Source: an optimization exercise on an open RTL-to-GDS flow (aim: small area). Production flows keep margins and buffers that such runs may drop. The RTL was checked by simulation tests, not by an equivalence proof against the original design. Some runs may be left out. An edit can pass the tests and still lose a function that they never use.

===== design/flow/design.v =====
module sync_fifo
#(
	parameter integer WIDTH = 8,
	parameter integer DEPTH = 32,
	parameter integer FWFT  = 0
)
(
	input  wire             clk,
	input  wire             srst,
	input  wire [WIDTH-1:0] din,
	input  wire             wr_en,
	input  wire             rd_en,
	output wire [WIDTH-1:0] dout,
	output wire             full,
	output wire             almost_full,
	output wire             empty,
	output wire             almost_empty
);
localparam integer AW = (DEPTH > 1) ? $clog2(DEPTH) : 1;
localparam integer CW = $clog2(DEPTH + 1);
reg [WIDTH-1:0] mem [0:DEPTH-1];
reg [AW-1:0] wr_ptr, rd_ptr;
reg [CW-1:0] count;
reg [WIDTH-1:0] dout_r;
wire do_rd = rd_en && (count != 0);
wire do_wr = wr_en && ((count != DEPTH) || do_rd);
assign full         = (count == DEPTH);
assign almost_full  = (count >= DEPTH - 1);
assign empty        = (count == 0);
assign almost_empty = (count <= 1);
always @(posedge clk)
begin
	if(do_wr)
		mem[wr_ptr] <= din;
end
always @(posedge clk)
begin
	if(srst)
		begin
			wr_ptr <= 0;
			rd_ptr <= 0;
			count  <= 0;
			dout_r <= 0;
		end
	else
		begin
			if(do_wr)
				wr_ptr <= (wr_ptr == DEPTH - 1) ? {AW{1'b0}} : wr_ptr + 1'b1;
			if(do_rd)
				begin
					rd_ptr <= (rd_ptr == DEPTH - 1) ? {AW{1'b0}} : rd_ptr + 1'b1;
					dout_r <= mem[rd_ptr];
				end
			count <= count + (do_wr ? 1'b1 : 1'b0) - (do_rd ? 1'b1 : 1'b0);
		end
end
assign dout = (FWFT != 0) ? mem[rd_ptr] : dout_r;
endmodule
module line_shift_register
#(
	parameter integer WIDTH = 8,
	parameter integer DEPTH = 32
)
(
	input  wire             CLK,
	input  wire             RST,
	input  wire             CE,
	input  wire [WIDTH-1:0] D,
	output wire [WIDTH-1:0] Q
);
reg [WIDTH-1:0] sr [0:DEPTH-1];
integer i;
always @(posedge CLK)
begin
	if(!RST)
		begin
			for(i=0;i<DEPTH;i=i+1)
				sr[i]<=0;
		end
	else if(CE)
		begin
			sr[0]<=D;
			for(i=1;i<DEPTH;i=i+1)
				sr[i]<=sr[i-1];
		end
end
assign Q = sr[DEPTH-1];
endmodule
module gray_shift
(
	input clk,
	input rst,
	input ce,
	input [23:0] rgb,
	output reg [7:0] gray
);
wire [7:0] red;
wire [7:0] green;
wire [7:0] blue;
reg [15:0] gray_r,gray_g,gray_b;
wire [15:0] gray_w;
assign red = rgb[23:16];
assign green = rgb[15:8];
assign blue = rgb[7:0];
assign gray_w = gray_r + gray_g + gray_b;
always@(posedge clk)
begin
    if(!rst)
		begin
			gray_r <= 0;
			gray_g <= 0;
			gray_b <= 0;
		end
    else if(ce)
		begin
			gray_r <= (red <<6) + (red <<3) + (red <<2) + red     ;
			gray_g <= (green<<7) + (green<<4) + (green<<2) + green;
			gray_b <= (blue <<4) + (blue <<3) + (blue <<2) + 1'b1 ;
		end
	else
		begin
			gray_r <= gray_r;
			gray_g <= gray_g;
			gray_b <= gray_b;
		end
end
always@(posedge clk)
begin
    if(!rst)
        gray <= 0;
    else if(ce)
		gray <= gray_w[15:8];
	else
		gray <= gray;
end
endmodule
module u_sort
(  
input	clk,
input	rst,
input	ce,    
input  [7:0] data1, data2, data3,  
output reg [7:0] max_data, mid_data, min_data 
); 
always@(posedge clk) 
begin  
	if(!rst)   
		begin   
			max_data <= 0;   
			mid_data <= 0;   
			min_data <= 0;   
		end  
	else if(ce)
		begin
			if(data1 >= data2 && data1 >= data3)    
				max_data <= data1;   
			else if(data2 >= data1 && data2 >= data3)    
				max_data <= data2;   
			else   
				max_data <= data3; 
			if((data1 >= data2 && data1 <= data3) || (data1 >= data3 && data1 <= data2))    
				mid_data <= data1;   
			else if((data2 >= data1 && data2 <= data3) || (data2 >= data3 && data2 <= data1))   
				mid_data <= data2;   
			else   
				mid_data <= data3;   
			if(data1 <= data2 && data1 <= data3)    
				min_data <= data1;   
			else if(data2 <= data1 && data2 <= data3)    
				min_data <= data2;   
			else    
				min_data <= data3;  
		end
	else	
		begin      
			max_data <= max_data;   
			mid_data <= mid_data;   
			min_data <= min_data;   		
		end 
end 
endmodule
module u_media_value
(
	input clk,
	input rst,
	input ce,
	input [7:0] data11,data12,data13,data21,data22,data23,data31,data32,data33,
	output [7:0] final_media_data
);
wire [7:0] max_data1, mid_data1, min_data1; 
wire [7:0] max_data2, mid_data2, min_data2;
wire [7:0] max_data3, mid_data3, min_data3;
wire [7:0] max_min_data, mid_mid_data, min_max_data; 
u_sort unit0 
(  
.clk  (clk),  
.rst  (rst), 
.ce   (ce),   
.data1  (data11),   
.data2  (data12),   
.data3  (data13),    
.max_data (max_data1),  
.mid_data (mid_data1),  
.min_data (min_data1) 
); 
u_sort unit1
(  
.clk  (clk),  
.rst  (rst),  
.ce   (ce),   
.data1  (data21),   
.data2  (data22),   
.data3  (data23),    
.max_data (max_data2),  
.mid_data (mid_data2),  
.min_data (min_data2) 
); 
u_sort unit2
(  
.clk  (clk),  
.rst  (rst),  
.ce   (ce),   
.data1  (data31),   
.data2  (data32),   
.data3  (data33),    
.max_data (max_data3),  
.mid_data (mid_data3),  
.min_data (min_data3) 
); 
u_sort unit3
(  
.clk  (clk),  
.rst  (rst), 
.ce   (ce),    
.data1  (max_data1),   
.data2  (max_data2),   
.data3  (max_data3),    
.max_data (),  
.mid_data (),  
.min_data (max_min_data) 
); 
u_sort unit4
(  
.clk  (clk),  
.rst  (rst), 
.ce   (ce),    
.data1  (mid_data1),   
.data2  (mid_data2),   
.data3  (mid_data3),    
.max_data (),  
.mid_data (mid_mid_data),  
.min_data () 
); 
u_sort unit5
(  
.clk  (clk), 
.rst  (rst), 
.ce   (ce),    
.data1  (min_data1),   
.data2  (min_data2),   
.data3  (min_data3),    
.max_data (min_max_data),  
.mid_data (),  
.min_data ()
);
u_sort unit6
(  
.clk  (clk),  
.rst  (rst),  
.ce   (ce),   
.data1  (max_min_data),   
.data2  (mid_mid_data),   
.data3  (min_max_data),    
.max_data (),  
.mid_data (final_media_data),  
.min_data   () 
);
endmodule
module u_3_3_matrix
(
	input clk,
	input rst,
	input ce,
	input [7:0] data_line_0,data_line_1,data_line_2,
	output reg [7:0] data11,data12,data13,data21,data22,data23,data31,data32,data33
);
always @(posedge clk)
begin
	if(!rst)
		begin
			data11<=0;
			data12<=0;
			data13<=0;
			data21<=0;
			data22<=0;
			data23<=0;
			data31<=0;
			data32<=0;
			data33<=0;
		end
	else if(ce)
		begin
			data11<=data_line_0;
			data12<=data_line_1;
			data13<=data_line_2;
			data21<=data11;
			data22<=data12;
			data23<=data13;
			data31<=data21;
			data32<=data22;
			data33<=data23;		
		end
	else
		begin
			data11<=data11;
			data12<=data12;
			data13<=data13;
			data21<=data21;
			data22<=data22;
			data23<=data23;
			data31<=data31;
			data32<=data32;
			data33<=data33;		
		end
end
endmodule
module u_2_2_matrix
(
	input clk,
	input rst,
	input ce,
	input [7:0] data_line_0,data_line_1,
	output reg [7:0] data11,data12,data21,data22
);
always @(posedge clk)
begin
	if(!rst)
		begin
			data11<=0;
			data12<=0;
			data21<=0;
			data22<=0;
		end
	else if(ce)
		begin
			data11<=data_line_0;
			data12<=data_line_1;
			data21<=data11;
			data22<=data12;
		end
	else
		begin
			data11<=data11;
			data12<=data12;
			data21<=data21;
			data22<=data22;
		end
end
endmodule
module u_average_value
(
	input clk,
	input rst,
	input ce,
	input [7:0] data11,data12,data21,data22,
	output reg [9:0] average_value
);
reg [8:0] av_buffer1,av_buffer2;
always @(posedge clk)
begin
	if(!rst)
		begin
		av_buffer1<=0;
		av_buffer2<=0;
		average_value<=0;
		end
	else if(ce)
		begin
		av_buffer1<=data11+data12;
		av_buffer2<=data21+data22;
		average_value<=av_buffer1+av_buffer2;
		end
	else
		begin
		av_buffer1<=av_buffer1;
		av_buffer2<=av_buffer2;
		average_value<=average_value;
		end
end 
endmodule
module u_block_value_generator
#(
	parameter integer IMG_W = 32,
	parameter integer IMG_H = 24
)
(
	input clk,
	input rst,
	input ce,
	input [9:0] average_value,
	input [7:0] gray_int,
	output reg [23:0] threshold_data
);
reg [9:0] x1_ns,x2_ns;
reg [8:0] y1_ns,y2_ns;
reg [9:0] x1_cs,x2_cs;
reg [8:0] y1_cs,y2_cs;
reg [9:0] cnt_x;
reg [8:0] cnt_y;
reg [10:0] cnt;
reg [16:0] bf_cnt;
reg [9:0] value_generated,bf_generated;
reg wr;
wire rd;
wire [9:0] fifo_gen,fifo_gen_bf;
reg backframe_rd_valid;
wire [9:0] back_pixel;
reg [9:0] sub_data1,sub_data2;
reg [9:0] abs_data;
reg [7:0] gray_bf_0,gray_bf_1,gray_bf_2;
assign rd = (cnt>=IMG_W) && ce;
always @(posedge clk)
begin
    if(!rst)
        wr<=0;
    else 
        wr<=(cnt<IMG_W) && ce;
end
always @(posedge clk)
begin
	if(!rst)
		cnt<=0;
	else if( ce && (cnt==(2*IMG_W-1)) )
		cnt<=0;
	else if( ce && (cnt!=(2*IMG_W-1)) )
		cnt<=cnt+1;
	else
	   cnt<=cnt;
end
always @(posedge clk)
begin
	if(!rst)
		bf_cnt<=0;
	else if( (cnt[0]==0) && (cnt<IMG_W) && ce && (bf_cnt==(IMG_W/2)*(IMG_H/2)-1) )
		bf_cnt<=(IMG_W/2)*(IMG_H/2);
	else if( (cnt[0]==0) && (cnt<IMG_W) && ce && (bf_cnt<(IMG_W/2)*(IMG_H/2)-1) )
		bf_cnt<=bf_cnt+1;
	else
	    bf_cnt<=bf_cnt;
end
always @(posedge clk)
begin
    if(!rst)
        backframe_rd_valid<=0;
    else if( ce && (bf_cnt==(IMG_W/2)*(IMG_H/2)-1) )
        backframe_rd_valid<=1;
    else
        backframe_rd_valid<=backframe_rd_valid;
end
sync_fifo #(.WIDTH(10), .DEPTH(IMG_W), .FWFT(0)) unit_fifo_block_av_gen
(
.clk(clk),
.srst(!rst),
.din(value_generated),
.wr_en(wr),
.rd_en(rd),
.dout(fifo_gen),
.full(),
.almost_full(),
.empty(),
.almost_empty()
);
sync_fifo #(.WIDTH(10), .DEPTH(IMG_W), .FWFT(0)) unit_fifo_block_bf_gen
(
.clk(clk),
.srst(!rst),
.din(bf_generated),
.wr_en(wr),
.rd_en(rd),
.dout(fifo_gen_bf),
.full(),
.almost_full(),
.empty(),
.almost_empty()
);
sync_fifo #(.WIDTH(10), .DEPTH((IMG_W/2)*(IMG_H/2)), .FWFT(0)) unit_fifo_backframe
(
.clk(clk),
.srst(!rst),
.din(average_value), 
.wr_en( (cnt[0]==0) && (cnt<IMG_W) && ce),
.rd_en( (cnt[0]==0) && (cnt<IMG_W) && ce && backframe_rd_valid),
.dout(back_pixel),
.full(),
.almost_full(),
.empty(),
.almost_empty()
);
always @(posedge clk)
begin
	if(!rst)
		value_generated<=0;
	else if( (cnt[0]==0) && (cnt<IMG_W) && ce ) 
		value_generated<=average_value;
	else if( (cnt[0]==1) && (cnt<IMG_W) && ce )
		value_generated<=value_generated;
	else if( (cnt>=IMG_W) && ce )
		value_generated<=fifo_gen;	
	else
		value_generated<=value_generated;
end
always @(posedge clk)
begin
    if(!rst)
        gray_bf_0<=0;
    else if(ce)
        gray_bf_0<=gray_int;
    else
        gray_bf_0<=gray_bf_0;
end
always @(posedge clk)
begin
	if(!rst)
		bf_generated<=0;
	else if( (cnt[0]==0) && (cnt<IMG_W) && ce ) 
		bf_generated<=back_pixel;
	else if( (cnt[0]==1) && (cnt<IMG_W) && ce )
		bf_generated<=bf_generated;
	else if( (cnt>=IMG_W) && ce )
		bf_generated<=fifo_gen_bf;	
	else
		bf_generated<=bf_generated;
end
always @(posedge clk)
begin
    if(!rst)
        begin
            sub_data1<=0;
            sub_data2<=0;
        end
    else if(ce)
        begin
            sub_data1<=value_generated;
            sub_data2<=bf_generated;
        end
    else
        begin
            sub_data1<=sub_data1;
            sub_data2<=sub_data2;
        end
end
always @(posedge clk)
begin
    if(!rst)
        gray_bf_1<=0;
    else if(ce)
        gray_bf_1<=gray_bf_0;
    else
        gray_bf_1<=gray_bf_1;
end
always @(posedge clk)
begin
    if(!rst)
        abs_data<=0;
    else if(ce)
        begin
            if(sub_data1>sub_data2)
                abs_data<=sub_data1-sub_data2;
            else
                abs_data<=sub_data2-sub_data1;
        end
    else
        abs_data<=abs_data;
end
always @(posedge clk)
begin
    if(!rst)
        gray_bf_2<=0;
    else if(ce)
        gray_bf_2<=gray_bf_1;
    else
        gray_bf_2<=gray_bf_2;
end
reg [7:0] gray_buffer;
wire gray_1bit_end;
assign gray_1bit_end = (sub_data1[2] || sub_data1[1]);
always @(posedge clk)
begin
    if(!rst)
        gray_buffer<=0;
    else if(ce)
        gray_buffer<={sub_data1[9:3],gray_1bit_end};
    else
        gray_buffer<=gray_buffer;
end
reg ce_buf;
reg ce_0,ce_1;
always @(posedge clk)
begin
    if(!rst)
        begin
        ce_0<=0;
        ce_1<=0;
        ce_buf<=0;
        end
    else
        begin
        ce_0<=ce;
        ce_1<=ce_0;
        ce_buf<=ce_1;
        end
end
always  @(posedge clk)
begin
    if(!rst)
        cnt_x<=0;
    else if(cnt_x<(IMG_W-1) && ce_buf)
        cnt_x<=cnt_x+1;
    else if(cnt_x==(IMG_W-1) && ce_buf)
        cnt_x<=0;
    else
        cnt_x<=cnt_x;
end
always  @(posedge clk)
begin
    if(!rst)
        cnt_y<=0;
    else if(cnt_y<(IMG_H-1) && ce_buf && cnt_x==(IMG_W-1))
        cnt_y<=cnt_y+1;
    else if(cnt_y==(IMG_H-1) && ce_buf && cnt_x==(IMG_W-1))
        cnt_y<=0;
    else
        cnt_y<=cnt_y;
end
always @(posedge clk)
begin
    if(!rst)
        begin
            x1_cs<=0;
            x2_cs<=0;
            y1_cs<=0;
            y2_cs<=0;
        end
     else if(cnt_y==(IMG_H-1) && ce_buf && cnt_x==(IMG_W-1))
        begin
            x1_cs<=x1_ns;
            x2_cs<=x2_ns;
            y1_cs<=y1_ns;
            y2_cs<=y2_ns;      
        end
     else
        begin
            x1_cs<=x1_cs;
            x2_cs<=x2_cs;
            y1_cs<=y1_cs;
            y2_cs<=y2_cs;   
        end
end
always @(posedge clk)
begin
    if(!rst)
        x1_ns<=0;
    else if(cnt_y==(IMG_H-1) && ce_buf && cnt_x==(IMG_W-1))
        x1_ns<=(IMG_W-1);
    else if(cnt_x<x1_ns && (abs_data>70) && ce_buf && (cnt_x>5) && (cnt_x<(IMG_W-6)))
        x1_ns<=cnt_x;
    else
        x1_ns<=x1_ns;
end         
always @(posedge clk)
begin
    if(!rst)
        x2_ns<=0;
    else if(cnt_y==(IMG_H-1) && ce_buf && cnt_x==(IMG_W-1))
        x2_ns<=0;
    else if(cnt_x>x2_ns && (abs_data>70) && ce_buf && (cnt_x>5) && (cnt_x<(IMG_W-6)))
        x2_ns<=cnt_x;
    else
        x2_ns<=x2_ns;
end         
always @(posedge clk)
begin
    if(!rst)
        y1_ns<=0;
    else if(cnt_y==(IMG_H-1) && ce_buf && cnt_x==(IMG_W-1))
        y1_ns<=(IMG_H-11);
    else if(cnt_y<y1_ns && (abs_data>70) && ce_buf  && (cnt_y>5) && (cnt_y<(IMG_H-6)))
        y1_ns<=cnt_y;
    else
        y1_ns<=y1_ns;
end  
always @(posedge clk)
begin
    if(!rst)
        y2_ns<=0;
    else if(cnt_y==(IMG_H-1) && ce_buf && cnt_x==(IMG_W-1))
        y2_ns<=0;
    else if(cnt_y>y2_ns && (abs_data>70) && ce_buf && (cnt_y>5) && (cnt_y<(IMG_H-6))  )
        y2_ns<=cnt_y;
    else
        y2_ns<=y2_ns;
end  
always @(posedge clk)
begin
    if(!rst)
        threshold_data<=0;
    else if(ce)
        begin
            if( (cnt_x<10) ||(cnt_x>(IMG_W-11)) || (cnt_y<10) || (cnt_y>(IMG_H-11)) )
                threshold_data<=24'd0;
            if(abs_data>70)
                threshold_data<={8'd255,8'd0,8'd0};
            else if(cnt_y==y1_cs && cnt_x<=x2_cs && cnt_x>=x1_cs)
                threshold_data<={8'd0,8'd0,8'd255};
            else if(cnt_y==y2_cs && cnt_x<=x2_cs && cnt_x>=x1_cs)
                threshold_data<={8'd0,8'd0,8'd255};          
            else if(cnt_x==x1_cs && cnt_y<y2_cs && cnt_y>y1_cs)
                threshold_data<={8'd0,8'd0,8'd255};            
            else if(cnt_x==x2_cs && cnt_y<y2_cs && cnt_y>y1_cs)
                threshold_data<={8'd0,8'd0,8'd255};              
            else 
                threshold_data<={gray_bf_2,gray_bf_2,gray_bf_2};
        end
    else
        threshold_data<=threshold_data;
end
endmodule
module image_process_v1_0 #
(
	parameter integer IMG_W = 32,
	parameter integer IMG_H = 24,
	parameter integer C_M00_AXIS_TDATA_WIDTH	= 32,
	parameter integer C_M00_AXIS_START_COUNT	= 32,
	parameter integer C_S00_AXIS_TDATA_WIDTH	= 32
)
(
	input wire  m00_axis_aclk,
	input wire  m00_axis_aresetn,
	output reg  m00_axis_tvalid,
	output wire [C_M00_AXIS_TDATA_WIDTH-1 : 0] m00_axis_tdata,
	output wire [(C_M00_AXIS_TDATA_WIDTH/8)-1 : 0] m00_axis_tstrb,
	output wire  m00_axis_tlast,
	input wire  m00_axis_tready,
	output reg  s00_axis_tready,
	input wire [C_S00_AXIS_TDATA_WIDTH-1 : 0] s00_axis_tdata,
	input wire [(C_S00_AXIS_TDATA_WIDTH/8)-1 : 0] s00_axis_tstrb,
	input wire  s00_axis_tlast,
	input wire  s00_axis_tvalid
);
wire ce;
wire [7:0] gray_r;
wire [7:0] gray_data0;
wire [7:0] gray_data1;
wire [7:0] gray_data2;	
wire rnext,wnext;
wire [7:0] data11,data12,data13,data21,data22,data23,data31,data32,data33;
wire [7:0] media_value;
wire [23:0] data_out;
wire signal_empty,signal_full,signal_almost_empty,signal_almost_full;
reg [9:0] cnt;
wire [9:0] average_value;
wire [7:0] av_din0,av_din1;
wire [7:0] av_11,av_12,av_21,av_22;
wire [23:0] threshold_data;
assign rnext = s00_axis_tready && s00_axis_tvalid;
assign wnext = m00_axis_tvalid && m00_axis_tready;
assign ce = rnext;
assign m00_axis_tdata = {8'd0, data_out};
assign m00_axis_tstrb = {(C_M00_AXIS_TDATA_WIDTH/8){1'b1}};
always @(posedge m00_axis_aclk)
begin
	if(!m00_axis_aresetn)
		cnt<=0;
	else if(cnt==IMG_W-1 && wnext)
		cnt<=0;
	else if( (cnt!=IMG_W-1) && wnext)
		cnt<=cnt+1;
	else 
		cnt<=cnt;
end
assign m00_axis_tlast = wnext && (cnt==IMG_W-1);
always @(posedge m00_axis_aclk)
begin
	if(!m00_axis_aresetn)
		m00_axis_tvalid<=1'b0;
	else if(signal_empty)
		m00_axis_tvalid<=1'b0;
	else if( signal_almost_empty && wnext )
		m00_axis_tvalid<=1'b0;
	else if( (!signal_empty) && (!m00_axis_tvalid) && m00_axis_tready )
		m00_axis_tvalid<=1'b1;
	else 
		m00_axis_tvalid<=1'b1;
end
always @(posedge m00_axis_aclk)
begin
	if(!m00_axis_aresetn)
		s00_axis_tready<=1'b0;
	else if(signal_full)
		s00_axis_tready<=1'b0;
	else if( signal_almost_full && rnext )
		s00_axis_tready<=1'b0;
	else if( (!signal_full) && (!s00_axis_tready) && s00_axis_tvalid )
		s00_axis_tready<=1'b1;
	else 
		s00_axis_tready<=1'b1;
end
gray_shift unit_gray_shift 
(
.clk(m00_axis_aclk),
.rst(m00_axis_aresetn),
.ce(ce),
.rgb(s00_axis_tdata[23:0]),
.gray(gray_r)
);
line_shift_register #(.DEPTH(IMG_W)) unit_line_shift_register_0
(
.RST(m00_axis_aresetn),
.D(gray_r),
.CLK(m00_axis_aclk),
.CE(ce),
.Q(gray_data0)
);
line_shift_register #(.DEPTH(IMG_W)) unit_line_shift_register_1
(
.RST(m00_axis_aresetn),
.D(gray_data0),
.CLK(m00_axis_aclk),
.CE(ce),
.Q(gray_data1)
);
line_shift_register #(.DEPTH(IMG_W)) unit_line_shift_register_2
(
.RST(m00_axis_aresetn),
.D(gray_data1),
.CLK(m00_axis_aclk),
.CE(ce),
.Q(gray_data2)
);
u_3_3_matrix unit_3_3_matrix
(
.clk(m00_axis_aclk),
.rst(m00_axis_aresetn),
.ce(ce),
.data_line_0(gray_data0),
.data_line_1(gray_data1),
.data_line_2(gray_data2),
.data11(data11),
.data12(data12),
.data13(data13),
.data21(data21),
.data22(data22),
.data23(data23),
.data31(data31),
.data32(data32),
.data33(data33)
);
u_media_value unit_media_value
(
.clk(m00_axis_aclk),
.rst(m00_axis_aresetn),
.ce(ce),
.data11(data11),
.data12(data12),
.data13(data13),
.data21(data21),
.data22(data22),
.data23(data23),
.data31(data31),
.data32(data32),
.data33(data33),
.final_media_data(media_value)
);
reg fifo_wr_valid,av_valid;
reg [11:0] valid_cnt;
always @(posedge m00_axis_aclk)
begin
	if(!m00_axis_aresetn)
		valid_cnt<=0;
    else if(rnext)
        valid_cnt<=valid_cnt+1;
	else 
		valid_cnt<=valid_cnt;
end
always @(posedge m00_axis_aclk)
begin
	if(!m00_axis_aresetn)
		av_valid<=1'b0;
	else if(valid_cnt==4*IMG_W+10)
		av_valid<=1'b1;
	else 
		av_valid<=av_valid;
end
always @(posedge m00_axis_aclk)
begin
	if(!m00_axis_aresetn)
		fifo_wr_valid<=1'b0;
	else if(valid_cnt==4*IMG_W+15)
		fifo_wr_valid<=1'b1;
	else 
		fifo_wr_valid<=fifo_wr_valid;
end
line_shift_register #(.DEPTH(IMG_W)) unit_line_average_0
(
.RST(m00_axis_aresetn),
.D(media_value),
.CLK(m00_axis_aclk),
.CE(ce),
.Q(av_din0)
);
line_shift_register #(.DEPTH(IMG_W)) unit_line_average_1
(
.RST(m00_axis_aresetn),
.D(av_din0),
.CLK(m00_axis_aclk),
.CE(ce),
.Q(av_din1)
);
u_2_2_matrix unit_2_2_matrix
(
.clk(m00_axis_aclk),
.rst(m00_axis_aresetn),
.ce(ce),
.data_line_0(av_din0),
.data_line_1(av_din1),
.data11(av_11),
.data12(av_12),
.data21(av_21),
.data22(av_22)
);
u_average_value unit_average_value
(
.clk(m00_axis_aclk),
.rst(m00_axis_aresetn),
.ce(ce),
.data11(av_11),
.data12(av_12),
.data21(av_21),
.data22(av_22),
.average_value(average_value)
);
u_block_value_generator #(.IMG_W(IMG_W), .IMG_H(IMG_H)) unit_block_value_generator_av
(
.clk(m00_axis_aclk),
.rst(m00_axis_aresetn),
.ce(ce && av_valid),
.average_value(average_value),
.gray_int(av_22),
.threshold_data(threshold_data)
);
sync_fifo #(.WIDTH(24), .DEPTH(32), .FWFT(1)) unit_fifo_0
(
.clk(m00_axis_aclk),
.srst(!m00_axis_aresetn),
.din(threshold_data), 
.wr_en(ce && fifo_wr_valid),
.rd_en(wnext),
.dout(data_out),
.full(signal_full),
.almost_full(signal_almost_full),
.empty(signal_empty),
.almost_empty(signal_almost_empty)
);
endmodule

===== design/flow/run.sh =====
#!/bin/bash
# synth_recipe.tcl (not shown) runs the flow's synth.tcl, then flattens the netlist and writes it again
# the make line also repeats each setting of config.mk as NAME=value (left out here)
make -C /OpenROAD-flow-scripts/flow DESIGN_CONFIG=/design/flow/config.mk WORK_HOME=/design/flow/orfs CLKGATE_MAP_FILE= SYNTH_SCRIPT=/design/flow/synth_recipe.tcl finish

===== design/flow/config.mk =====
export PLATFORM = sky130hd
export DESIGN_NAME = image_process_v1_0
export DESIGN_NICKNAME = image_process_v1_0
export VERILOG_FILES = /design/flow/design.v
export SDC_FILE = /design/flow/constraint.sdc
export NUM_CORES = 4
export LEC_CHECK = 0
export CAP_MARGIN = 20
export CORE_MARGIN = 2
export CORE_UTILIZATION = 45
export PLACE_DENSITY = 0.6
export SLEW_MARGIN = 20

===== design/flow/constraint.sdc =====
create_clock -name core_clock -period 10.0 [get_ports {m00_axis_aclk}]
set_input_delay 2.0000 -clock core_clock [delete_from_list [all_inputs] [get_ports {m00_axis_aclk}]]
set_output_delay 2.0000 -clock core_clock [all_outputs]
set_load 0.01 [all_outputs]

==> impl_metrics.toml, run 1 <==
[cts]
ctsHoldBuffers = 0
htree_levels = 6
postCtsResizedCells = 0
cts_tree = "done"
clkLatencyLatePin_ps = 1060
ctsRootBufferMaster = "clkbuf_16"
postCtsSetupBuffers = 0
clk_path_buf_depth = 4
cts_sinks = 5192
clk_pin_slew_ps = 60

[detailed_routing]
via_per_inst = 5.49
wl_met1_um = 202000
wl_met2_um = 220000
dr.first_iter.drc_count = 10900
firstDrtPassIters = 5
highest_layer = "met5"
wl_met3_um = 23900

[timing]
relSlewSlack_pct = 25.5
maxSlewViolCount = 0
whs_ps = 407
hold_violations = 0
fin_crit_ps = 6650
tns_ps = 0
tightest_slew_ps = 1110
worst_slack_ps = 3350
timing.final.crit_share_pct = 66.5

[setup_path]
crit_slowest_cell = "dfxtp_4"
rrSetupSlack_ps = 4990
crit_top_cell = "mux4_2"
cp-end-kind = "primary output"
required_ps = 8000
r2r_cells = 7
critical_path.top_delay_family = "multiplexers"
crit_fanout = 137
worst-path-buf-inv = 2
r2r-start = "s00_axis_tready"
worstSetupPathType = "flop to primary output"

[finish]
largestClassByArea = "sequential cells"
n_fill_cell = 38600
multi_input_area_sq_mm = 0.0636
drive_gt1_share_pct = 13.7
clockNetworkAreaShare_pct = 7.54
reg.largest.list = "unit_block_value_generator_av.unit_fifo_backframe.mem (1920), unit_fifo_0.mem (768)"
nFlopsAndLatches = 5192
multi_input_area_share_pct = 27.7
syn2layout_area_growth_pct = 11.6
largest_register_ffs = 1920
regMostFlops = "unit_block_value_generator_av.unit_fifo_backframe.mem"
final_util_pct = 50.4
nMultiInputCombCells = 8593
buffer_area_share_pct = 1.01
n_all_inverters = 336
n_all_buffers = 251
seq_area_sq_mm = 0.137

[global_routing]
grt_max_degree = 243
grt.overflow.total = 0
grt_pass1_vias = 115000
busiest_layer = "met2"
grt_pass1_wl_um = 699000
use_met1_pct = 27.2

[floorplan]
io_pins = 80
core_area_sq_mm = 0.456
die_w_um = 680
num_rows = 248
tap_cells = 6000

[synthesis]
yosys_warnings = 12
syn_area_per_cell_sq_um = 13.7
synthAdderAreaFrac_pct = 3.01
synth.most_common_cell = "edfxtp_1"
synth_top_family_by_area = "multiplexers"
synthCells = 15000
synth_top_cell_area_share_pct = 48.6
synth_flop_cell = "edfxtp_1"
synth.cell_area_sq_mm = 0.206
synth_enable_flop_cells = 3328
synth_seq_cells = 5192
async_flop_share_pct = 0

[min_path]
hold_end = "unit_line_average_1.sr[29][2]"
hold_depth = 2

[flow_run]
cap_violations = 0

[place]
place_hpwl_um = 266000
place_inst = 20400
placed_area_sq_mm = 0.212

[run_status]
status = "finished clean"
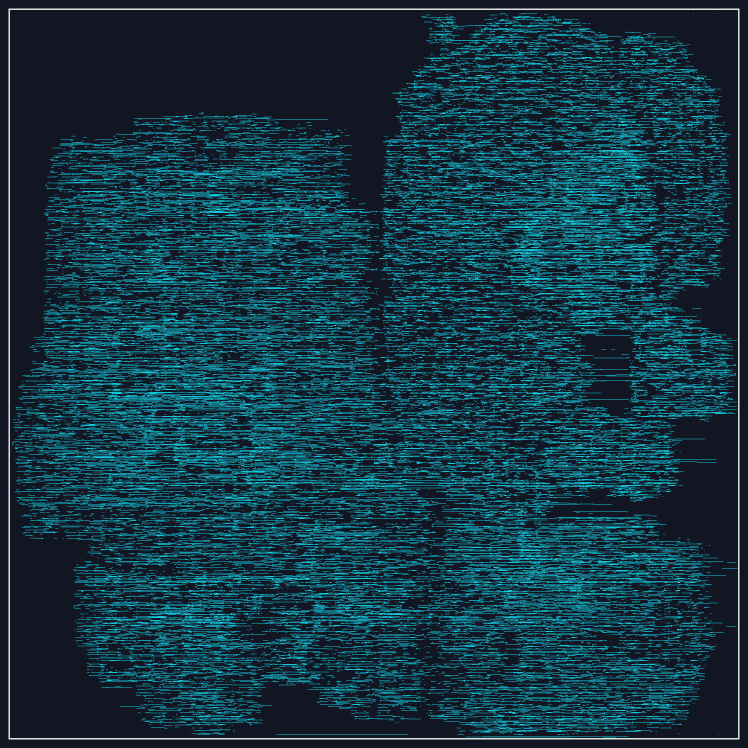
Fig. 1. Signal wires on met1 (run 1).
The longest straight run is 137 um. 14843 nets have wire on it. The wires run mostly horizontal.

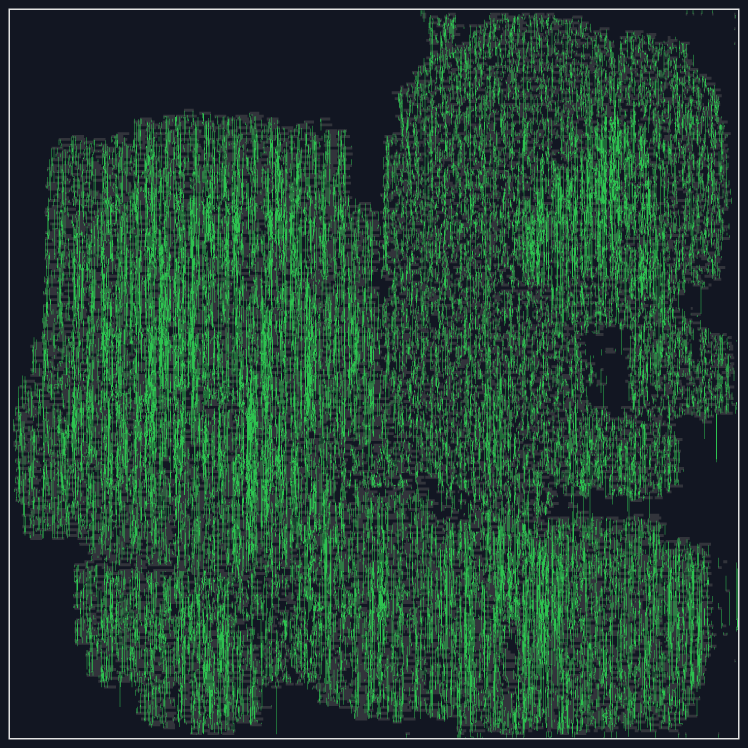
Fig. 2. Signal wires on met2 (run 1).
12536 nets have wire on it. The layer holds 48% of the routed length. The layer carries 220 mm of wire. The wires run mostly vertical.

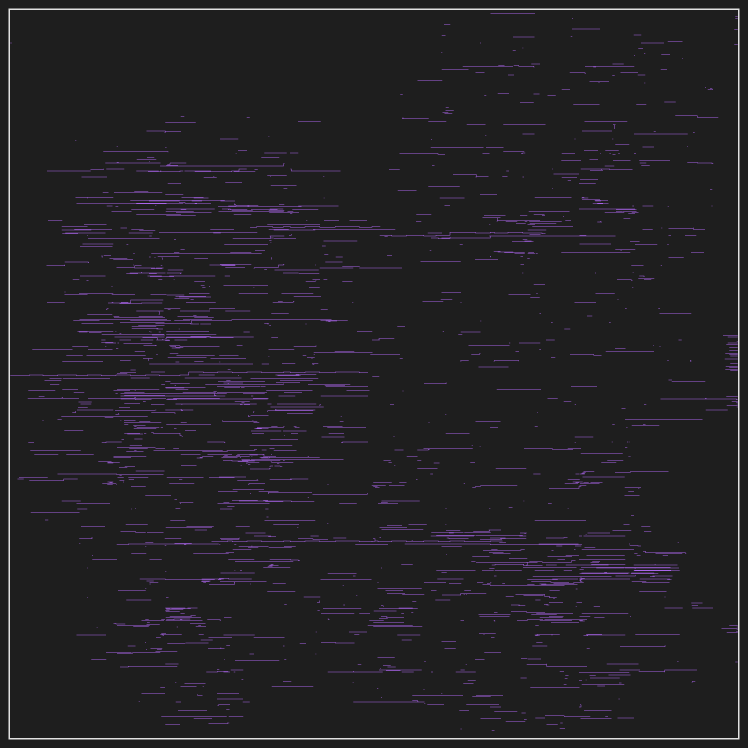
Fig. 3. The metal 3 layer (run 1).
The wires run mostly horizontal. The layer holds 5.2% of the routed length. 682 nets have wire on it. The layer carries 23.9 mm of wire.
met3 usage: 2.68%
final WL: 456000 um
vias after detailed routing: 117000

--- run 2 (changed files replaced; the others as in run 1) ---
==> design/flow/design.v <==
module image_process_v1_0 #
(
	parameter integer IMG_W = 32,
	parameter integer IMG_H = 24,
	parameter integer C_M00_AXIS_TDATA_WIDTH	= 32,
	parameter integer C_M00_AXIS_START_COUNT	= 32,
	parameter integer C_S00_AXIS_TDATA_WIDTH	= 32
)
(
	input wire  m00_axis_aclk,
	input wire  m00_axis_aresetn,
	output reg  m00_axis_tvalid,
	output wire [C_M00_AXIS_TDATA_WIDTH-1 : 0] m00_axis_tdata,
	output wire [(C_M00_AXIS_TDATA_WIDTH/8)-1 : 0] m00_axis_tstrb,
	output wire  m00_axis_tlast,
	input wire  m00_axis_tready,
	output reg  s00_axis_tready,
	input wire [C_S00_AXIS_TDATA_WIDTH-1 : 0] s00_axis_tdata,
	input wire [(C_S00_AXIS_TDATA_WIDTH/8)-1 : 0] s00_axis_tstrb,
	input wire  s00_axis_tlast,
	input wire  s00_axis_tvalid
);
localparam integer NBLK = (IMG_W/2)*(IMG_H/2);	 
localparam integer GLEN = 3*IMG_W + 3;			 
localparam integer MLEN = 2*IMG_W + 5;			 
wire clk = m00_axis_aclk;
wire rst = m00_axis_aresetn;			 
wire rnext = s00_axis_tready && s00_axis_tvalid;
wire wnext = m00_axis_tvalid && m00_axis_tready;
wire ce    = rnext;
reg [7:0] n;
always @(posedge clk)
begin
	if(!rst)
		n<=0;
	else if(ce && n!=4*IMG_W+16)
		n<=n+1'b1;
end
reg av_valid, fifo_wr_valid;
always @(posedge clk)
begin
	if(!rst)
		begin
			av_valid<=1'b0;
			fifo_wr_valid<=1'b0;
		end
	else
		begin
			if(n==4*IMG_W+10)
				av_valid<=1'b1;
			if(n==4*IMG_W+15)
				fifo_wr_valid<=1'b1;
		end
end
wire [15:0] gray_w = s00_axis_tdata[23:16]*8'd77 + s00_axis_tdata[15:8]*8'd149
                   + s00_axis_tdata[7:0]*8'd28 + 16'd1;
reg [8*GLEN-1:0] dch;
always @(posedge clk)
begin
	if(ce)
		dch<={dch[8*GLEN-9:0],gray_w[15:8]};
end
wire [7:0] t1 = (n>IMG_W+2)   ? dch[8*(IMG_W+2)+:8]   : 8'd0;
wire [7:0] t2 = (n>2*IMG_W+2) ? dch[8*(2*IMG_W+2)+:8] : 8'd0;
wire [7:0] t3 = (n>3*IMG_W+2) ? dch[8*(3*IMG_W+2)+:8] : 8'd0;
function [7:0] max3;
	input [7:0] a,b,c;
	reg [7:0] m;
	begin
		m = (a>b) ? a : b;
		max3 = (m>c) ? m : c;
	end
endfunction
function [7:0] min3;
	input [7:0] a,b,c;
	reg [7:0] m;
	begin
		m = (a<b) ? a : b;
		min3 = (m<c) ? m : c;
	end
endfunction
function [7:0] mid3;
	input [7:0] a,b,c;
	reg [7:0] hi,lo;
	begin
		hi = (a>b) ? a : b;
		lo = (a>b) ? b : a;
		mid3 = (c>=hi) ? hi : ((c<=lo) ? lo : c);
	end
endfunction
reg [7:0] mx0,md0,mn0,mx1,md1,mn1,mx2,md2,mn2;
reg [7:0] min_max,mid_mid,max_min;
reg [7:0] med;
always @(posedge clk)
begin
	if(!rst)
		begin
			mx0<=0; md0<=0; mn0<=0;
			mx1<=0; md1<=0; mn1<=0;
			mx2<=0; md2<=0; mn2<=0;
			min_max<=0; mid_mid<=0; max_min<=0;
			med<=0;
		end
	else if(ce)
		begin
			mx0<=max3(t1,t2,t3);
			md0<=mid3(t1,t2,t3);
			mn0<=min3(t1,t2,t3);
			mx1<=mx0; md1<=md0; mn1<=mn0;
			mx2<=mx1; md2<=md1; mn2<=mn1;
			min_max<=min3(mx0,mx1,mx2);
			mid_mid<=mid3(md0,md1,md2);
			max_min<=max3(mn0,mn1,mn2);
			med<=mid3(min_max,mid_mid,max_min);
		end
end
reg [8*MLEN-1:0] ech;
always @(posedge clk)
begin
	if(ce)
		ech<={ech[8*MLEN-9:0],med};
end
wire [7:0] e35 = ech[8*(IMG_W+2)+:8];
wire [7:0] e36 = ech[8*(IMG_W+3)+:8];
wire [7:0] e67 = ech[8*(2*IMG_W+2)+:8];
wire [7:0] e68 = ech[8*(2*IMG_W+3)+:8];
wire [9:0] average_value = e35 + e36 + e67 + e68;
wire [7:0] gray_bf_2 = ech[8*(2*IMG_W+4)+:8];		 
wire ceb = ce && av_valid;
reg [5:0] cnt;
always @(posedge clk)
begin
	if(!rst)
		cnt<=0;
	else if(ceb)
		cnt<=cnt+1'b1;
end
wire row_a = (cnt<IMG_W);
wire wcond = ceb && row_a && !cnt[0];
reg [7:0] bf_cnt;
always @(posedge clk)
begin
	if(!rst)
		bf_cnt<=0;
	else if(wcond && bf_cnt!=NBLK)
		bf_cnt<=bf_cnt+1'b1;
end
reg [10*NBLK-1:0] bg;
always @(posedge clk)
begin
	if(wcond)
		bg<={bg[10*NBLK-11:0],average_value};
end
wire [9:0] back_pixel = (bf_cnt==NBLK) ? bg[10*NBLK-1-:10] : 10'd0;
wire [10:0] diff = {1'b0,average_value} - {1'b0,back_pixel};
wire [10:0] ndiff = {1'b0,back_pixel} - {1'b0,average_value};
wire moving = (!diff[10] && diff>11'd70) || (!ndiff[10] && ndiff>11'd70);
reg [IMG_W/2-1:0] rowflag;
reg rf_out;
reg flag, flag_1, flag_2;
always @(posedge clk)
begin
	if(wcond)
		rowflag<={rowflag[IMG_W/2-2:0],moving};
	else if(ceb && !row_a && cnt[0])
		rowflag<={rowflag[IMG_W/2-2:0],1'b0};
end
always @(posedge clk)
begin
	if(!rst)
		begin
			rf_out<=0;
			flag<=0;
			flag_1<=0;
			flag_2<=0;
		end
	else if(ceb)
		begin
			if(!row_a)
				rf_out<=rowflag[IMG_W/2-1];
			if(row_a && !cnt[0])
				flag<=moving;
			else if(!row_a)
				flag<=rf_out;
			flag_1<=flag;
			flag_2<=flag_1;
		end
end
reg ce_0,ce_1,ce_buf;
always @(posedge clk)
begin
	if(!rst)
		begin
			ce_0<=0;
			ce_1<=0;
			ce_buf<=0;
		end
	else
		begin
			ce_0<=ceb;
			ce_1<=ce_0;
			ce_buf<=ce_1;
		end
end
reg [4:0] cnt_x,cnt_y;
reg [4:0] x1_ns,x2_ns,y1_ns,y2_ns;
reg [4:0] x1_cs,x2_cs,y1_cs,y2_cs;
wire x_end = (cnt_x==IMG_W-1);
wire f_end = (cnt_y==IMG_H-1) && x_end && ce_buf;
wire x_in  = (cnt_x>5) && (cnt_x<IMG_W-6);
wire y_in  = (cnt_y>5) && (cnt_y<IMG_H-6);
wire trk   = flag_2 && ce_buf;
always @(posedge clk)
begin
	if(!rst)
		begin
			cnt_x<=0;
			cnt_y<=0;
		end
	else if(ce_buf)
		begin
			cnt_x<=x_end ? 5'd0 : cnt_x+1'b1;
			if(x_end)
				cnt_y<=(cnt_y==IMG_H-1) ? 5'd0 : cnt_y+1'b1;
		end
end
always @(posedge clk)
begin
	if(!rst)
		begin
			x1_cs<=0; x2_cs<=0; y1_cs<=0; y2_cs<=0;
			x1_ns<=0; x2_ns<=0; y1_ns<=0; y2_ns<=0;
		end
	else if(f_end)
		begin
			x1_cs<=x1_ns; x2_cs<=x2_ns; y1_cs<=y1_ns; y2_cs<=y2_ns;
			x1_ns<=IMG_W-1; x2_ns<=0; y1_ns<=IMG_H-11; y2_ns<=0;
		end
	else if(trk)
		begin
			if(x_in && cnt_x<x1_ns) x1_ns<=cnt_x;
			if(x_in && cnt_x>x2_ns) x2_ns<=cnt_x;
			if(y_in && cnt_y<y1_ns) y1_ns<=cnt_y;
			if(y_in && cnt_y>y2_ns) y2_ns<=cnt_y;
		end
end
wire in_x = (cnt_x<=x2_cs) && (cnt_x>=x1_cs);
wire in_y = (cnt_y<y2_cs) && (cnt_y>y1_cs);
wire blue = ((cnt_y==y1_cs || cnt_y==y2_cs) && in_x) ||
            ((cnt_x==x1_cs || cnt_x==x2_cs) && in_y);
reg [8:0] th;
always @(posedge clk)
begin
	if(!rst)
		th<=0;
	else if(ceb)
		begin
			if(flag_2)
				th<=9'h100;
			else if(blue)
				th<=9'h101;
			else
				th<={1'b0,gray_bf_2};
		end
end
reg [8:0] mem [0:31];
reg [5:0] wp, rp;
wire [5:0] count = wp - rp;
wire do_wr = ce && fifo_wr_valid;
wire do_rd = wnext;
always @(posedge clk)
begin
	if(do_wr)
		mem[wp[4:0]]<=th;
end
always @(posedge clk)
begin
	if(!rst)
		begin
			wp<=0;
			rp<=0;
		end
	else
		begin
			if(do_wr)
				wp<=wp+1'b1;
			if(do_rd)
				rp<=rp+1'b1;
		end
end
wire empty        = (count==0);
wire almost_empty = (count<=1);
wire full         = (count==32);
wire almost_full  = (count>=31);
wire [8:0] q = mem[rp[4:0]];
wire [7:0] r_o = q[8] ? {8{~q[0]}} : q[7:0];
wire [7:0] g_o = q[8] ? 8'd0 : q[7:0];
wire [7:0] b_o = q[8] ? {8{q[0]}} : q[7:0];
assign m00_axis_tdata = {8'd0, r_o, g_o, b_o};
assign m00_axis_tstrb = {(C_M00_AXIS_TDATA_WIDTH/8){1'b1}};
reg [4:0] ocnt;
always @(posedge clk)
begin
	if(!rst)
		ocnt<=0;
	else if(wnext)
		ocnt<=ocnt+1'b1;
end
assign m00_axis_tlast = wnext && (ocnt==IMG_W-1);
always @(posedge clk)
begin
	if(!rst)
		begin
			m00_axis_tvalid<=1'b0;
			s00_axis_tready<=1'b0;
		end
	else
		begin
			m00_axis_tvalid<=!empty && !(almost_empty && wnext);
			s00_axis_tready<=!full && !(almost_full && rnext);
		end
end
endmodule
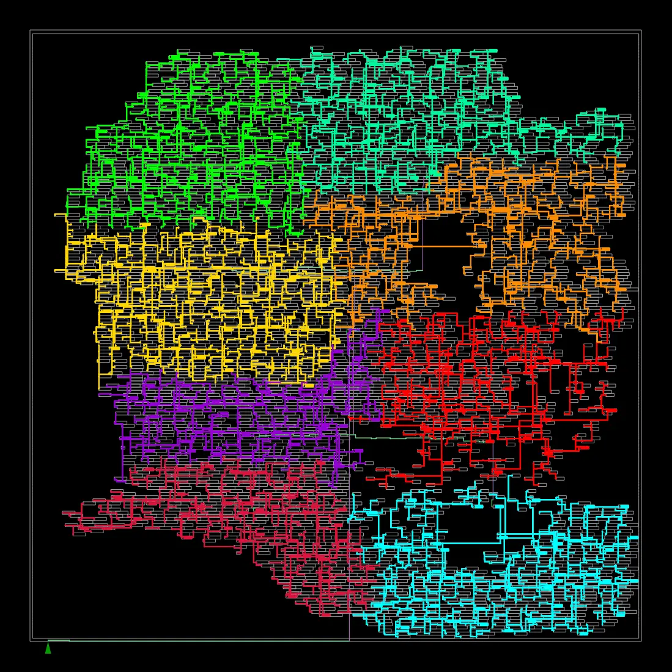
Fig. 4. CTS result over the die (run 2).
Clk Tree Root Cell: clkbuf_16
H-Tree Depth: 5
Num CTS Buffers: 377
Sink Count: 3786
seq_cells: 3786

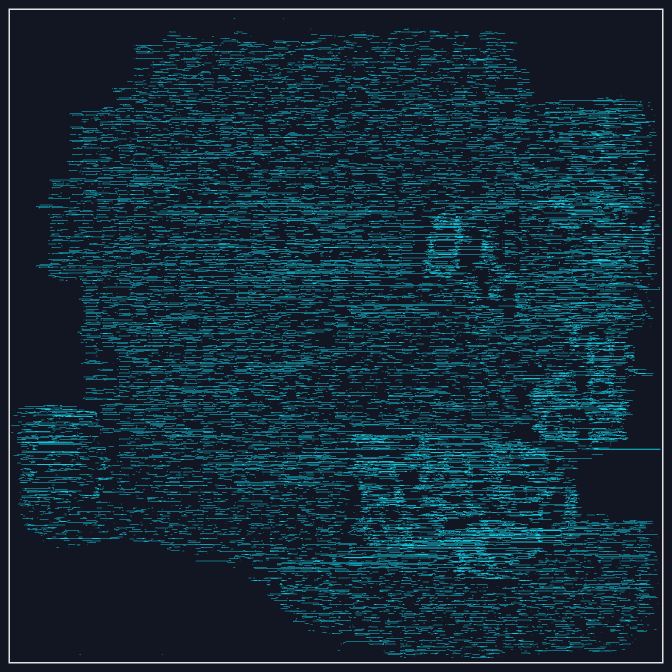
Fig. 5. Signal wires on met1 (run 2).
The wires run mostly horizontal. 6509 nets have wire on it. The layer carries 87.7 mm of wire. The longest straight run is 108 um.

==> impl_metrics.toml, run 2 <==
[detailed_routing]
wl_met3_um = 8240
highest_layer = "met4"
via_per_inst = 4.86
antenna_left = 0
firstDrtPassIters = 5
wl_um = 173000
wl_met2_um = 73300
dr.first_iter.drc_count = 4703
wl_met1_um = 87700

[setup_path]
cpPeakStageDelay_ps = 770
arrival_ps = 5040
required_ps = 8000
rrSetupSlack_ps = 4200
crit_slowest_cell = "buf_4"
worst-path-buf-inv = 2
cp-end-kind = "primary output"
crit_top_cell = "mux4_2"
crit_fanout = 43
r2r_cells = 23
critical_path.top_delay_family = "multiplexers"
cp-endpoint = "m00_axis_tdata[23]"
r2r-start = "n[0]"
worstSetupPathType = "flop to primary output"

[finish]
nMultiInputCombCells = 1736
n_all_inverters = 282
syn2layout_area_growth_pct = 13.7
final_util_pct = 51.4
seq_share_pct = 76.9
n_all_buffers = 113
clock_buffers = 455
final_cell_mix = "edfxtp_1 (3568), clkbuf_16 (379), inv_1 (280)"
largest_register_ffs = 1920
multi_input_area_sq_mm = 0.0146
buffer_area_share_pct = 0.874
reg.largest.list = "bg (1920), dch (792), ech (552)"
largestClassByArea = "sequential cells"
n_fill_cell = 21900
clockNetworkAreaShare_pct = 8.19
regMostFlops = "bg"
drive_gt1_share_pct = 11.1
seq_area_sq_mm = 0.112
multi_input_area_share_pct = 10.1
nets = 6682

[place]
place_hpwl_um = 90700
placed_area_sq_mm = 0.133
place_inst = 9658

[timing]
whs_ps = 358
timing.final.crit_share_pct = 70.4
tightest_slew_ps = 1080
fin_crit_ps = 7040
maxSlewViolCount = 0
worst_slack_ps = 2960
hold_violations = 0
tns_ps = 0
relSlewSlack_pct = 28.0

[synthesis]
synth_flop_cell = "edfxtp_1"
synth_top_cell_area_share_pct = 84.0
synth.most_common_cell = "edfxtp_1"
synthAdderAreaFrac_pct = 3.82
synth_seq_cells = 3786
yosys_warnings = 1
synthCells = 5909
async_flop_share_pct = 0
syn_area_per_cell_sq_um = 21.6
synth_top_family_by_area = "adder cells"
synth_enable_flop_cells = 3568
synth.cell_area_sq_mm = 0.128

[cts]
postCtsResizedCells = 0
clkLatencyLatePin_ps = 890
clk_path_buf_depth = 4
clk_pin_slew_ps = 60
ctsHoldBuffers = 0
cts_tree = "done"
postCtsSetupBuffers = 0

[floorplan]
num_rows = 195
io_pins = 80
die_w_um = 536
core_area_sq_mm = 0.282
tap_cells = 3743

[global_routing]
use_met3_pct = 2.46
grt_max_degree = 195
grt_pass1_vias = 49800
use_met1_pct = 19.0
busiest_layer = "met1"
grt_pass1_wl_um = 277000

[run_status]
status = "finished clean"

[flow_run]
cap_violations = 0

[min_path]
hold_depth = 0
hold_end = "bg[584]"
## Run 3: files that changed since run 2, shown whole
removed: design/flow/run.sh
==> design/flow/design.v <==
module image_process_v1_0 #
(
	parameter integer IMG_W = 32,
	parameter integer IMG_H = 24,
	parameter integer C_M00_AXIS_TDATA_WIDTH	= 32,
	parameter integer C_M00_AXIS_START_COUNT	= 32,
	parameter integer C_S00_AXIS_TDATA_WIDTH	= 32
)
(
	input wire  m00_axis_aclk,
	input wire  m00_axis_aresetn,
	output reg  m00_axis_tvalid,
	output wire [C_M00_AXIS_TDATA_WIDTH-1 : 0] m00_axis_tdata,
	output wire [(C_M00_AXIS_TDATA_WIDTH/8)-1 : 0] m00_axis_tstrb,
	output wire  m00_axis_tlast,
	input wire  m00_axis_tready,
	output reg  s00_axis_tready,
	input wire [C_S00_AXIS_TDATA_WIDTH-1 : 0] s00_axis_tdata,
	input wire [(C_S00_AXIS_TDATA_WIDTH/8)-1 : 0] s00_axis_tstrb,
	input wire  s00_axis_tlast,
	input wire  s00_axis_tvalid
);
localparam integer NBLK = (IMG_W/2)*(IMG_H/2);	 
localparam integer GLEN = 3*IMG_W + 8;			 
localparam integer MLEN = 2*IMG_W + 5;			 
wire clk = m00_axis_aclk;
wire rst = m00_axis_aresetn;			 
wire rnext = s00_axis_tready && s00_axis_tvalid;
wire wnext = m00_axis_tvalid && m00_axis_tready;
wire ce    = rnext;
reg [7:0] n;
always @(posedge clk)
begin
	if(!rst)
		n<=0;
	else if(ce && n!=4*IMG_W+16)
		n<=n+1'b1;
end
reg av_valid, fifo_wr_valid;
always @(posedge clk)
begin
	if(!rst)
		begin
			av_valid<=1'b0;
			fifo_wr_valid<=1'b0;
		end
	else
		begin
			if(n==4*IMG_W+10)
				av_valid<=1'b1;
			if(n==4*IMG_W+15)
				fifo_wr_valid<=1'b1;
		end
end
wire [7:0] gr = s00_axis_tdata[23:16];
wire [7:0] gg = s00_axis_tdata[15:8];
wire [7:0] gb = s00_axis_tdata[7:0];
wire gray_n1 = gr[0] ^ gg[0] ^ 1'b1;
wire gray_n2 = (gr[0] & gg[0]) | (gr[0] & 1'b1) | (gg[0] & 1'b1);
wire gray_n3 = gr[0] ^ gr[2] ^ gg[0];
wire gray_n4 = (gr[0] & gr[2]) | (gr[0] & gg[0]) | (gr[2] & gg[0]);
wire gray_n5 = gg[2] ^ ~gb[0] ^ 1'b1;
wire gray_n6 = (gg[2] & ~gb[0]) | (gg[2] & 1'b1) | (~gb[0] & 1'b1);
wire gray_n7 = gr[0] ^ gr[1] ^ gr[3];
wire gray_n8 = (gr[0] & gr[1]) | (gr[0] & gr[3]) | (gr[1] & gr[3]);
wire gray_n9 = gg[1] ^ gg[3] ^ ~gb[1];
wire gray_n10 = (gg[1] & gg[3]) | (gg[1] & ~gb[1]) | (gg[3] & ~gb[1]);
wire gray_n11 = gr[1] ^ gr[2] ^ gr[4];
wire gray_n12 = (gr[1] & gr[2]) | (gr[1] & gr[4]) | (gr[2] & gr[4]);
wire gray_n13 = gg[0] ^ gg[2] ^ gg[4];
wire gray_n14 = (gg[0] & gg[2]) | (gg[0] & gg[4]) | (gg[2] & gg[4]);
wire gray_n15 = gr[2] ^ gr[3] ^ gr[5];
wire gray_n16 = (gr[2] & gr[3]) | (gr[2] & gr[5]) | (gr[3] & gr[5]);
wire gray_n17 = gg[1] ^ gg[3] ^ gg[5];
wire gray_n18 = (gg[1] & gg[3]) | (gg[1] & gg[5]) | (gg[3] & gg[5]);
wire gray_n19 = gb[0] ^ ~gb[3];
wire gray_n20 = gb[0] & ~gb[3];
wire gray_n21 = gr[0] ^ gr[3] ^ gr[4];
wire gray_n22 = (gr[0] & gr[3]) | (gr[0] & gr[4]) | (gr[3] & gr[4]);
wire gray_n23 = gr[6] ^ gg[2] ^ gg[4];
wire gray_n24 = (gr[6] & gg[2]) | (gr[6] & gg[4]) | (gg[2] & gg[4]);
wire gray_n25 = gg[6] ^ gb[1] ^ ~gb[4];
wire gray_n26 = (gg[6] & gb[1]) | (gg[6] & ~gb[4]) | (gb[1] & ~gb[4]);
wire gray_n27 = gr[1] ^ gr[4] ^ gr[5];
wire gray_n28 = (gr[1] & gr[4]) | (gr[1] & gr[5]) | (gr[4] & gr[5]);
wire gray_n29 = gr[7] ^ gg[0] ^ gg[3];
wire gray_n30 = (gr[7] & gg[0]) | (gr[7] & gg[3]) | (gg[0] & gg[3]);
wire gray_n31 = gg[5] ^ gg[7] ^ gb[2];
wire gray_n32 = (gg[5] & gg[7]) | (gg[5] & gb[2]) | (gg[7] & gb[2]);
wire gray_n33 = gr[2] ^ gr[5] ^ gr[6];
wire gray_n34 = (gr[2] & gr[5]) | (gr[2] & gr[6]) | (gr[5] & gr[6]);
wire gray_n35 = gg[1] ^ gg[4] ^ gg[6];
wire gray_n36 = (gg[1] & gg[4]) | (gg[1] & gg[6]) | (gg[4] & gg[6]);
wire gray_n37 = gb[3] ^ ~gb[6];
wire gray_n38 = gb[3] & ~gb[6];
wire gray_n39 = gr[3] ^ gr[6] ^ gr[7];
wire gray_n40 = (gr[3] & gr[6]) | (gr[3] & gr[7]) | (gr[6] & gr[7]);
wire gray_n41 = gg[2] ^ gg[5] ^ gg[7];
wire gray_n42 = (gg[2] & gg[5]) | (gg[2] & gg[7]) | (gg[5] & gg[7]);
wire gray_n43 = gb[4] ^ ~gb[7];
wire gray_n44 = gb[4] & ~gb[7];
wire gray_n45 = gr[4] ^ gr[7] ^ gg[3];
wire gray_n46 = (gr[4] & gr[7]) | (gr[4] & gg[3]) | (gr[7] & gg[3]);
wire gray_n47 = gg[6] ^ gb[5] ^ 1'b1;
wire gray_n48 = (gg[6] & gb[5]) | (gg[6] & 1'b1) | (gb[5] & 1'b1);
wire gray_n49 = gr[5] ^ gg[4] ^ gg[7];
wire gray_n50 = (gr[5] & gg[4]) | (gr[5] & gg[7]) | (gg[4] & gg[7]);
wire gray_n51 = gb[6] ^ 1'b1;
wire gray_n52 = gb[6] & 1'b1;
wire gray_n53 = gr[6] ^ gg[5] ^ gb[7];
wire gray_n54 = (gr[6] & gg[5]) | (gr[6] & gb[7]) | (gg[5] & gb[7]);
wire gray_n55 = gr[7] ^ gg[6] ^ 1'b1;
wire gray_n56 = (gr[7] & gg[6]) | (gr[7] & 1'b1) | (gg[6] & 1'b1);
wire gray_n57 = gray_n2 ^ gr[1] ^ gg[1];
wire gray_n58 = (gray_n2 & gr[1]) | (gray_n2 & gg[1]) | (gr[1] & gg[1]);
wire gray_n59 = gray_n4 ^ gray_n6 ^ gray_n7;
wire gray_n60 = (gray_n4 & gray_n6) | (gray_n4 & gray_n7) | (gray_n6 & gray_n7);
wire gray_n61 = gray_n8 ^ gray_n10 ^ gray_n11;
wire gray_n62 = (gray_n8 & gray_n10) | (gray_n8 & gray_n11) | (gray_n10 & gray_n11);
wire gray_n63 = gray_n13 ^ ~gb[2];
wire gray_n64 = gray_n13 & ~gb[2];
wire gray_n65 = gray_n12 ^ gray_n14 ^ gray_n15;
wire gray_n66 = (gray_n12 & gray_n14) | (gray_n12 & gray_n15) | (gray_n14 & gray_n15);
wire gray_n67 = gray_n17 ^ gray_n19;
wire gray_n68 = gray_n17 & gray_n19;
wire gray_n69 = gray_n16 ^ gray_n18 ^ gray_n20;
wire gray_n70 = (gray_n16 & gray_n18) | (gray_n16 & gray_n20) | (gray_n18 & gray_n20);
wire gray_n71 = gray_n21 ^ gray_n23 ^ gray_n25;
wire gray_n72 = (gray_n21 & gray_n23) | (gray_n21 & gray_n25) | (gray_n23 & gray_n25);
wire gray_n73 = gray_n22 ^ gray_n24 ^ gray_n26;
wire gray_n74 = (gray_n22 & gray_n24) | (gray_n22 & gray_n26) | (gray_n24 & gray_n26);
wire gray_n75 = gray_n27 ^ gray_n29 ^ gray_n31;
wire gray_n76 = (gray_n27 & gray_n29) | (gray_n27 & gray_n31) | (gray_n29 & gray_n31);
wire gray_n77 = gray_n28 ^ gray_n30 ^ gray_n32;
wire gray_n78 = (gray_n28 & gray_n30) | (gray_n28 & gray_n32) | (gray_n30 & gray_n32);
wire gray_n79 = gray_n33 ^ gray_n35 ^ gray_n37;
wire gray_n80 = (gray_n33 & gray_n35) | (gray_n33 & gray_n37) | (gray_n35 & gray_n37);
wire gray_n81 = gray_n34 ^ gray_n36 ^ gray_n38;
wire gray_n82 = (gray_n34 & gray_n36) | (gray_n34 & gray_n38) | (gray_n36 & gray_n38);
wire gray_n83 = gray_n39 ^ gray_n41 ^ gray_n43;
wire gray_n84 = (gray_n39 & gray_n41) | (gray_n39 & gray_n43) | (gray_n41 & gray_n43);
wire gray_n85 = gray_n40 ^ gray_n42 ^ gray_n44;
wire gray_n86 = (gray_n40 & gray_n42) | (gray_n40 & gray_n44) | (gray_n42 & gray_n44);
wire gray_n87 = gray_n45 ^ gray_n47;
wire gray_n88 = gray_n45 & gray_n47;
wire gray_n89 = gray_n46 ^ gray_n48 ^ gray_n49;
wire gray_n90 = (gray_n46 & gray_n48) | (gray_n46 & gray_n49) | (gray_n48 & gray_n49);
wire gray_n91 = gray_n50 ^ gray_n52 ^ gray_n53;
wire gray_n92 = (gray_n50 & gray_n52) | (gray_n50 & gray_n53) | (gray_n52 & gray_n53);
wire gray_n93 = gray_n56 ^ gg[7] ^ 1'b1;
wire gray_n94 = (gray_n56 & gg[7]) | (gray_n56 & 1'b1) | (gg[7] & 1'b1);
wire gray_n95 = gray_n58 ^ gray_n3 ^ gray_n5;
wire gray_n96 = (gray_n58 & gray_n3) | (gray_n58 & gray_n5) | (gray_n3 & gray_n5);
wire gray_n97 = gray_n60 ^ gray_n61 ^ gray_n63;
wire gray_n98 = (gray_n60 & gray_n61) | (gray_n60 & gray_n63) | (gray_n61 & gray_n63);
wire gray_n99 = gray_n62 ^ gray_n64 ^ gray_n65;
wire gray_n100 = (gray_n62 & gray_n64) | (gray_n62 & gray_n65) | (gray_n64 & gray_n65);
wire gray_n101 = gray_n66 ^ gray_n68 ^ gray_n69;
wire gray_n102 = (gray_n66 & gray_n68) | (gray_n66 & gray_n69) | (gray_n68 & gray_n69);
wire gray_n103 = gray_n70 ^ gray_n72 ^ gray_n73;
wire gray_n104 = (gray_n70 & gray_n72) | (gray_n70 & gray_n73) | (gray_n72 & gray_n73);
wire gray_n105 = gray_n75 ^ ~gb[5];
wire gray_n106 = gray_n75 & ~gb[5];
wire gray_n107 = gray_n74 ^ gray_n76 ^ gray_n77;
wire gray_n108 = (gray_n74 & gray_n76) | (gray_n74 & gray_n77) | (gray_n76 & gray_n77);
wire gray_n109 = gray_n78 ^ gray_n80 ^ gray_n81;
wire gray_n110 = (gray_n78 & gray_n80) | (gray_n78 & gray_n81) | (gray_n80 & gray_n81);
wire gray_n111 = gray_n82 ^ gray_n84 ^ gray_n85;
wire gray_n112 = (gray_n82 & gray_n84) | (gray_n82 & gray_n85) | (gray_n84 & gray_n85);
wire gray_n113 = gray_n86 ^ gray_n88 ^ gray_n89;
wire gray_n114 = (gray_n86 & gray_n88) | (gray_n86 & gray_n89) | (gray_n88 & gray_n89);
wire gray_n115 = gray_n90 ^ gray_n91 ^ 1'b1;
wire gray_n116 = (gray_n90 & gray_n91) | (gray_n90 & 1'b1) | (gray_n91 & 1'b1);
wire gray_n117 = gray_n92 ^ gray_n54 ^ gray_n55;
wire gray_n118 = (gray_n92 & gray_n54) | (gray_n92 & gray_n55) | (gray_n54 & gray_n55);
wire gray_n119 = gray_n96 ^ gray_n59 ^ gray_n9;
wire gray_n120 = (gray_n96 & gray_n59) | (gray_n96 & gray_n9) | (gray_n59 & gray_n9);
wire gray_n121 = gray_n98 ^ gray_n99 ^ gray_n67;
wire gray_n122 = (gray_n98 & gray_n99) | (gray_n98 & gray_n67) | (gray_n99 & gray_n67);
wire gray_n123 = gray_n100 ^ gray_n101 ^ gray_n71;
wire gray_n124 = (gray_n100 & gray_n101) | (gray_n100 & gray_n71) | (gray_n101 & gray_n71);
wire gray_n125 = gray_n102 ^ gray_n103 ^ gray_n105;
wire gray_n126 = (gray_n102 & gray_n103) | (gray_n102 & gray_n105) | (gray_n103 & gray_n105);
wire gray_n127 = gray_n104 ^ gray_n106 ^ gray_n107;
wire gray_n128 = (gray_n104 & gray_n106) | (gray_n104 & gray_n107) | (gray_n106 & gray_n107);
wire gray_n129 = gray_n108 ^ gray_n109 ^ gray_n83;
wire gray_n130 = (gray_n108 & gray_n109) | (gray_n108 & gray_n83) | (gray_n109 & gray_n83);
wire gray_n131 = gray_n110 ^ gray_n111 ^ gray_n87;
wire gray_n132 = (gray_n110 & gray_n111) | (gray_n110 & gray_n87) | (gray_n111 & gray_n87);
wire gray_n133 = gray_n112 ^ gray_n113 ^ gray_n51;
wire gray_n134 = (gray_n112 & gray_n113) | (gray_n112 & gray_n51) | (gray_n113 & gray_n51);
wire gray_n135 = gray_n126 ^ gray_n127 ^ gray_n79;
wire gray_n136 = (gray_n126 & gray_n127) | (gray_n126 & gray_n79) | (gray_n127 & gray_n79);
wire gray_n137 = gray_n134 ^ gray_n114 ^ gray_n115;
wire gray_n138 = (gray_n134 & gray_n114) | (gray_n134 & gray_n115) | (gray_n114 & gray_n115);
wire gray_n139 = gray_n136 ^ gray_n128 ^ gray_n129;
wire gray_n140 = (gray_n136 & gray_n128) | (gray_n136 & gray_n129) | (gray_n128 & gray_n129);
wire gray_n141 = gray_n138 ^ gray_n116 ^ gray_n117;
wire gray_n142 = (gray_n138 & gray_n116) | (gray_n138 & gray_n117) | (gray_n116 & gray_n117);
wire gray_n143 = gray_n140 ^ gray_n130 ^ gray_n131;
wire gray_n144 = (gray_n140 & gray_n130) | (gray_n140 & gray_n131) | (gray_n130 & gray_n131);
wire gray_n145 = gray_n142 ^ gray_n118 ^ gray_n93;
wire gray_n146 = (gray_n142 & gray_n118) | (gray_n142 & gray_n93) | (gray_n118 & gray_n93);
wire gray_n147 = gray_n144 ^ gray_n132 ^ gray_n133;
wire gray_n148 = (gray_n144 & gray_n132) | (gray_n144 & gray_n133) | (gray_n132 & gray_n133);
wire gray_n149 = gray_n146 ^ gray_n94 ^ 1'b1;
wire gray_n150 = (gray_n146 & gray_n94) | (gray_n146 & 1'b1) | (gray_n94 & 1'b1);
wire gray_n151 = gray_n120 ^ gray_n97;
wire gray_n152 = gray_n120 & gray_n97;
wire gray_n153 = gray_n121 ^ gray_n152;
wire gray_n154 = gray_n121 & gray_n152;
wire gray_n155 = gray_n122 ^ gray_n123 ^ gray_n154;
wire gray_n156 = (gray_n122 & gray_n123) | (gray_n122 & gray_n154) | (gray_n123 & gray_n154);
wire gray_n157 = gray_n124 ^ gray_n125 ^ gray_n156;
wire gray_n158 = (gray_n124 & gray_n125) | (gray_n124 & gray_n156) | (gray_n125 & gray_n156);
wire gray_n159 = gray_n135 ^ gray_n158;
wire gray_n160 = gray_n135 & gray_n158;
wire gray_n161 = gray_n139 ^ gray_n160;
wire gray_n162 = gray_n139 & gray_n160;
wire gray_n163 = gray_n143 ^ gray_n162;
wire gray_n164 = gray_n143 & gray_n162;
wire gray_n165 = gray_n147 ^ gray_n164;
wire gray_n166 = gray_n147 & gray_n164;
wire gray_n167 = gray_n148 ^ gray_n137 ^ gray_n166;
wire gray_n168 = (gray_n148 & gray_n137) | (gray_n148 & gray_n166) | (gray_n137 & gray_n166);
wire gray_n169 = gray_n141 ^ gray_n168;
wire gray_n170 = gray_n141 & gray_n168;
wire gray_n171 = gray_n145 ^ gray_n170;
wire gray_n172 = gray_n145 & gray_n170;
wire gray_n173 = gray_n149 ^ gray_n172;
wire gray_n174 = gray_n149 & gray_n172;
wire [7:0] gray = {gray_n173, gray_n171, gray_n169, gray_n167, gray_n165, gray_n163, gray_n161, gray_n159};
reg [8*GLEN-1:0] dch;
always @(posedge clk)
begin
	if(ce)
		dch<={dch[8*GLEN-9:0],gray};
end
function [7:0] tap;
	input [8*GLEN-1:0] ch;
	input [7:0] cnt;
	input integer p;
	tap = (cnt>p) ? ch[8*p+:8] : 8'd0;
endfunction
function gt;
	input [7:0] a,b;
	integer i;
	reg g;
	begin
		g = 1'b0;
		for(i=0;i<8;i=i+1)
			g = (a[i] & ~b[i]) | ((a[i] | ~b[i]) & g);
		gt = g;
	end
endfunction
function [7:0] sel3;
	input [7:0] a,b,c;
	input sa,sb,sc;
	sel3 = ({8{sa}} & a) | ({8{sb}} & b) | ({8{sc}} & c);
endfunction
function [7:0] max3;
	input [7:0] a,b,c;
	input ab,ac,bc;
	max3 = sel3(a,b,c, ab&ac, ~ab&bc, ~(ab&ac)&~(~ab&bc));
endfunction
function [7:0] min3;
	input [7:0] a,b,c;
	input ab,ac,bc;
	min3 = sel3(a,b,c, ~ab&~ac, ab&~bc, (ab&bc)|(~ab&ac));
endfunction
function [7:0] mid3;
	input [7:0] a,b,c;
	input ab,ac,bc;
	mid3 = sel3(a,b,c, (ab&~bc&~ac)|(~ab&ac), (ab&bc)|(~ab&~ac&~bc), (ab&~bc&ac)|(~ab&~ac&bc));
endfunction
wire [7:0] a0 = dch[8*(IMG_W+5)+:8], a1 = dch[8*(IMG_W+6)+:8], a2 = dch[8*(IMG_W+7)+:8];
wire [7:0] b0 = tap(dch,n,2*IMG_W+5), b1 = tap(dch,n,2*IMG_W+6), b2 = tap(dch,n,2*IMG_W+7);
wire [7:0] c0 = tap(dch,n,3*IMG_W+5), c1 = tap(dch,n,3*IMG_W+6), c2 = tap(dch,n,3*IMG_W+7);
wire ab0 = gt(a0,b0), ac0 = gt(a0,c0), bc0 = gt(b0,c0);
reg  ab1,ac1,bc1,ab2,ac2,bc2;
wire [7:0] mx0 = max3(a0,b0,c0,ab0,ac0,bc0), md0 = mid3(a0,b0,c0,ab0,ac0,bc0), mn0 = min3(a0,b0,c0,ab0,ac0,bc0);
wire [7:0] mx1 = max3(a1,b1,c1,ab1,ac1,bc1), md1 = mid3(a1,b1,c1,ab1,ac1,bc1), mn1 = min3(a1,b1,c1,ab1,ac1,bc1);
wire [7:0] mx2 = max3(a2,b2,c2,ab2,ac2,bc2), md2 = mid3(a2,b2,c2,ab2,ac2,bc2), mn2 = min3(a2,b2,c2,ab2,ac2,bc2);
wire x01 = gt(mx0,mx1), x02 = gt(mx0,mx2);
wire d01 = gt(md0,md1), d02 = gt(md0,md2);
wire n01 = gt(mn0,mn1), n02 = gt(mn0,mn2);
reg  x12, d12, n12;
wire [7:0] min_max = min3(mx0,mx1,mx2,x01,x02,x12);
wire [7:0] mid_mid = mid3(md0,md1,md2,d01,d02,d12);
wire [7:0] max_min = max3(mn0,mn1,mn2,n01,n02,n12);
wire [7:0] med = mid3(min_max,mid_mid,max_min,
                      gt(min_max,mid_mid),gt(min_max,max_min),gt(mid_mid,max_min));
always @(posedge clk)
begin
	if(!rst)
		begin
			ab1<=0; ac1<=0; bc1<=0;
			ab2<=0; ac2<=0; bc2<=0;
			x12<=0; d12<=0; n12<=0;
		end
	else if(ce)
		begin
			ab1<=ab0; ac1<=ac0; bc1<=bc0;
			ab2<=ab1; ac2<=ac1; bc2<=bc1;
			x12<=x01; d12<=d01; n12<=n01;
		end
end
reg [8*MLEN-1:0] ech;
always @(posedge clk)
begin
	if(ce)
		ech<={ech[8*MLEN-9:0],med};
end
wire [7:0] e35 = ech[8*(IMG_W+2)+:8];
wire [7:0] e36 = ech[8*(IMG_W+3)+:8];
wire [7:0] e67 = ech[8*(2*IMG_W+2)+:8];
wire [7:0] e68 = ech[8*(2*IMG_W+3)+:8];
wire [9:0] average_value = e35 + e36 + e67 + e68;
wire [7:0] gray_bf_2 = ech[8*(2*IMG_W+4)+:8];		 
wire ceb = ce && av_valid;
reg [5:0] cnt;
always @(posedge clk)
begin
	if(!rst)
		cnt<=0;
	else if(ceb)
		cnt<=cnt+1'b1;
end
wire row_a = (cnt<IMG_W);
wire wcond = ceb && row_a && !cnt[0];
reg [7:0] bf_cnt;
always @(posedge clk)
begin
	if(!rst)
		bf_cnt<=0;
	else if(wcond && bf_cnt!=NBLK)
		bf_cnt<=bf_cnt+1'b1;
end
reg [10*NBLK-1:0] bg;
always @(posedge clk)
begin
	if(wcond)
		bg<={bg[10*NBLK-11:0],average_value};
end
wire [9:0] back_pixel = (bf_cnt==NBLK) ? bg[10*NBLK-1-:10] : 10'd0;
wire [10:0] diff = {1'b0,average_value} - {1'b0,back_pixel};
wire moving = diff[10] ? (diff < 11'h7ba) : (diff > 11'd70);	 
reg [IMG_W/2-1:0] rowflag;
reg rf_out;
reg flag, flag_1, flag_2;
always @(posedge clk)
begin
	if(wcond)
		rowflag<={rowflag[IMG_W/2-2:0],moving};
	else if(ceb && !row_a && cnt[0])
		rowflag<={rowflag[IMG_W/2-2:0],1'b0};
end
always @(posedge clk)
begin
	if(!rst)
		begin
			rf_out<=0;
			flag<=0;
			flag_1<=0;
			flag_2<=0;
		end
	else if(ceb)
		begin
			if(!row_a)
				rf_out<=rowflag[IMG_W/2-1];
			if(row_a && !cnt[0])
				flag<=moving;
			else if(!row_a)
				flag<=rf_out;
			flag_1<=flag;
			flag_2<=flag_1;
		end
end
reg ce_0,ce_1,ce_buf;
always @(posedge clk)
begin
	if(!rst)
		begin
			ce_0<=0;
			ce_1<=0;
			ce_buf<=0;
		end
	else
		begin
			ce_0<=ceb;
			ce_1<=ce_0;
			ce_buf<=ce_1;
		end
end
reg [4:0] cnt_x,cnt_y;
reg [4:0] x1_ns,x2_ns,y1_ns,y2_ns;
reg [4:0] x1_cs,x2_cs,y1_cs,y2_cs;
wire x_end = (cnt_x==IMG_W-1);
wire f_end = (cnt_y==IMG_H-1) && x_end && ce_buf;
wire x_in  = (cnt_x>5) && (cnt_x<IMG_W-6);
wire y_in  = (cnt_y>5) && (cnt_y<IMG_H-6);
wire trk   = flag_2 && ce_buf;
always @(posedge clk)
begin
	if(!rst)
		begin
			cnt_x<=0;
			cnt_y<=0;
		end
	else if(ce_buf)
		begin
			cnt_x<=x_end ? 5'd0 : cnt_x+1'b1;
			if(x_end)
				cnt_y<=(cnt_y==IMG_H-1) ? 5'd0 : cnt_y+1'b1;
		end
end
always @(posedge clk)
begin
	if(!rst)
		begin
			x1_cs<=0; x2_cs<=0; y1_cs<=0; y2_cs<=0;
			x1_ns<=0; x2_ns<=0; y1_ns<=0; y2_ns<=0;
		end
	else if(f_end)
		begin
			x1_cs<=x1_ns; x2_cs<=x2_ns; y1_cs<=y1_ns; y2_cs<=y2_ns;
			x1_ns<=IMG_W-1; x2_ns<=0; y1_ns<=IMG_H-11; y2_ns<=0;
		end
	else if(trk)
		begin
			if(x_in && cnt_x<x1_ns) x1_ns<=cnt_x;
			if(x_in && cnt_x>x2_ns) x2_ns<=cnt_x;
			if(y_in && cnt_y<y1_ns) y1_ns<=cnt_y;
			if(y_in && cnt_y>y2_ns) y2_ns<=cnt_y;
		end
end
wire in_x = (cnt_x<=x2_cs) && (cnt_x>=x1_cs);
wire in_y = (cnt_y<y2_cs) && (cnt_y>y1_cs);
wire blue = ((cnt_y==y1_cs || cnt_y==y2_cs) && in_x) ||
            ((cnt_x==x1_cs || cnt_x==x2_cs) && in_y);
reg [8:0] th;
always @(posedge clk)
begin
	if(!rst)
		th<=0;
	else if(ceb)
		begin
			if(flag_2)
				th<=9'h100;
			else if(blue)
				th<=9'h101;
			else
				th<={1'b0,gray_bf_2};
		end
end
reg [9*32-1:0] fq;
reg [5:0] count;
wire do_wr = ce && fifo_wr_valid;
wire do_rd = wnext;
always @(posedge clk)
begin
	if(do_wr)
		fq<={fq[9*31-1:0],th};
end
always @(posedge clk)
begin
	if(!rst)
		count<=0;
	else if(do_wr && !do_rd)
		count<=count+1'b1;
	else if(!do_wr && do_rd)
		count<=count-1'b1;
end
wire empty        = (count==0);
wire almost_empty = (count<=1);
wire full         = (count==32);
wire almost_full  = (count>=31);
wire [4:0] ridx = count[4:0]-1'b1;
wire [8:0] q = fq[9*ridx+:9];
wire [7:0] r_o = q[8] ? {8{~q[0]}} : q[7:0];
wire [7:0] g_o = q[8] ? 8'd0 : q[7:0];
wire [7:0] b_o = q[8] ? {8{q[0]}} : q[7:0];
assign m00_axis_tdata = {8'd0, r_o, g_o, b_o};
assign m00_axis_tstrb = {(C_M00_AXIS_TDATA_WIDTH/8){1'b1}};
reg [4:0] ocnt;
always @(posedge clk)
begin
	if(!rst)
		ocnt<=0;
	else if(wnext)
		ocnt<=ocnt+1'b1;
end
assign m00_axis_tlast = wnext && (ocnt==IMG_W-1);
always @(posedge clk)
begin
	if(!rst)
		begin
			m00_axis_tvalid<=1'b0;
			s00_axis_tready<=1'b0;
		end
	else
		begin
			m00_axis_tvalid<=!empty && !(almost_empty && wnext);
			s00_axis_tready<=!full && !(almost_full && rnext);
		end
end
endmodule
==> design/flow/flow/run.sh <==
#!/bin/bash
# Layout: the standard flow (standard.sh), with these changes:
#  - ports are buffered with buf_1 instead of the default buffer;
set -uo pipefail
here=$(pwd)
export BUFFER_PORTS_ARGS="-buffer_cell sky130_fd_sc_hd__buf_1"
results=$here/orfs/results/sky130hd/image_process_v1_0/base
for cfg in "30 60" "24 50" "20 45"; do
  set -- $cfg
  tag=cts_${1}_${2}
  export CTS_ARGS="-sink_clustering_enable -repair_clock_nets -sink_clustering_size $1 -sink_clustering_max_diameter $2 -buf_list sky130_fd_sc_hd__clkbuf_16 -dont_use_dummy_load"
  rm -rf "$here/orfs" "$here/out/final.def"
  if ! bash standard.sh > "standard_$tag.log" 2>&1; then
    echo "standard flow failed for $tag"
    continue
  fi
  openroad -no_init -exit flow/clkslew.tcl > "clkslew_$tag.log" 2>&1 || true
  slew=$(sed -n 's/^MAXCLKSLEW //p' "clkslew_$tag.log")
  echo "$tag: max clock pin slew ${slew:-unknown} ns"
  if [[ -n "$slew" ]] && awk -v s="$slew" 'BEGIN { exit !(s <= 0.118) }'; then
    exit 0
  fi
done
# keep the last layout
exit 0
==> design/flow/flow/clkslew.tcl <==
# Largest slew at a flip-flop clock pin of the routed layout.
set res orfs/results/sky130hd/image_process_v1_0/base
read_db $res/6_final.odb
read_liberty $::env(FLOW_HOME)/platforms/sky130hd/lib/sky130_fd_sc_hd__tt_025C_1v80.lib
read_sdc $res/6_final.sdc
read_spef $res/6_final.spef
set mx 0
foreach p [get_pins -hierarchical */CLK] {
  set s [get_property $p slew_max]
  if {$s > $mx} { set mx $s }
}
puts "MAXCLKSLEW $mx"
==> design/flow/standard.sh <==
#!/bin/bash
# synth_recipe.tcl (not shown) runs the flow's synth.tcl, then flattens the netlist and writes it again
# the make line also repeats each setting of config.mk as NAME=value (left out here)
make -C /OpenROAD-flow-scripts/flow DESIGN_CONFIG=/design/flow/config.mk WORK_HOME=/design/flow/orfs CLKGATE_MAP_FILE= SYNTH_SCRIPT=/design/flow/synth_recipe.tcl "${@:-finish}"
==> design/flow/config.mk <==
export PLATFORM = sky130hd
export DESIGN_NAME = image_process_v1_0
export DESIGN_NICKNAME = image_process_v1_0
export VERILOG_FILES = /design/flow/design.v
export SDC_FILE = /design/flow/constraint.sdc
export NUM_CORES = 4
export LEC_CHECK = 0
export CAP_MARGIN = 0
export CORE_MARGIN = 2
export CORE_UTILIZATION = 70
export PLACE_DENSITY = 0.8
export SLEW_MARGIN = 0
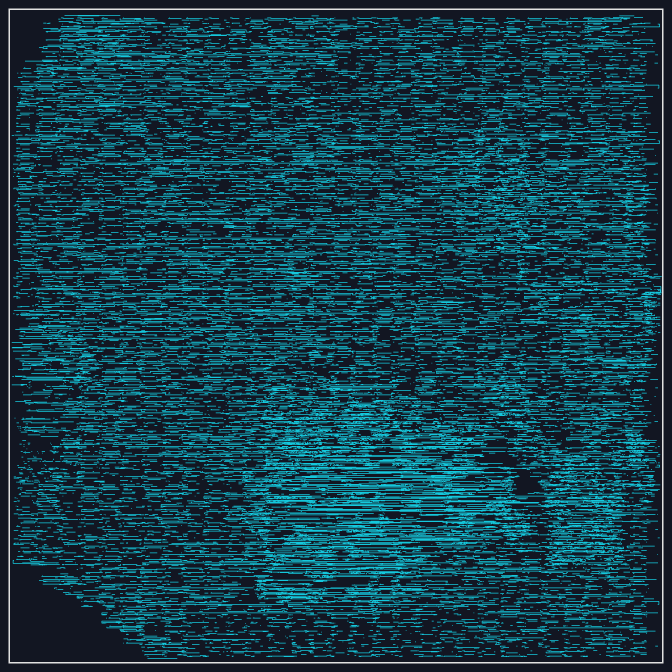
Fig. 6. Signal wires on met1 (run 3).
The longest straight run is 114 um. The layer carries 90.9 mm of wire. The wires run mostly horizontal. 5927 nets have wire on it. The layer holds 41% of the routed length.
final WL: 222000 um
vias after detailed routing: 51000
GRT met1 Usage: 35.3%

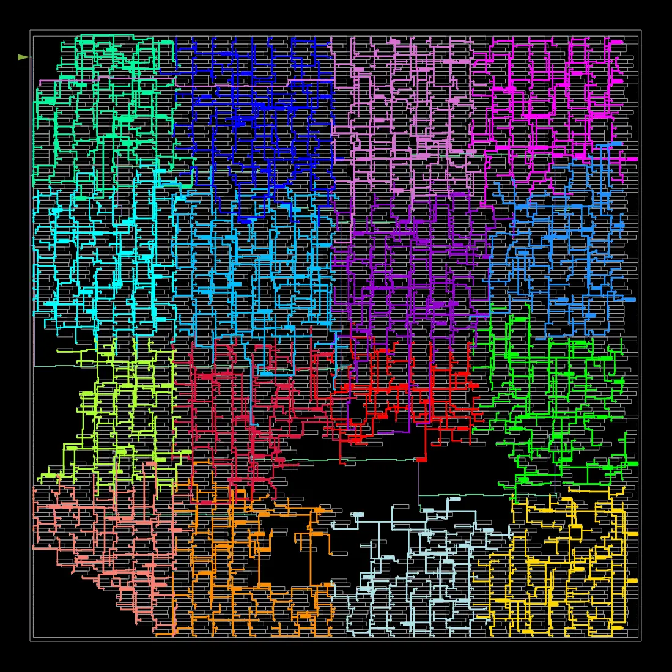
Fig. 7. CTS result over the die (run 3).
seq_cells: 3720
H-Tree Depth: 4

==> impl_metrics.toml, run 3 <==
[setup_path]
r2r_cells = 26
arrival_ps = 9910
required_ps = 10630
rrSetupSlack_ps = 720
crit_slowest_cell = "o211ai_1"
critical_path.top_delay_family = "compound AO/OA/AOI/OAI gates"
worstSetupPathType = "flop to flop"
cp-end-kind = "flop"
cpPeakStageDelay_ps = 880
worst-path-buf-inv = 1
crit_fanout = 17

[finish]
nMultiInputCombCells = 1636
drive_gt1_share_pct = 7.42
nets = 6062
reg.largest.list = "bg (1920), dch (832), ech (552)"
clock_buffers = 210
multi_input_area_share_pct = 9.73
largestClassByArea = "sequential cells"
regMostFlops = "bg"
n_all_buffers = 103
seq_share_pct = 83.0
syn2layout_area_growth_pct = 6.89
multi_input_area_sq_mm = 0.0130

[synthesis]
synth.cell_area_sq_mm = 0.125
synth_top_family_by_area = "compound AO/OA/AOI/OAI gates"
synthCells = 5645
yosys_warnings = 1
synthAdderAreaFrac_pct = 2.23
synth_enable_flop_cells = 3608
synth_flop_cell = "edfxtp_1"

[global_routing]
grt_pass1_wl_um = 329000
grt_max_degree = 250
busiest_layer = "met2"
grt_pass1_vias = 51400

[cts]
cts_buffers = 210
cts_tree = "done"
cts_sinks = 3720
postCtsSetupBuffers = 0
ctsRootBufferMaster = "clkbuf_16"
postCtsResizedCells = 0

[min_path]
hold_depth = 0
hold_end = "ech[177]"

[detailed_routing]
via_per_inst = 6.22
antenna_left = 0
wl_met2_um = 111000
firstDrtPassIters = 6

[floorplan]
io_pins = 80
tap_cells = 2340
num_rows = 154

[timing]
tightest_slew_ps = 1390
fin_crit_ps = 9280
relSlewSlack_pct = 7.65
timing.final.crit_share_pct = 92.8

[run_status]
status = "finished clean"

[place]
place_inst = 7978
## Run 4: what changed since run 3
--- a/design/flow/flow/run.sh
+++ b/design/flow/flow/run.sh
@@ -18,5 +18,5 @@
   slew=$(sed -n 's/^MAXCLKSLEW //p' "clkslew_$tag.log")
   echo "$tag: max clock pin slew ${slew:-unknown} ns"
-  if [[ -n "$slew" ]] && awk -v s="$slew" 'BEGIN { exit !(s <= 0.118) }'; then
+  if [[ -n "$slew" ]] && awk -v s="$slew" 'BEGIN { exit !(s <= 0.124) }'; then
     exit 0
   fi
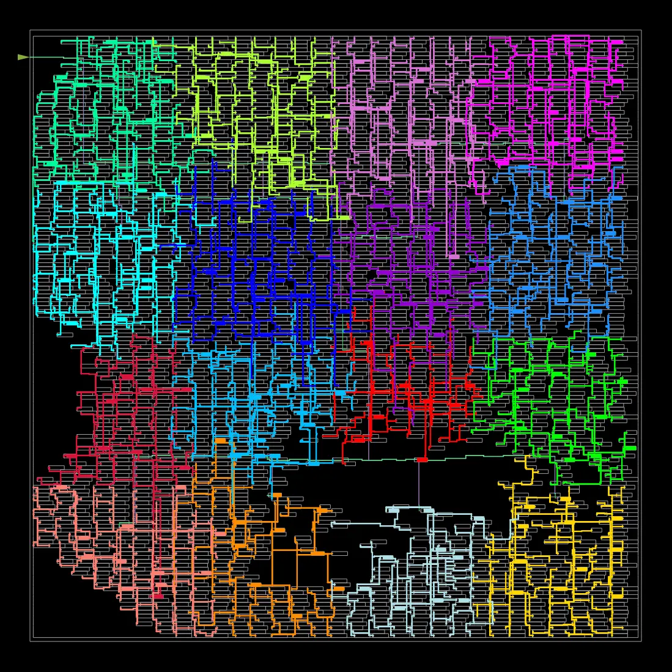
Fig. 8. CTS result over the die (run 4).
Sink Count: 3720
Num CTS Buffers: 175

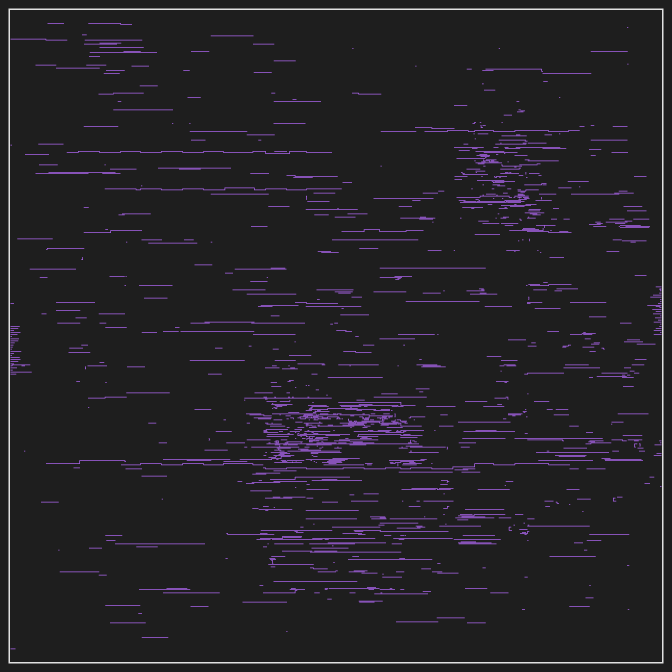
Fig. 9. The metal 3 layer (run 4).
The layer holds 5.3% of the routed length. The longest straight run is 99.4 um. The wires run mostly horizontal.
final WL: 217000 um
met3 usage: 3.09%
vias after detailed routing: 50400

==> impl_metrics.toml, run 4 <==
[detailed_routing]
antenna_left = 0
highest_layer = "met5"
firstDrtPassIters = 8

[timing]
tightest_slew_ps = 1330
fin_crit_ps = 9440
timing.final.crit_share_pct = 94.4
relSlewSlack_pct = 11.1
hold_violations = 0

[synthesis]
synth_seq_cells = 3720
synth_compound_area_share_pct = 3.15
yosys_warnings = 1
synth_top_family_by_area = "compound AO/OA/AOI/OAI gates"
synthAdderAreaFrac_pct = 2.23
async_flop_share_pct = 0
synthCells = 5645
synth_flop_cell = "edfxtp_1"
synth.cell_area_sq_mm = 0.125
synth_mux_area_share_pct = 2.05
synth_enable_flop_cells = 3608

[setup_path]
rrSetupSlack_ps = 560
critical_path.top_delay_family = "compound AO/OA/AOI/OAI gates"
worstSetupPathType = "flop to flop"
cp-end-kind = "flop"
crit_fanout = 14
crit_slowest_cell = "a221oi_1"
worst-path-buf-inv = 1
cpPeakStageDelay_ps = 1050
arrival_ps = 9940
r2r_cells = 25
required_ps = 10500

[finish]
multi_input_area_sq_mm = 0.0130
regMostFlops = "bg"
nMultiInputCombCells = 1636
drive_gt1_share_pct = 6.85
n_all_buffers = 103
nFlopsAndLatches = 3720
clock_buffers = 175
nets = 6027
largestClassByArea = "sequential cells"
multi_input_area_share_pct = 9.79
reg.largest.list = "bg (1920), dch (832), ech (552)"
seq_share_pct = 83.6

[place]
place_inst = 7978
place_hpwl_um = 112000

[cts]
cts_tree = "done"
ctsRootBufferMaster = "clkbuf_16"
htree_levels = 4
postCtsSetupBuffers = 0
postCtsResizedCells = 0

[global_routing]
busiest_layer = "met2"
grt.overflow.total = 0
grt_pass1_vias = 50200
use_met1_pct = 34.8
grt_pass1_wl_um = 322000

[run_status]
status = "finished clean"

[floorplan]
io_pins = 80
num_rows = 154
tap_cells = 2340
start_util_pct = 70.6

[min_path]
hold_depth = 0
hp-class = "flop to flop"
hold_end = "bg[998]"
## Run 5: what changed since run 4
--- a/design/flow/flow/run.sh
+++ b/design/flow/flow/run.sh
@@ -1,9 +1,16 @@
 #!/bin/bash
 # Layout: the standard flow (standard.sh), with these changes:
+#  - synthesis maps logic with ABC using flow/abc_area.script (an
+#    area-oriented script) in place of ORFS's; everything else in synthesis,
+#    and every other step, is ORFS's own script (a copy of ORFS's scripts
+#    folder in which only abc_area.script is replaced);
 #  - ports are buffered with buf_1 instead of the default buffer;
 set -uo pipefail
 here=$(pwd)
+scripts=$here/orfs_scripts
+rm -rf "$scripts"
+cp -r "$FLOW_HOME/scripts" "$scripts"
+cp flow/abc_area.script "$scripts/abc_area.script"
 export BUFFER_PORTS_ARGS="-buffer_cell sky130_fd_sc_hd__buf_1"
-results=$here/orfs/results/sky130hd/image_process_v1_0/base
 for cfg in "30 60" "24 50" "20 45"; do
   set -- $cfg
@@ -11,5 +18,5 @@
   export CTS_ARGS="-sink_clustering_enable -repair_clock_nets -sink_clustering_size $1 -sink_clustering_max_diameter $2 -buf_list sky130_fd_sc_hd__clkbuf_16 -dont_use_dummy_load"
   rm -rf "$here/orfs" "$here/out/final.def"
-  if ! bash standard.sh > "standard_$tag.log" 2>&1; then
+  if ! bash standard.sh SCRIPTS_DIR="$scripts" finish > "standard_$tag.log" 2>&1; then
     echo "standard flow failed for $tag"
     continue
==> design/flow/flow/abc_area.script (new file) <==
strash; &get -n; &fraig -x; &put; scorr; dc2; dretime; strash; &get -n; &dch -f; &nf -R 1000; &put; topo; dnsize
--- a/design/flow/config.mk
+++ b/design/flow/config.mk
@@ -6,4 +6,5 @@
 export NUM_CORES = 4
 export LEC_CHECK = 0
+export ABC_AREA = 1
 export CAP_MARGIN = 0
 export CORE_MARGIN = 2
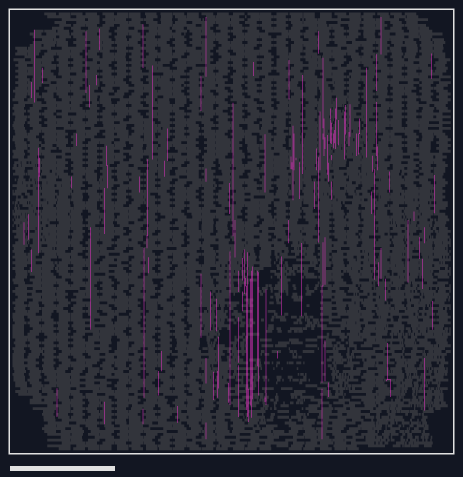
Fig. 10. Signal wires on met4 (run 5).
Scale bar: 100 um.
The layer holds 2.6% of the routed length. The wires run mostly vertical. The layer carries 5400 um of wire. The longest straight run is 156 um.

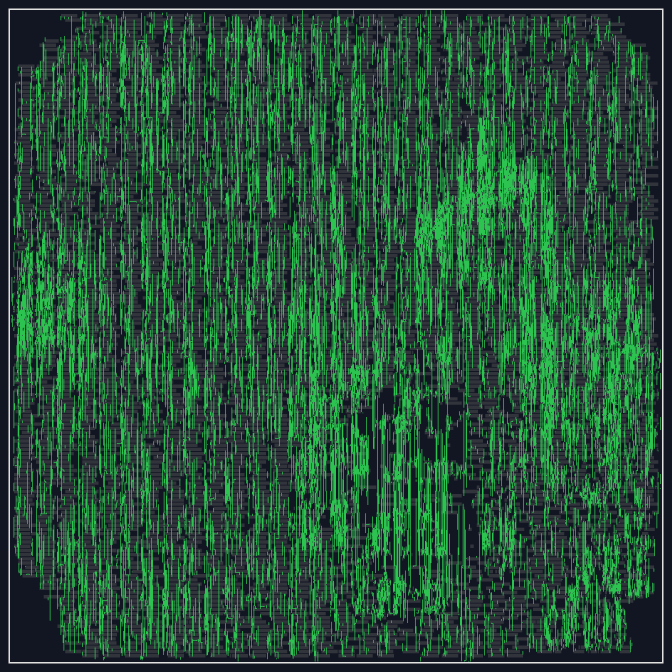
Fig. 11. Signal wires on met2 (run 5).
5445 nets have wire on it. The longest straight run is 121 um. The layer carries 103 mm of wire. The wires run mostly vertical. The layer holds 50% of the routed length.
GRT met2 Usage: 37.9%
vias after detailed routing: 48000

==> impl_metrics.toml, run 5 <==
[min_path]
hp-class = "flop to flop"
hold_depth = 0
hold_end = "ech[154]"

[setup_path]
rrSetupSlack_ps = 350
worst-path-buf-inv = 3
crit_slowest_cell = "maj3_2"
cp-end-kind = "flop"

[finish]
reg.largest.list = "bg (1920), dch (832), ech (552)"
nFlopsAndLatches = 3720
regMostFlops = "bg"
largestClassByArea = "sequential cells"
n_all_buffers = 237
nets = 5893
drive_gt1_share_pct = 9.16

[global_routing]
grt_pass1_vias = 48500
grt.overflow.total = 0
busiest_layer = "met2"
use_met1_pct = 34.6

[synthesis]
synth_mux_area_share_pct = 1.11
yosys_warnings = 1
synth.cell_area_sq_mm = 0.122
synth_seq_cells = 3720
synth_enable_flop_cells = 3608
synth_compound_area_share_pct = 2.77
synthCells = 5271

[detailed_routing]
firstDrtPassIters = 6
highest_layer = "met5"
antenna_left = 0

[floorplan]
io_pins = 80
start_util_pct = 70.3
num_rows = 153
tap_cells = 2325

[place]
place_hpwl_um = 104000

[cts]
cts_buffers = 173
postCtsResizedCells = 58
cts_tree = "done"
ctsRootBufferMaster = "clkbuf_16"
cts_sinks = 3720

[run_status]
status = "finished clean"

[timing]
hold_violations = 0
## Run 6: what changed since run 5
--- a/design/flow/design.v
+++ b/design/flow/design.v
@@ -237,10 +237,4 @@
 		dch<={dch[8*GLEN-9:0],gray};
 end
-function [7:0] tap;
-	input [8*GLEN-1:0] ch;
-	input [7:0] cnt;
-	input integer p;
-	tap = (cnt>p) ? ch[8*p+:8] : 8'd0;
-endfunction
 function gt;
 	input [7:0] a,b;
@@ -274,9 +268,32 @@
 	mid3 = sel3(a,b,c, (ab&~bc&~ac)|(~ab&ac), (ab&bc)|(~ab&~ac&~bc), (ab&~bc&ac)|(~ab&~ac&bc));
 endfunction
+reg v68,v69,v70,v71,v100,v101,v102,v103;
+always @(posedge clk)
+begin
+	if(!rst)
+		{v68,v69,v70,v71,v100,v101,v102,v103}<=8'd0;
+	else if(ce)
+		begin
+			if(n==2*IMG_W+4) v68<=1'b1;
+			if(n==2*IMG_W+5) v69<=1'b1;
+			if(n==2*IMG_W+6) v70<=1'b1;
+			if(n==2*IMG_W+7) v71<=1'b1;
+			if(n==3*IMG_W+4) v100<=1'b1;
+			if(n==3*IMG_W+5) v101<=1'b1;
+			if(n==3*IMG_W+6) v102<=1'b1;
+			if(n==3*IMG_W+7) v103<=1'b1;
+		end
+end
 wire [7:0] a0 = dch[8*(IMG_W+5)+:8], a1 = dch[8*(IMG_W+6)+:8], a2 = dch[8*(IMG_W+7)+:8];
-wire [7:0] b0 = tap(dch,n,2*IMG_W+5), b1 = tap(dch,n,2*IMG_W+6), b2 = tap(dch,n,2*IMG_W+7);
-wire [7:0] c0 = tap(dch,n,3*IMG_W+5), c1 = tap(dch,n,3*IMG_W+6), c2 = tap(dch,n,3*IMG_W+7);
-wire ab0 = gt(a0,b0), ac0 = gt(a0,c0), bc0 = gt(b0,c0);
-reg  ab1,ac1,bc1,ab2,ac2,bc2;
+wire [7:0] b0 = v69 ? dch[8*(2*IMG_W+5)+:8] : 8'd0;
+wire [7:0] b1 = v70 ? dch[8*(2*IMG_W+6)+:8] : 8'd0;
+wire [7:0] b2 = v71 ? dch[8*(2*IMG_W+7)+:8] : 8'd0;
+wire [7:0] c0 = v101 ? dch[8*(3*IMG_W+5)+:8] : 8'd0;
+wire [7:0] c1 = v102 ? dch[8*(3*IMG_W+6)+:8] : 8'd0;
+wire [7:0] c2 = v103 ? dch[8*(3*IMG_W+7)+:8] : 8'd0;
+wire [7:0] an = dch[8*(IMG_W+4)+:8];
+wire [7:0] bn = v68 ? dch[8*(2*IMG_W+4)+:8] : 8'd0;
+wire [7:0] cn = v100 ? dch[8*(3*IMG_W+4)+:8] : 8'd0;
+reg  ab0,ac0,bc0,ab1,ac1,bc1,ab2,ac2,bc2;
 wire [7:0] mx0 = max3(a0,b0,c0,ab0,ac0,bc0), md0 = mid3(a0,b0,c0,ab0,ac0,bc0), mn0 = min3(a0,b0,c0,ab0,ac0,bc0);
 wire [7:0] mx1 = max3(a1,b1,c1,ab1,ac1,bc1), md1 = mid3(a1,b1,c1,ab1,ac1,bc1), mn1 = min3(a1,b1,c1,ab1,ac1,bc1);
@@ -295,4 +312,5 @@
 	if(!rst)
 		begin
+			ab0<=0; ac0<=0; bc0<=0;
 			ab1<=0; ac1<=0; bc1<=0;
 			ab2<=0; ac2<=0; bc2<=0;
@@ -301,4 +319,5 @@
 	else if(ce)
 		begin
+			ab0<=gt(an,bn); ac0<=gt(an,cn); bc0<=gt(bn,cn);
 			ab1<=ab0; ac1<=ac0; bc1<=bc0;
 			ab2<=ab1; ac2<=ac1; bc2<=bc1;
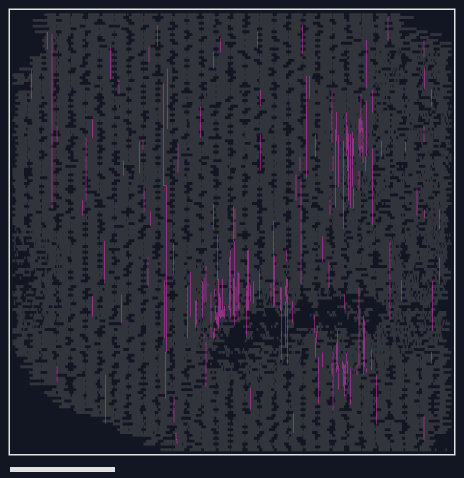
Fig. 12. Signal wires on met4 (run 6).
Scale bar: 100 um.
The wires run mostly vertical. The layer holds 2.6% of the routed length. 107 nets have wire on it. The longest straight run is 166 um.

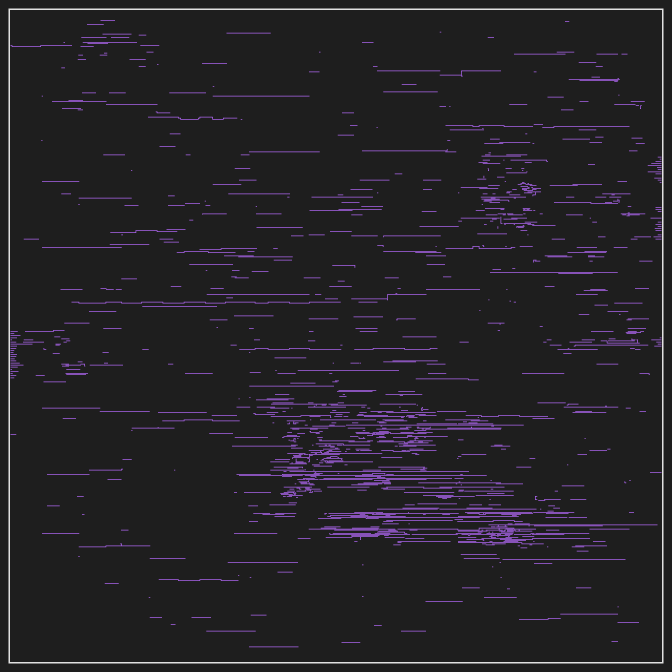
Fig. 13. The metal 3 layer (run 6).
The layer carries 11800 um of wire. The longest straight run is 118 um. The layer holds 5.8% of the routed length.
vias after detailed routing: 48600
met3 usage: 3.48%
final WL: 203000 um

==> impl_metrics.toml, run 6 <==
[finish]
nFlopsAndLatches = 3731
reg.largest.list = "bg (1920), dch (832), ech (552)"
multi_input_area_share_pct = 8.30
nets = 5831
seq_share_pct = 85.0
largestClassByArea = "sequential cells"
final_util_pct = 75.1
n_all_buffers = 100
drive_gt1_share_pct = 5.06
final_common_cell = "edfxtp_1"
regMostFlops = "bg"

[detailed_routing]
antenna_left = 0
firstDrtPassIters = 6
dr.first_iter.drc_count = 5785
wl_met2_um = 103000
highest_layer = "met5"

[cts]
cts_sinks = 3731
ctsRootBufferMaster = "clkbuf_16"
cts_buffers = 177
postCtsResizedCells = 0
cts_tree = "done"
htree_levels = 4

[synthesis]
synth_seq_cells = 3731
synth_mux_area_share_pct = 1.07
synth.cell_area_sq_mm = 0.122
synth-simple-area-share_pct = 1.96
synth_compound_area_share_pct = 2.97
synthCells = 5342
yosys_warnings = 1
synth_enable_flop_cells = 3608

[run_status]
status = "finished clean"

[global_routing]
grt_pass1_vias = 48800
use_met1_pct = 33.5
grt_pass1_wl_um = 305000
grt_use_total_pct = 23.1
grt.overflow.total = 0
busiest_layer = "met2"
met2_usage_pct = 37.8

[floorplan]
core_area_sq_mm = 0.174
start_util_pct = 70.4
io_pins = 80
tap_cells = 2325
num_rows = 153

[min_path]
hp-class = "flop to flop"
hold_depth = 0
hold_end = "dch[83]"

[timing]
relSlewSlack_pct = 11.4
fin_crit_ps = 9350
hold_violations = 0
rsz0062_at_grt = "no"

[setup_path]
crit_slowest_cell = "a221oi_1"
rrSetupSlack_ps = 650
cp-end-kind = "flop"

[place]
place_hpwl_um = 104000
## Run 7: what changed since run 6
--- a/design/flow/design.v
+++ b/design/flow/design.v
@@ -348,12 +348,13 @@
 wire row_a = (cnt<IMG_W);
 wire wcond = ceb && row_a && !cnt[0];
-reg [7:0] bf_cnt;
+reg [3:0] pairs;
 always @(posedge clk)
 begin
 	if(!rst)
-		bf_cnt<=0;
-	else if(wcond && bf_cnt!=NBLK)
-		bf_cnt<=bf_cnt+1'b1;
+		pairs<=0;
+	else if(ceb && cnt==6'd63 && pairs!=NBLK/(IMG_W/2))
+		pairs<=pairs+1'b1;
 end
+wire bg_full = (pairs==NBLK/(IMG_W/2)) || (pairs==NBLK/(IMG_W/2)-1 && cnt>=IMG_W-1);
 reg [10*NBLK-1:0] bg;
 always @(posedge clk)
@@ -362,5 +363,5 @@
 		bg<={bg[10*NBLK-11:0],average_value};
 end
-wire [9:0] back_pixel = (bf_cnt==NBLK) ? bg[10*NBLK-1-:10] : 10'd0;
+wire [9:0] back_pixel = bg_full ? bg[10*NBLK-1-:10] : 10'd0;
 wire [10:0] diff = {1'b0,average_value} - {1'b0,back_pixel};
 wire moving = diff[10] ? (diff < 11'h7ba) : (diff > 11'd70);	 
--- a/design/flow/flow/run.sh
+++ b/design/flow/flow/run.sh
@@ -16,5 +16,5 @@
   set -- $cfg
   tag=cts_${1}_${2}
-  export CTS_ARGS="-sink_clustering_enable -repair_clock_nets -sink_clustering_size $1 -sink_clustering_max_diameter $2 -buf_list sky130_fd_sc_hd__clkbuf_16 -dont_use_dummy_load"
+  export CTS_ARGS="-sink_clustering_enable -repair_clock_nets -sink_clustering_size $1 -sink_clustering_max_diameter $2 -buf_list sky130_fd_sc_hd__clkbuf_16 -tree_buf sky130_fd_sc_hd__clkbuf_8 -dont_use_dummy_load"
   rm -rf "$here/orfs" "$here/out/final.def"
   if ! bash standard.sh SCRIPTS_DIR="$scripts" finish > "standard_$tag.log" 2>&1; then
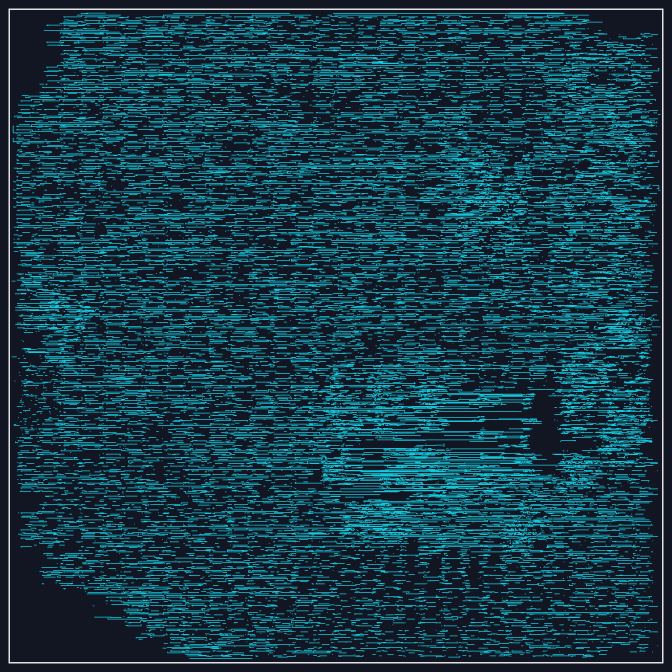
Fig. 14. Signal wires on met1 (run 7).
The wires run mostly horizontal. 5668 nets have wire on it. The layer holds 43% of the routed length.
GRT met1 Usage: 33.3%
vias after detailed routing: 48000
final WL: 197000 um

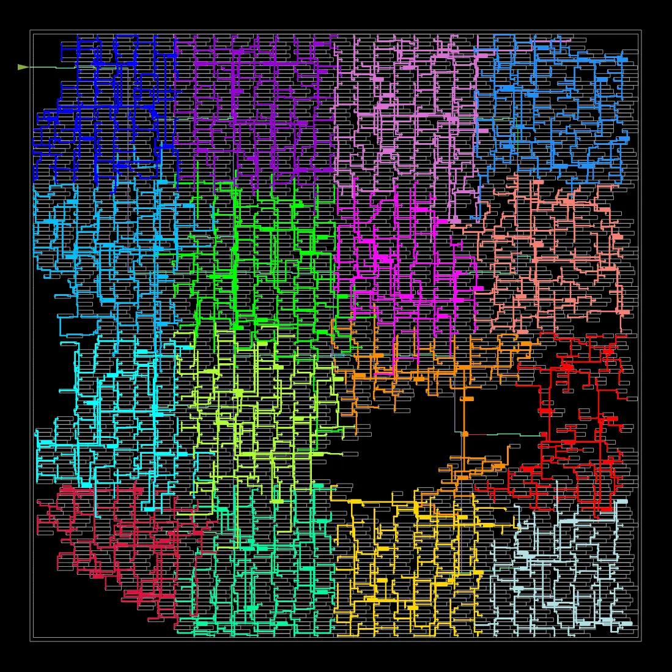
Fig. 15. CTS result over the die (run 7).
Num CTS Buffers: 172
seq_cells: 3727
Sink Count: 3727

==> impl_metrics.toml, run 7 <==
[finish]
n_all_buffers = 107
final_util_pct = 74.9
nets = 5842
largestClassByArea = "sequential cells"
multi_input_area_share_pct = 8.29
final_common_cell = "edfxtp_1"
drive_gt1_share_pct = 5.08
reg.largest.list = "bg (1920), dch (832), ech (552)"
buffer_area_share_pct = 0.579
regMostFlops = "bg"
seq_share_pct = 85.2

[global_routing]
grt_pass1_wl_um = 298000
met2_usage_pct = 36.3
grt_pass1_vias = 48400
grt_max_degree = 237
grt_antenna_before_repair = 9
busiest_layer = "met2"
grt.overflow.total = 0
use_met3_pct = 3.02

[floorplan]
io_pins = 80
tap_cells = 2325
start_util_pct = 70.4
core_area_sq_mm = 0.174
num_rows = 153

[synthesis]
synth-simple-area-share_pct = 1.96
synthCells = 5351
synth_seq_cells = 3727
synth_enable_flop_cells = 3608
yosys_warnings = 1
synth.cell_area_sq_mm = 0.122
synth_top_cell_area_share_pct = 88.7
synth_mux_area_share_pct = 1.08
synth.area.top_cells = "edfxtp_1 (89%), dfxtp_1 (2.0%), fa_1 (1.2%)"

[cts]
ctsRootBufferMaster = "clkbuf_16"
postCtsResizedCells = 0
htree_levels = 4
clkLatencyLatePin_ps = 880
cts_tree = "done"

[place]
place_hpwl_um = 103000

[setup_path]
cp-start-kind = "flop"
cp-end-kind = "flop"
crit_slowest_cell = "a21oi_1"
rrSetupSlack_ps = 830

[timing]
fin_crit_ps = 9170
relSlewSlack_pct = 14.9
rsz0062_at_grt = "no"
hold_violations = 0

[detailed_routing]
wl_met1_um = 84000
highest_layer = "met5"
firstDrtPassIters = 13
wl_met2_um = 98400
dr.first_iter.drc_count = 5693
antenna_left = 0

[min_path]
hp-class = "flop to flop"
hold_depth = 0
hold_end = "ech[425]"

[run_status]
status = "finished clean"
## Run 8: what changed since run 7
--- a/design/flow/design.v
+++ b/design/flow/design.v
@@ -310,12 +310,5 @@
 always @(posedge clk)
 begin
-	if(!rst)
-		begin
-			ab0<=0; ac0<=0; bc0<=0;
-			ab1<=0; ac1<=0; bc1<=0;
-			ab2<=0; ac2<=0; bc2<=0;
-			x12<=0; d12<=0; n12<=0;
-		end
-	else if(ce)
+	if(ce)
 		begin
 			ab0<=gt(an,bn); ac0<=gt(an,cn); bc0<=gt(bn,cn);
@@ -462,7 +455,5 @@
 always @(posedge clk)
 begin
-	if(!rst)
-		th<=0;
-	else if(ceb)
+	if(ceb)
 		begin
 			if(flag_2)
--- a/design/flow/flow/run.sh
+++ b/design/flow/flow/run.sh
@@ -13,5 +13,5 @@
 cp flow/abc_area.script "$scripts/abc_area.script"
 export BUFFER_PORTS_ARGS="-buffer_cell sky130_fd_sc_hd__buf_1"
-for cfg in "30 60" "24 50" "20 45"; do
+for cfg in "32 62" "30 60" "24 50"; do
   set -- $cfg
   tag=cts_${1}_${2}
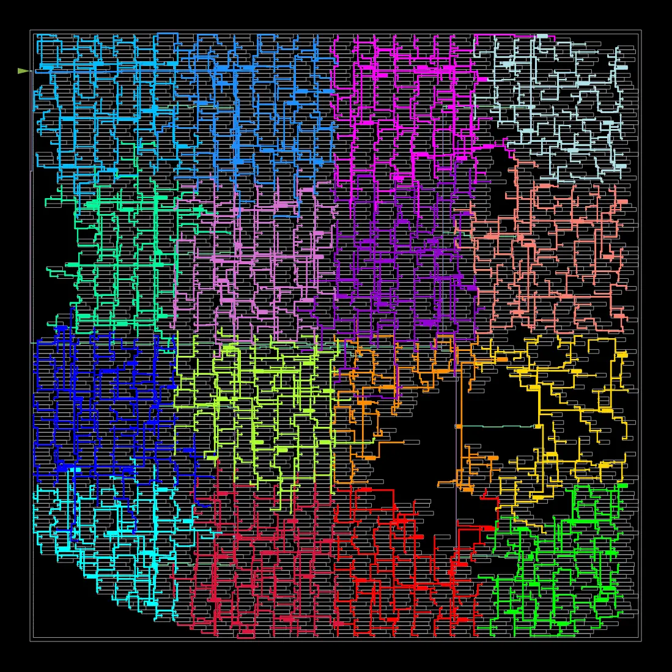
Fig. 16. CTS result over the die (run 8).
Num CTS Buffers: 163

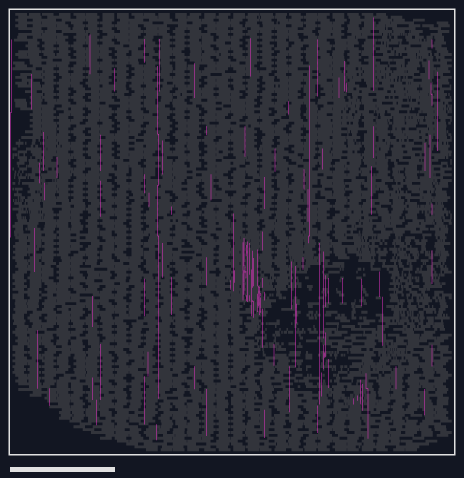
Fig. 17. Signal wires on met4 (run 8).
Scale bar: 100 um.
The layer holds 2.0% of the routed length. The longest straight run is 162 um. 69 nets have wire on it. The layer carries 3950 um of wire.
vias after detailed routing: 47400
final WL: 197000 um

==> impl_metrics.toml, run 8 <==
[detailed_routing]
wl_met2_um = 98500
antenna_left = 0
drc_errors = 0
wl_met1_um = 85300
firstDrtPassIters = 8
dr.first_iter.drc_count = 5466
highest_layer = "met4"

[finish]
final_cells = 7875
largestClassByArea = "sequential cells"
buffer_area_share_pct = 0.622
clock_buffers = 163
final_util_pct = 74.7
drive_gt1_share_pct = 5.01
n_all_buffers = 111
nets = 5761
seq_share_pct = 85.5
nFlopsAndLatches = 3727
final_common_cell = "edfxtp_1"
reg.largest.list = "bg (1920), dch (832), ech (552)"
multi_input_area_share_pct = 8.11
nMultiInputCombCells = 1372
regMostFlops = "bg"

[min_path]
hold_depth = 0
hold_end = "bg[745]"
hp-class = "flop to flop"

[cts]
cts_tree = "done"
htree_levels = 4
clkLatencyLatePin_ps = 860
ctsRootBufferMaster = "clkbuf_16"
postCtsResizedCells = 0
cts_sinks = 3727

[timing]
tightest_slew_ps = 1300
finClkSkew_ps = 97.4
setup-violations-final = 0
fin_crit_ps = 9570
rsz0062_at_grt = "no"
hold_violations = 0
relSlewSlack_pct = 12.9
worst_slack_ps = 425

[setup_path]
cp-endpoint = "ech[6]"
cp-end-kind = "flop"
crit_slowest_cell = "xnor2_1"
r2r_cells = 25
rrSetupSlack_ps = 430
cp-start-kind = "flop"
crit_top_cell = "maj3_1"
crit_cells = 25

[global_routing]
grt_pass1_wl_um = 297000
met2_usage_pct = 36.3
use_met3_pct = 3.20
grt_pass1_vias = 47600
grt_antenna_before_repair = 9
grt_use_total_pct = 22.4
busiest_layer = "met2"
use_met1_pct = 33.5
grt.overflow.total = 0
grt_max_degree = 215

[synthesis]
synth_top_cell_area_share_pct = 89.2
synth_cell_types = 57
synth-simple-area-share_pct = 1.80
synth.cell_area_sq_mm = 0.122
synth.area.top_cells = "edfxtp_1 (89%), dfxtp_1 (1.6%), fa_1 (1.2%)"
synthCells = 5275
synth_mux_area_share_pct = 1.08
yosys_warnings = 1
synth_enable_flop_cells = 3629
synth_seq_cells = 3727

[floorplan]
io_pins = 80
tap_cells = 2325
num_rows = 153
start_util_pct = 70.3
die_w_um = 422
core_area_sq_mm = 0.174

[run_status]
status = "finished clean"

[place]
place_inst = 7709
place_hpwl_um = 103000

## port drivers added, routing unchanged
No port has a modelled driver above. Below, the same layouts with a new extraction and two added sets of constraints. Step 1, drivers: a clkbuf_16 drives m00_axis_aclk and a buf_2 each remaining input, both assumed. Step 2 moves the port delays by t, midway between the first and last clock arrival at a register: inputs arrive t later, outputs are due t later. That takes back most of the time a late clock gives input paths. Three values: no drivers, after step 1, after step 2; two values: the first two.
run	t, ns	setup slack, ns	worst setup path at the end	clock arrival spread, ns	worst slew at a driven data input, ns
run 1	1.147	3.352 / 3.239 / 2.915	input to register	0.063 / 0.063	0.32
run 2	0.942	2.956 / 2.865 / 2.185	input to register	0.089 / 0.090	0.06
run 3	0.913	0.715 / 0.715 / 0.715	register to register	0.103 / 0.102	0.05
run 4	0.892	0.561 / 0.561 / 0.561	register to register	0.106 / 0.107	0.05
run 5	0.895	0.350 / 0.350 / 0.350	register to register	0.113 / 0.112	0.08
run 6	0.888	0.654 / 0.654 / 0.654	register to register	0.128 / 0.129	0.05
run 7	0.915	0.834 / 0.834 / 0.834	register to register	0.129 / 0.128	0.06
run 8	0.908	0.425 / 0.425 / 0.425	register to register	0.113 / 0.113	0.05
After both steps setup and hold are still met in every run listed. The setup slack of run 2, which loses most, moves by -0.091 ns with the drivers and by -0.771 ns with both steps.
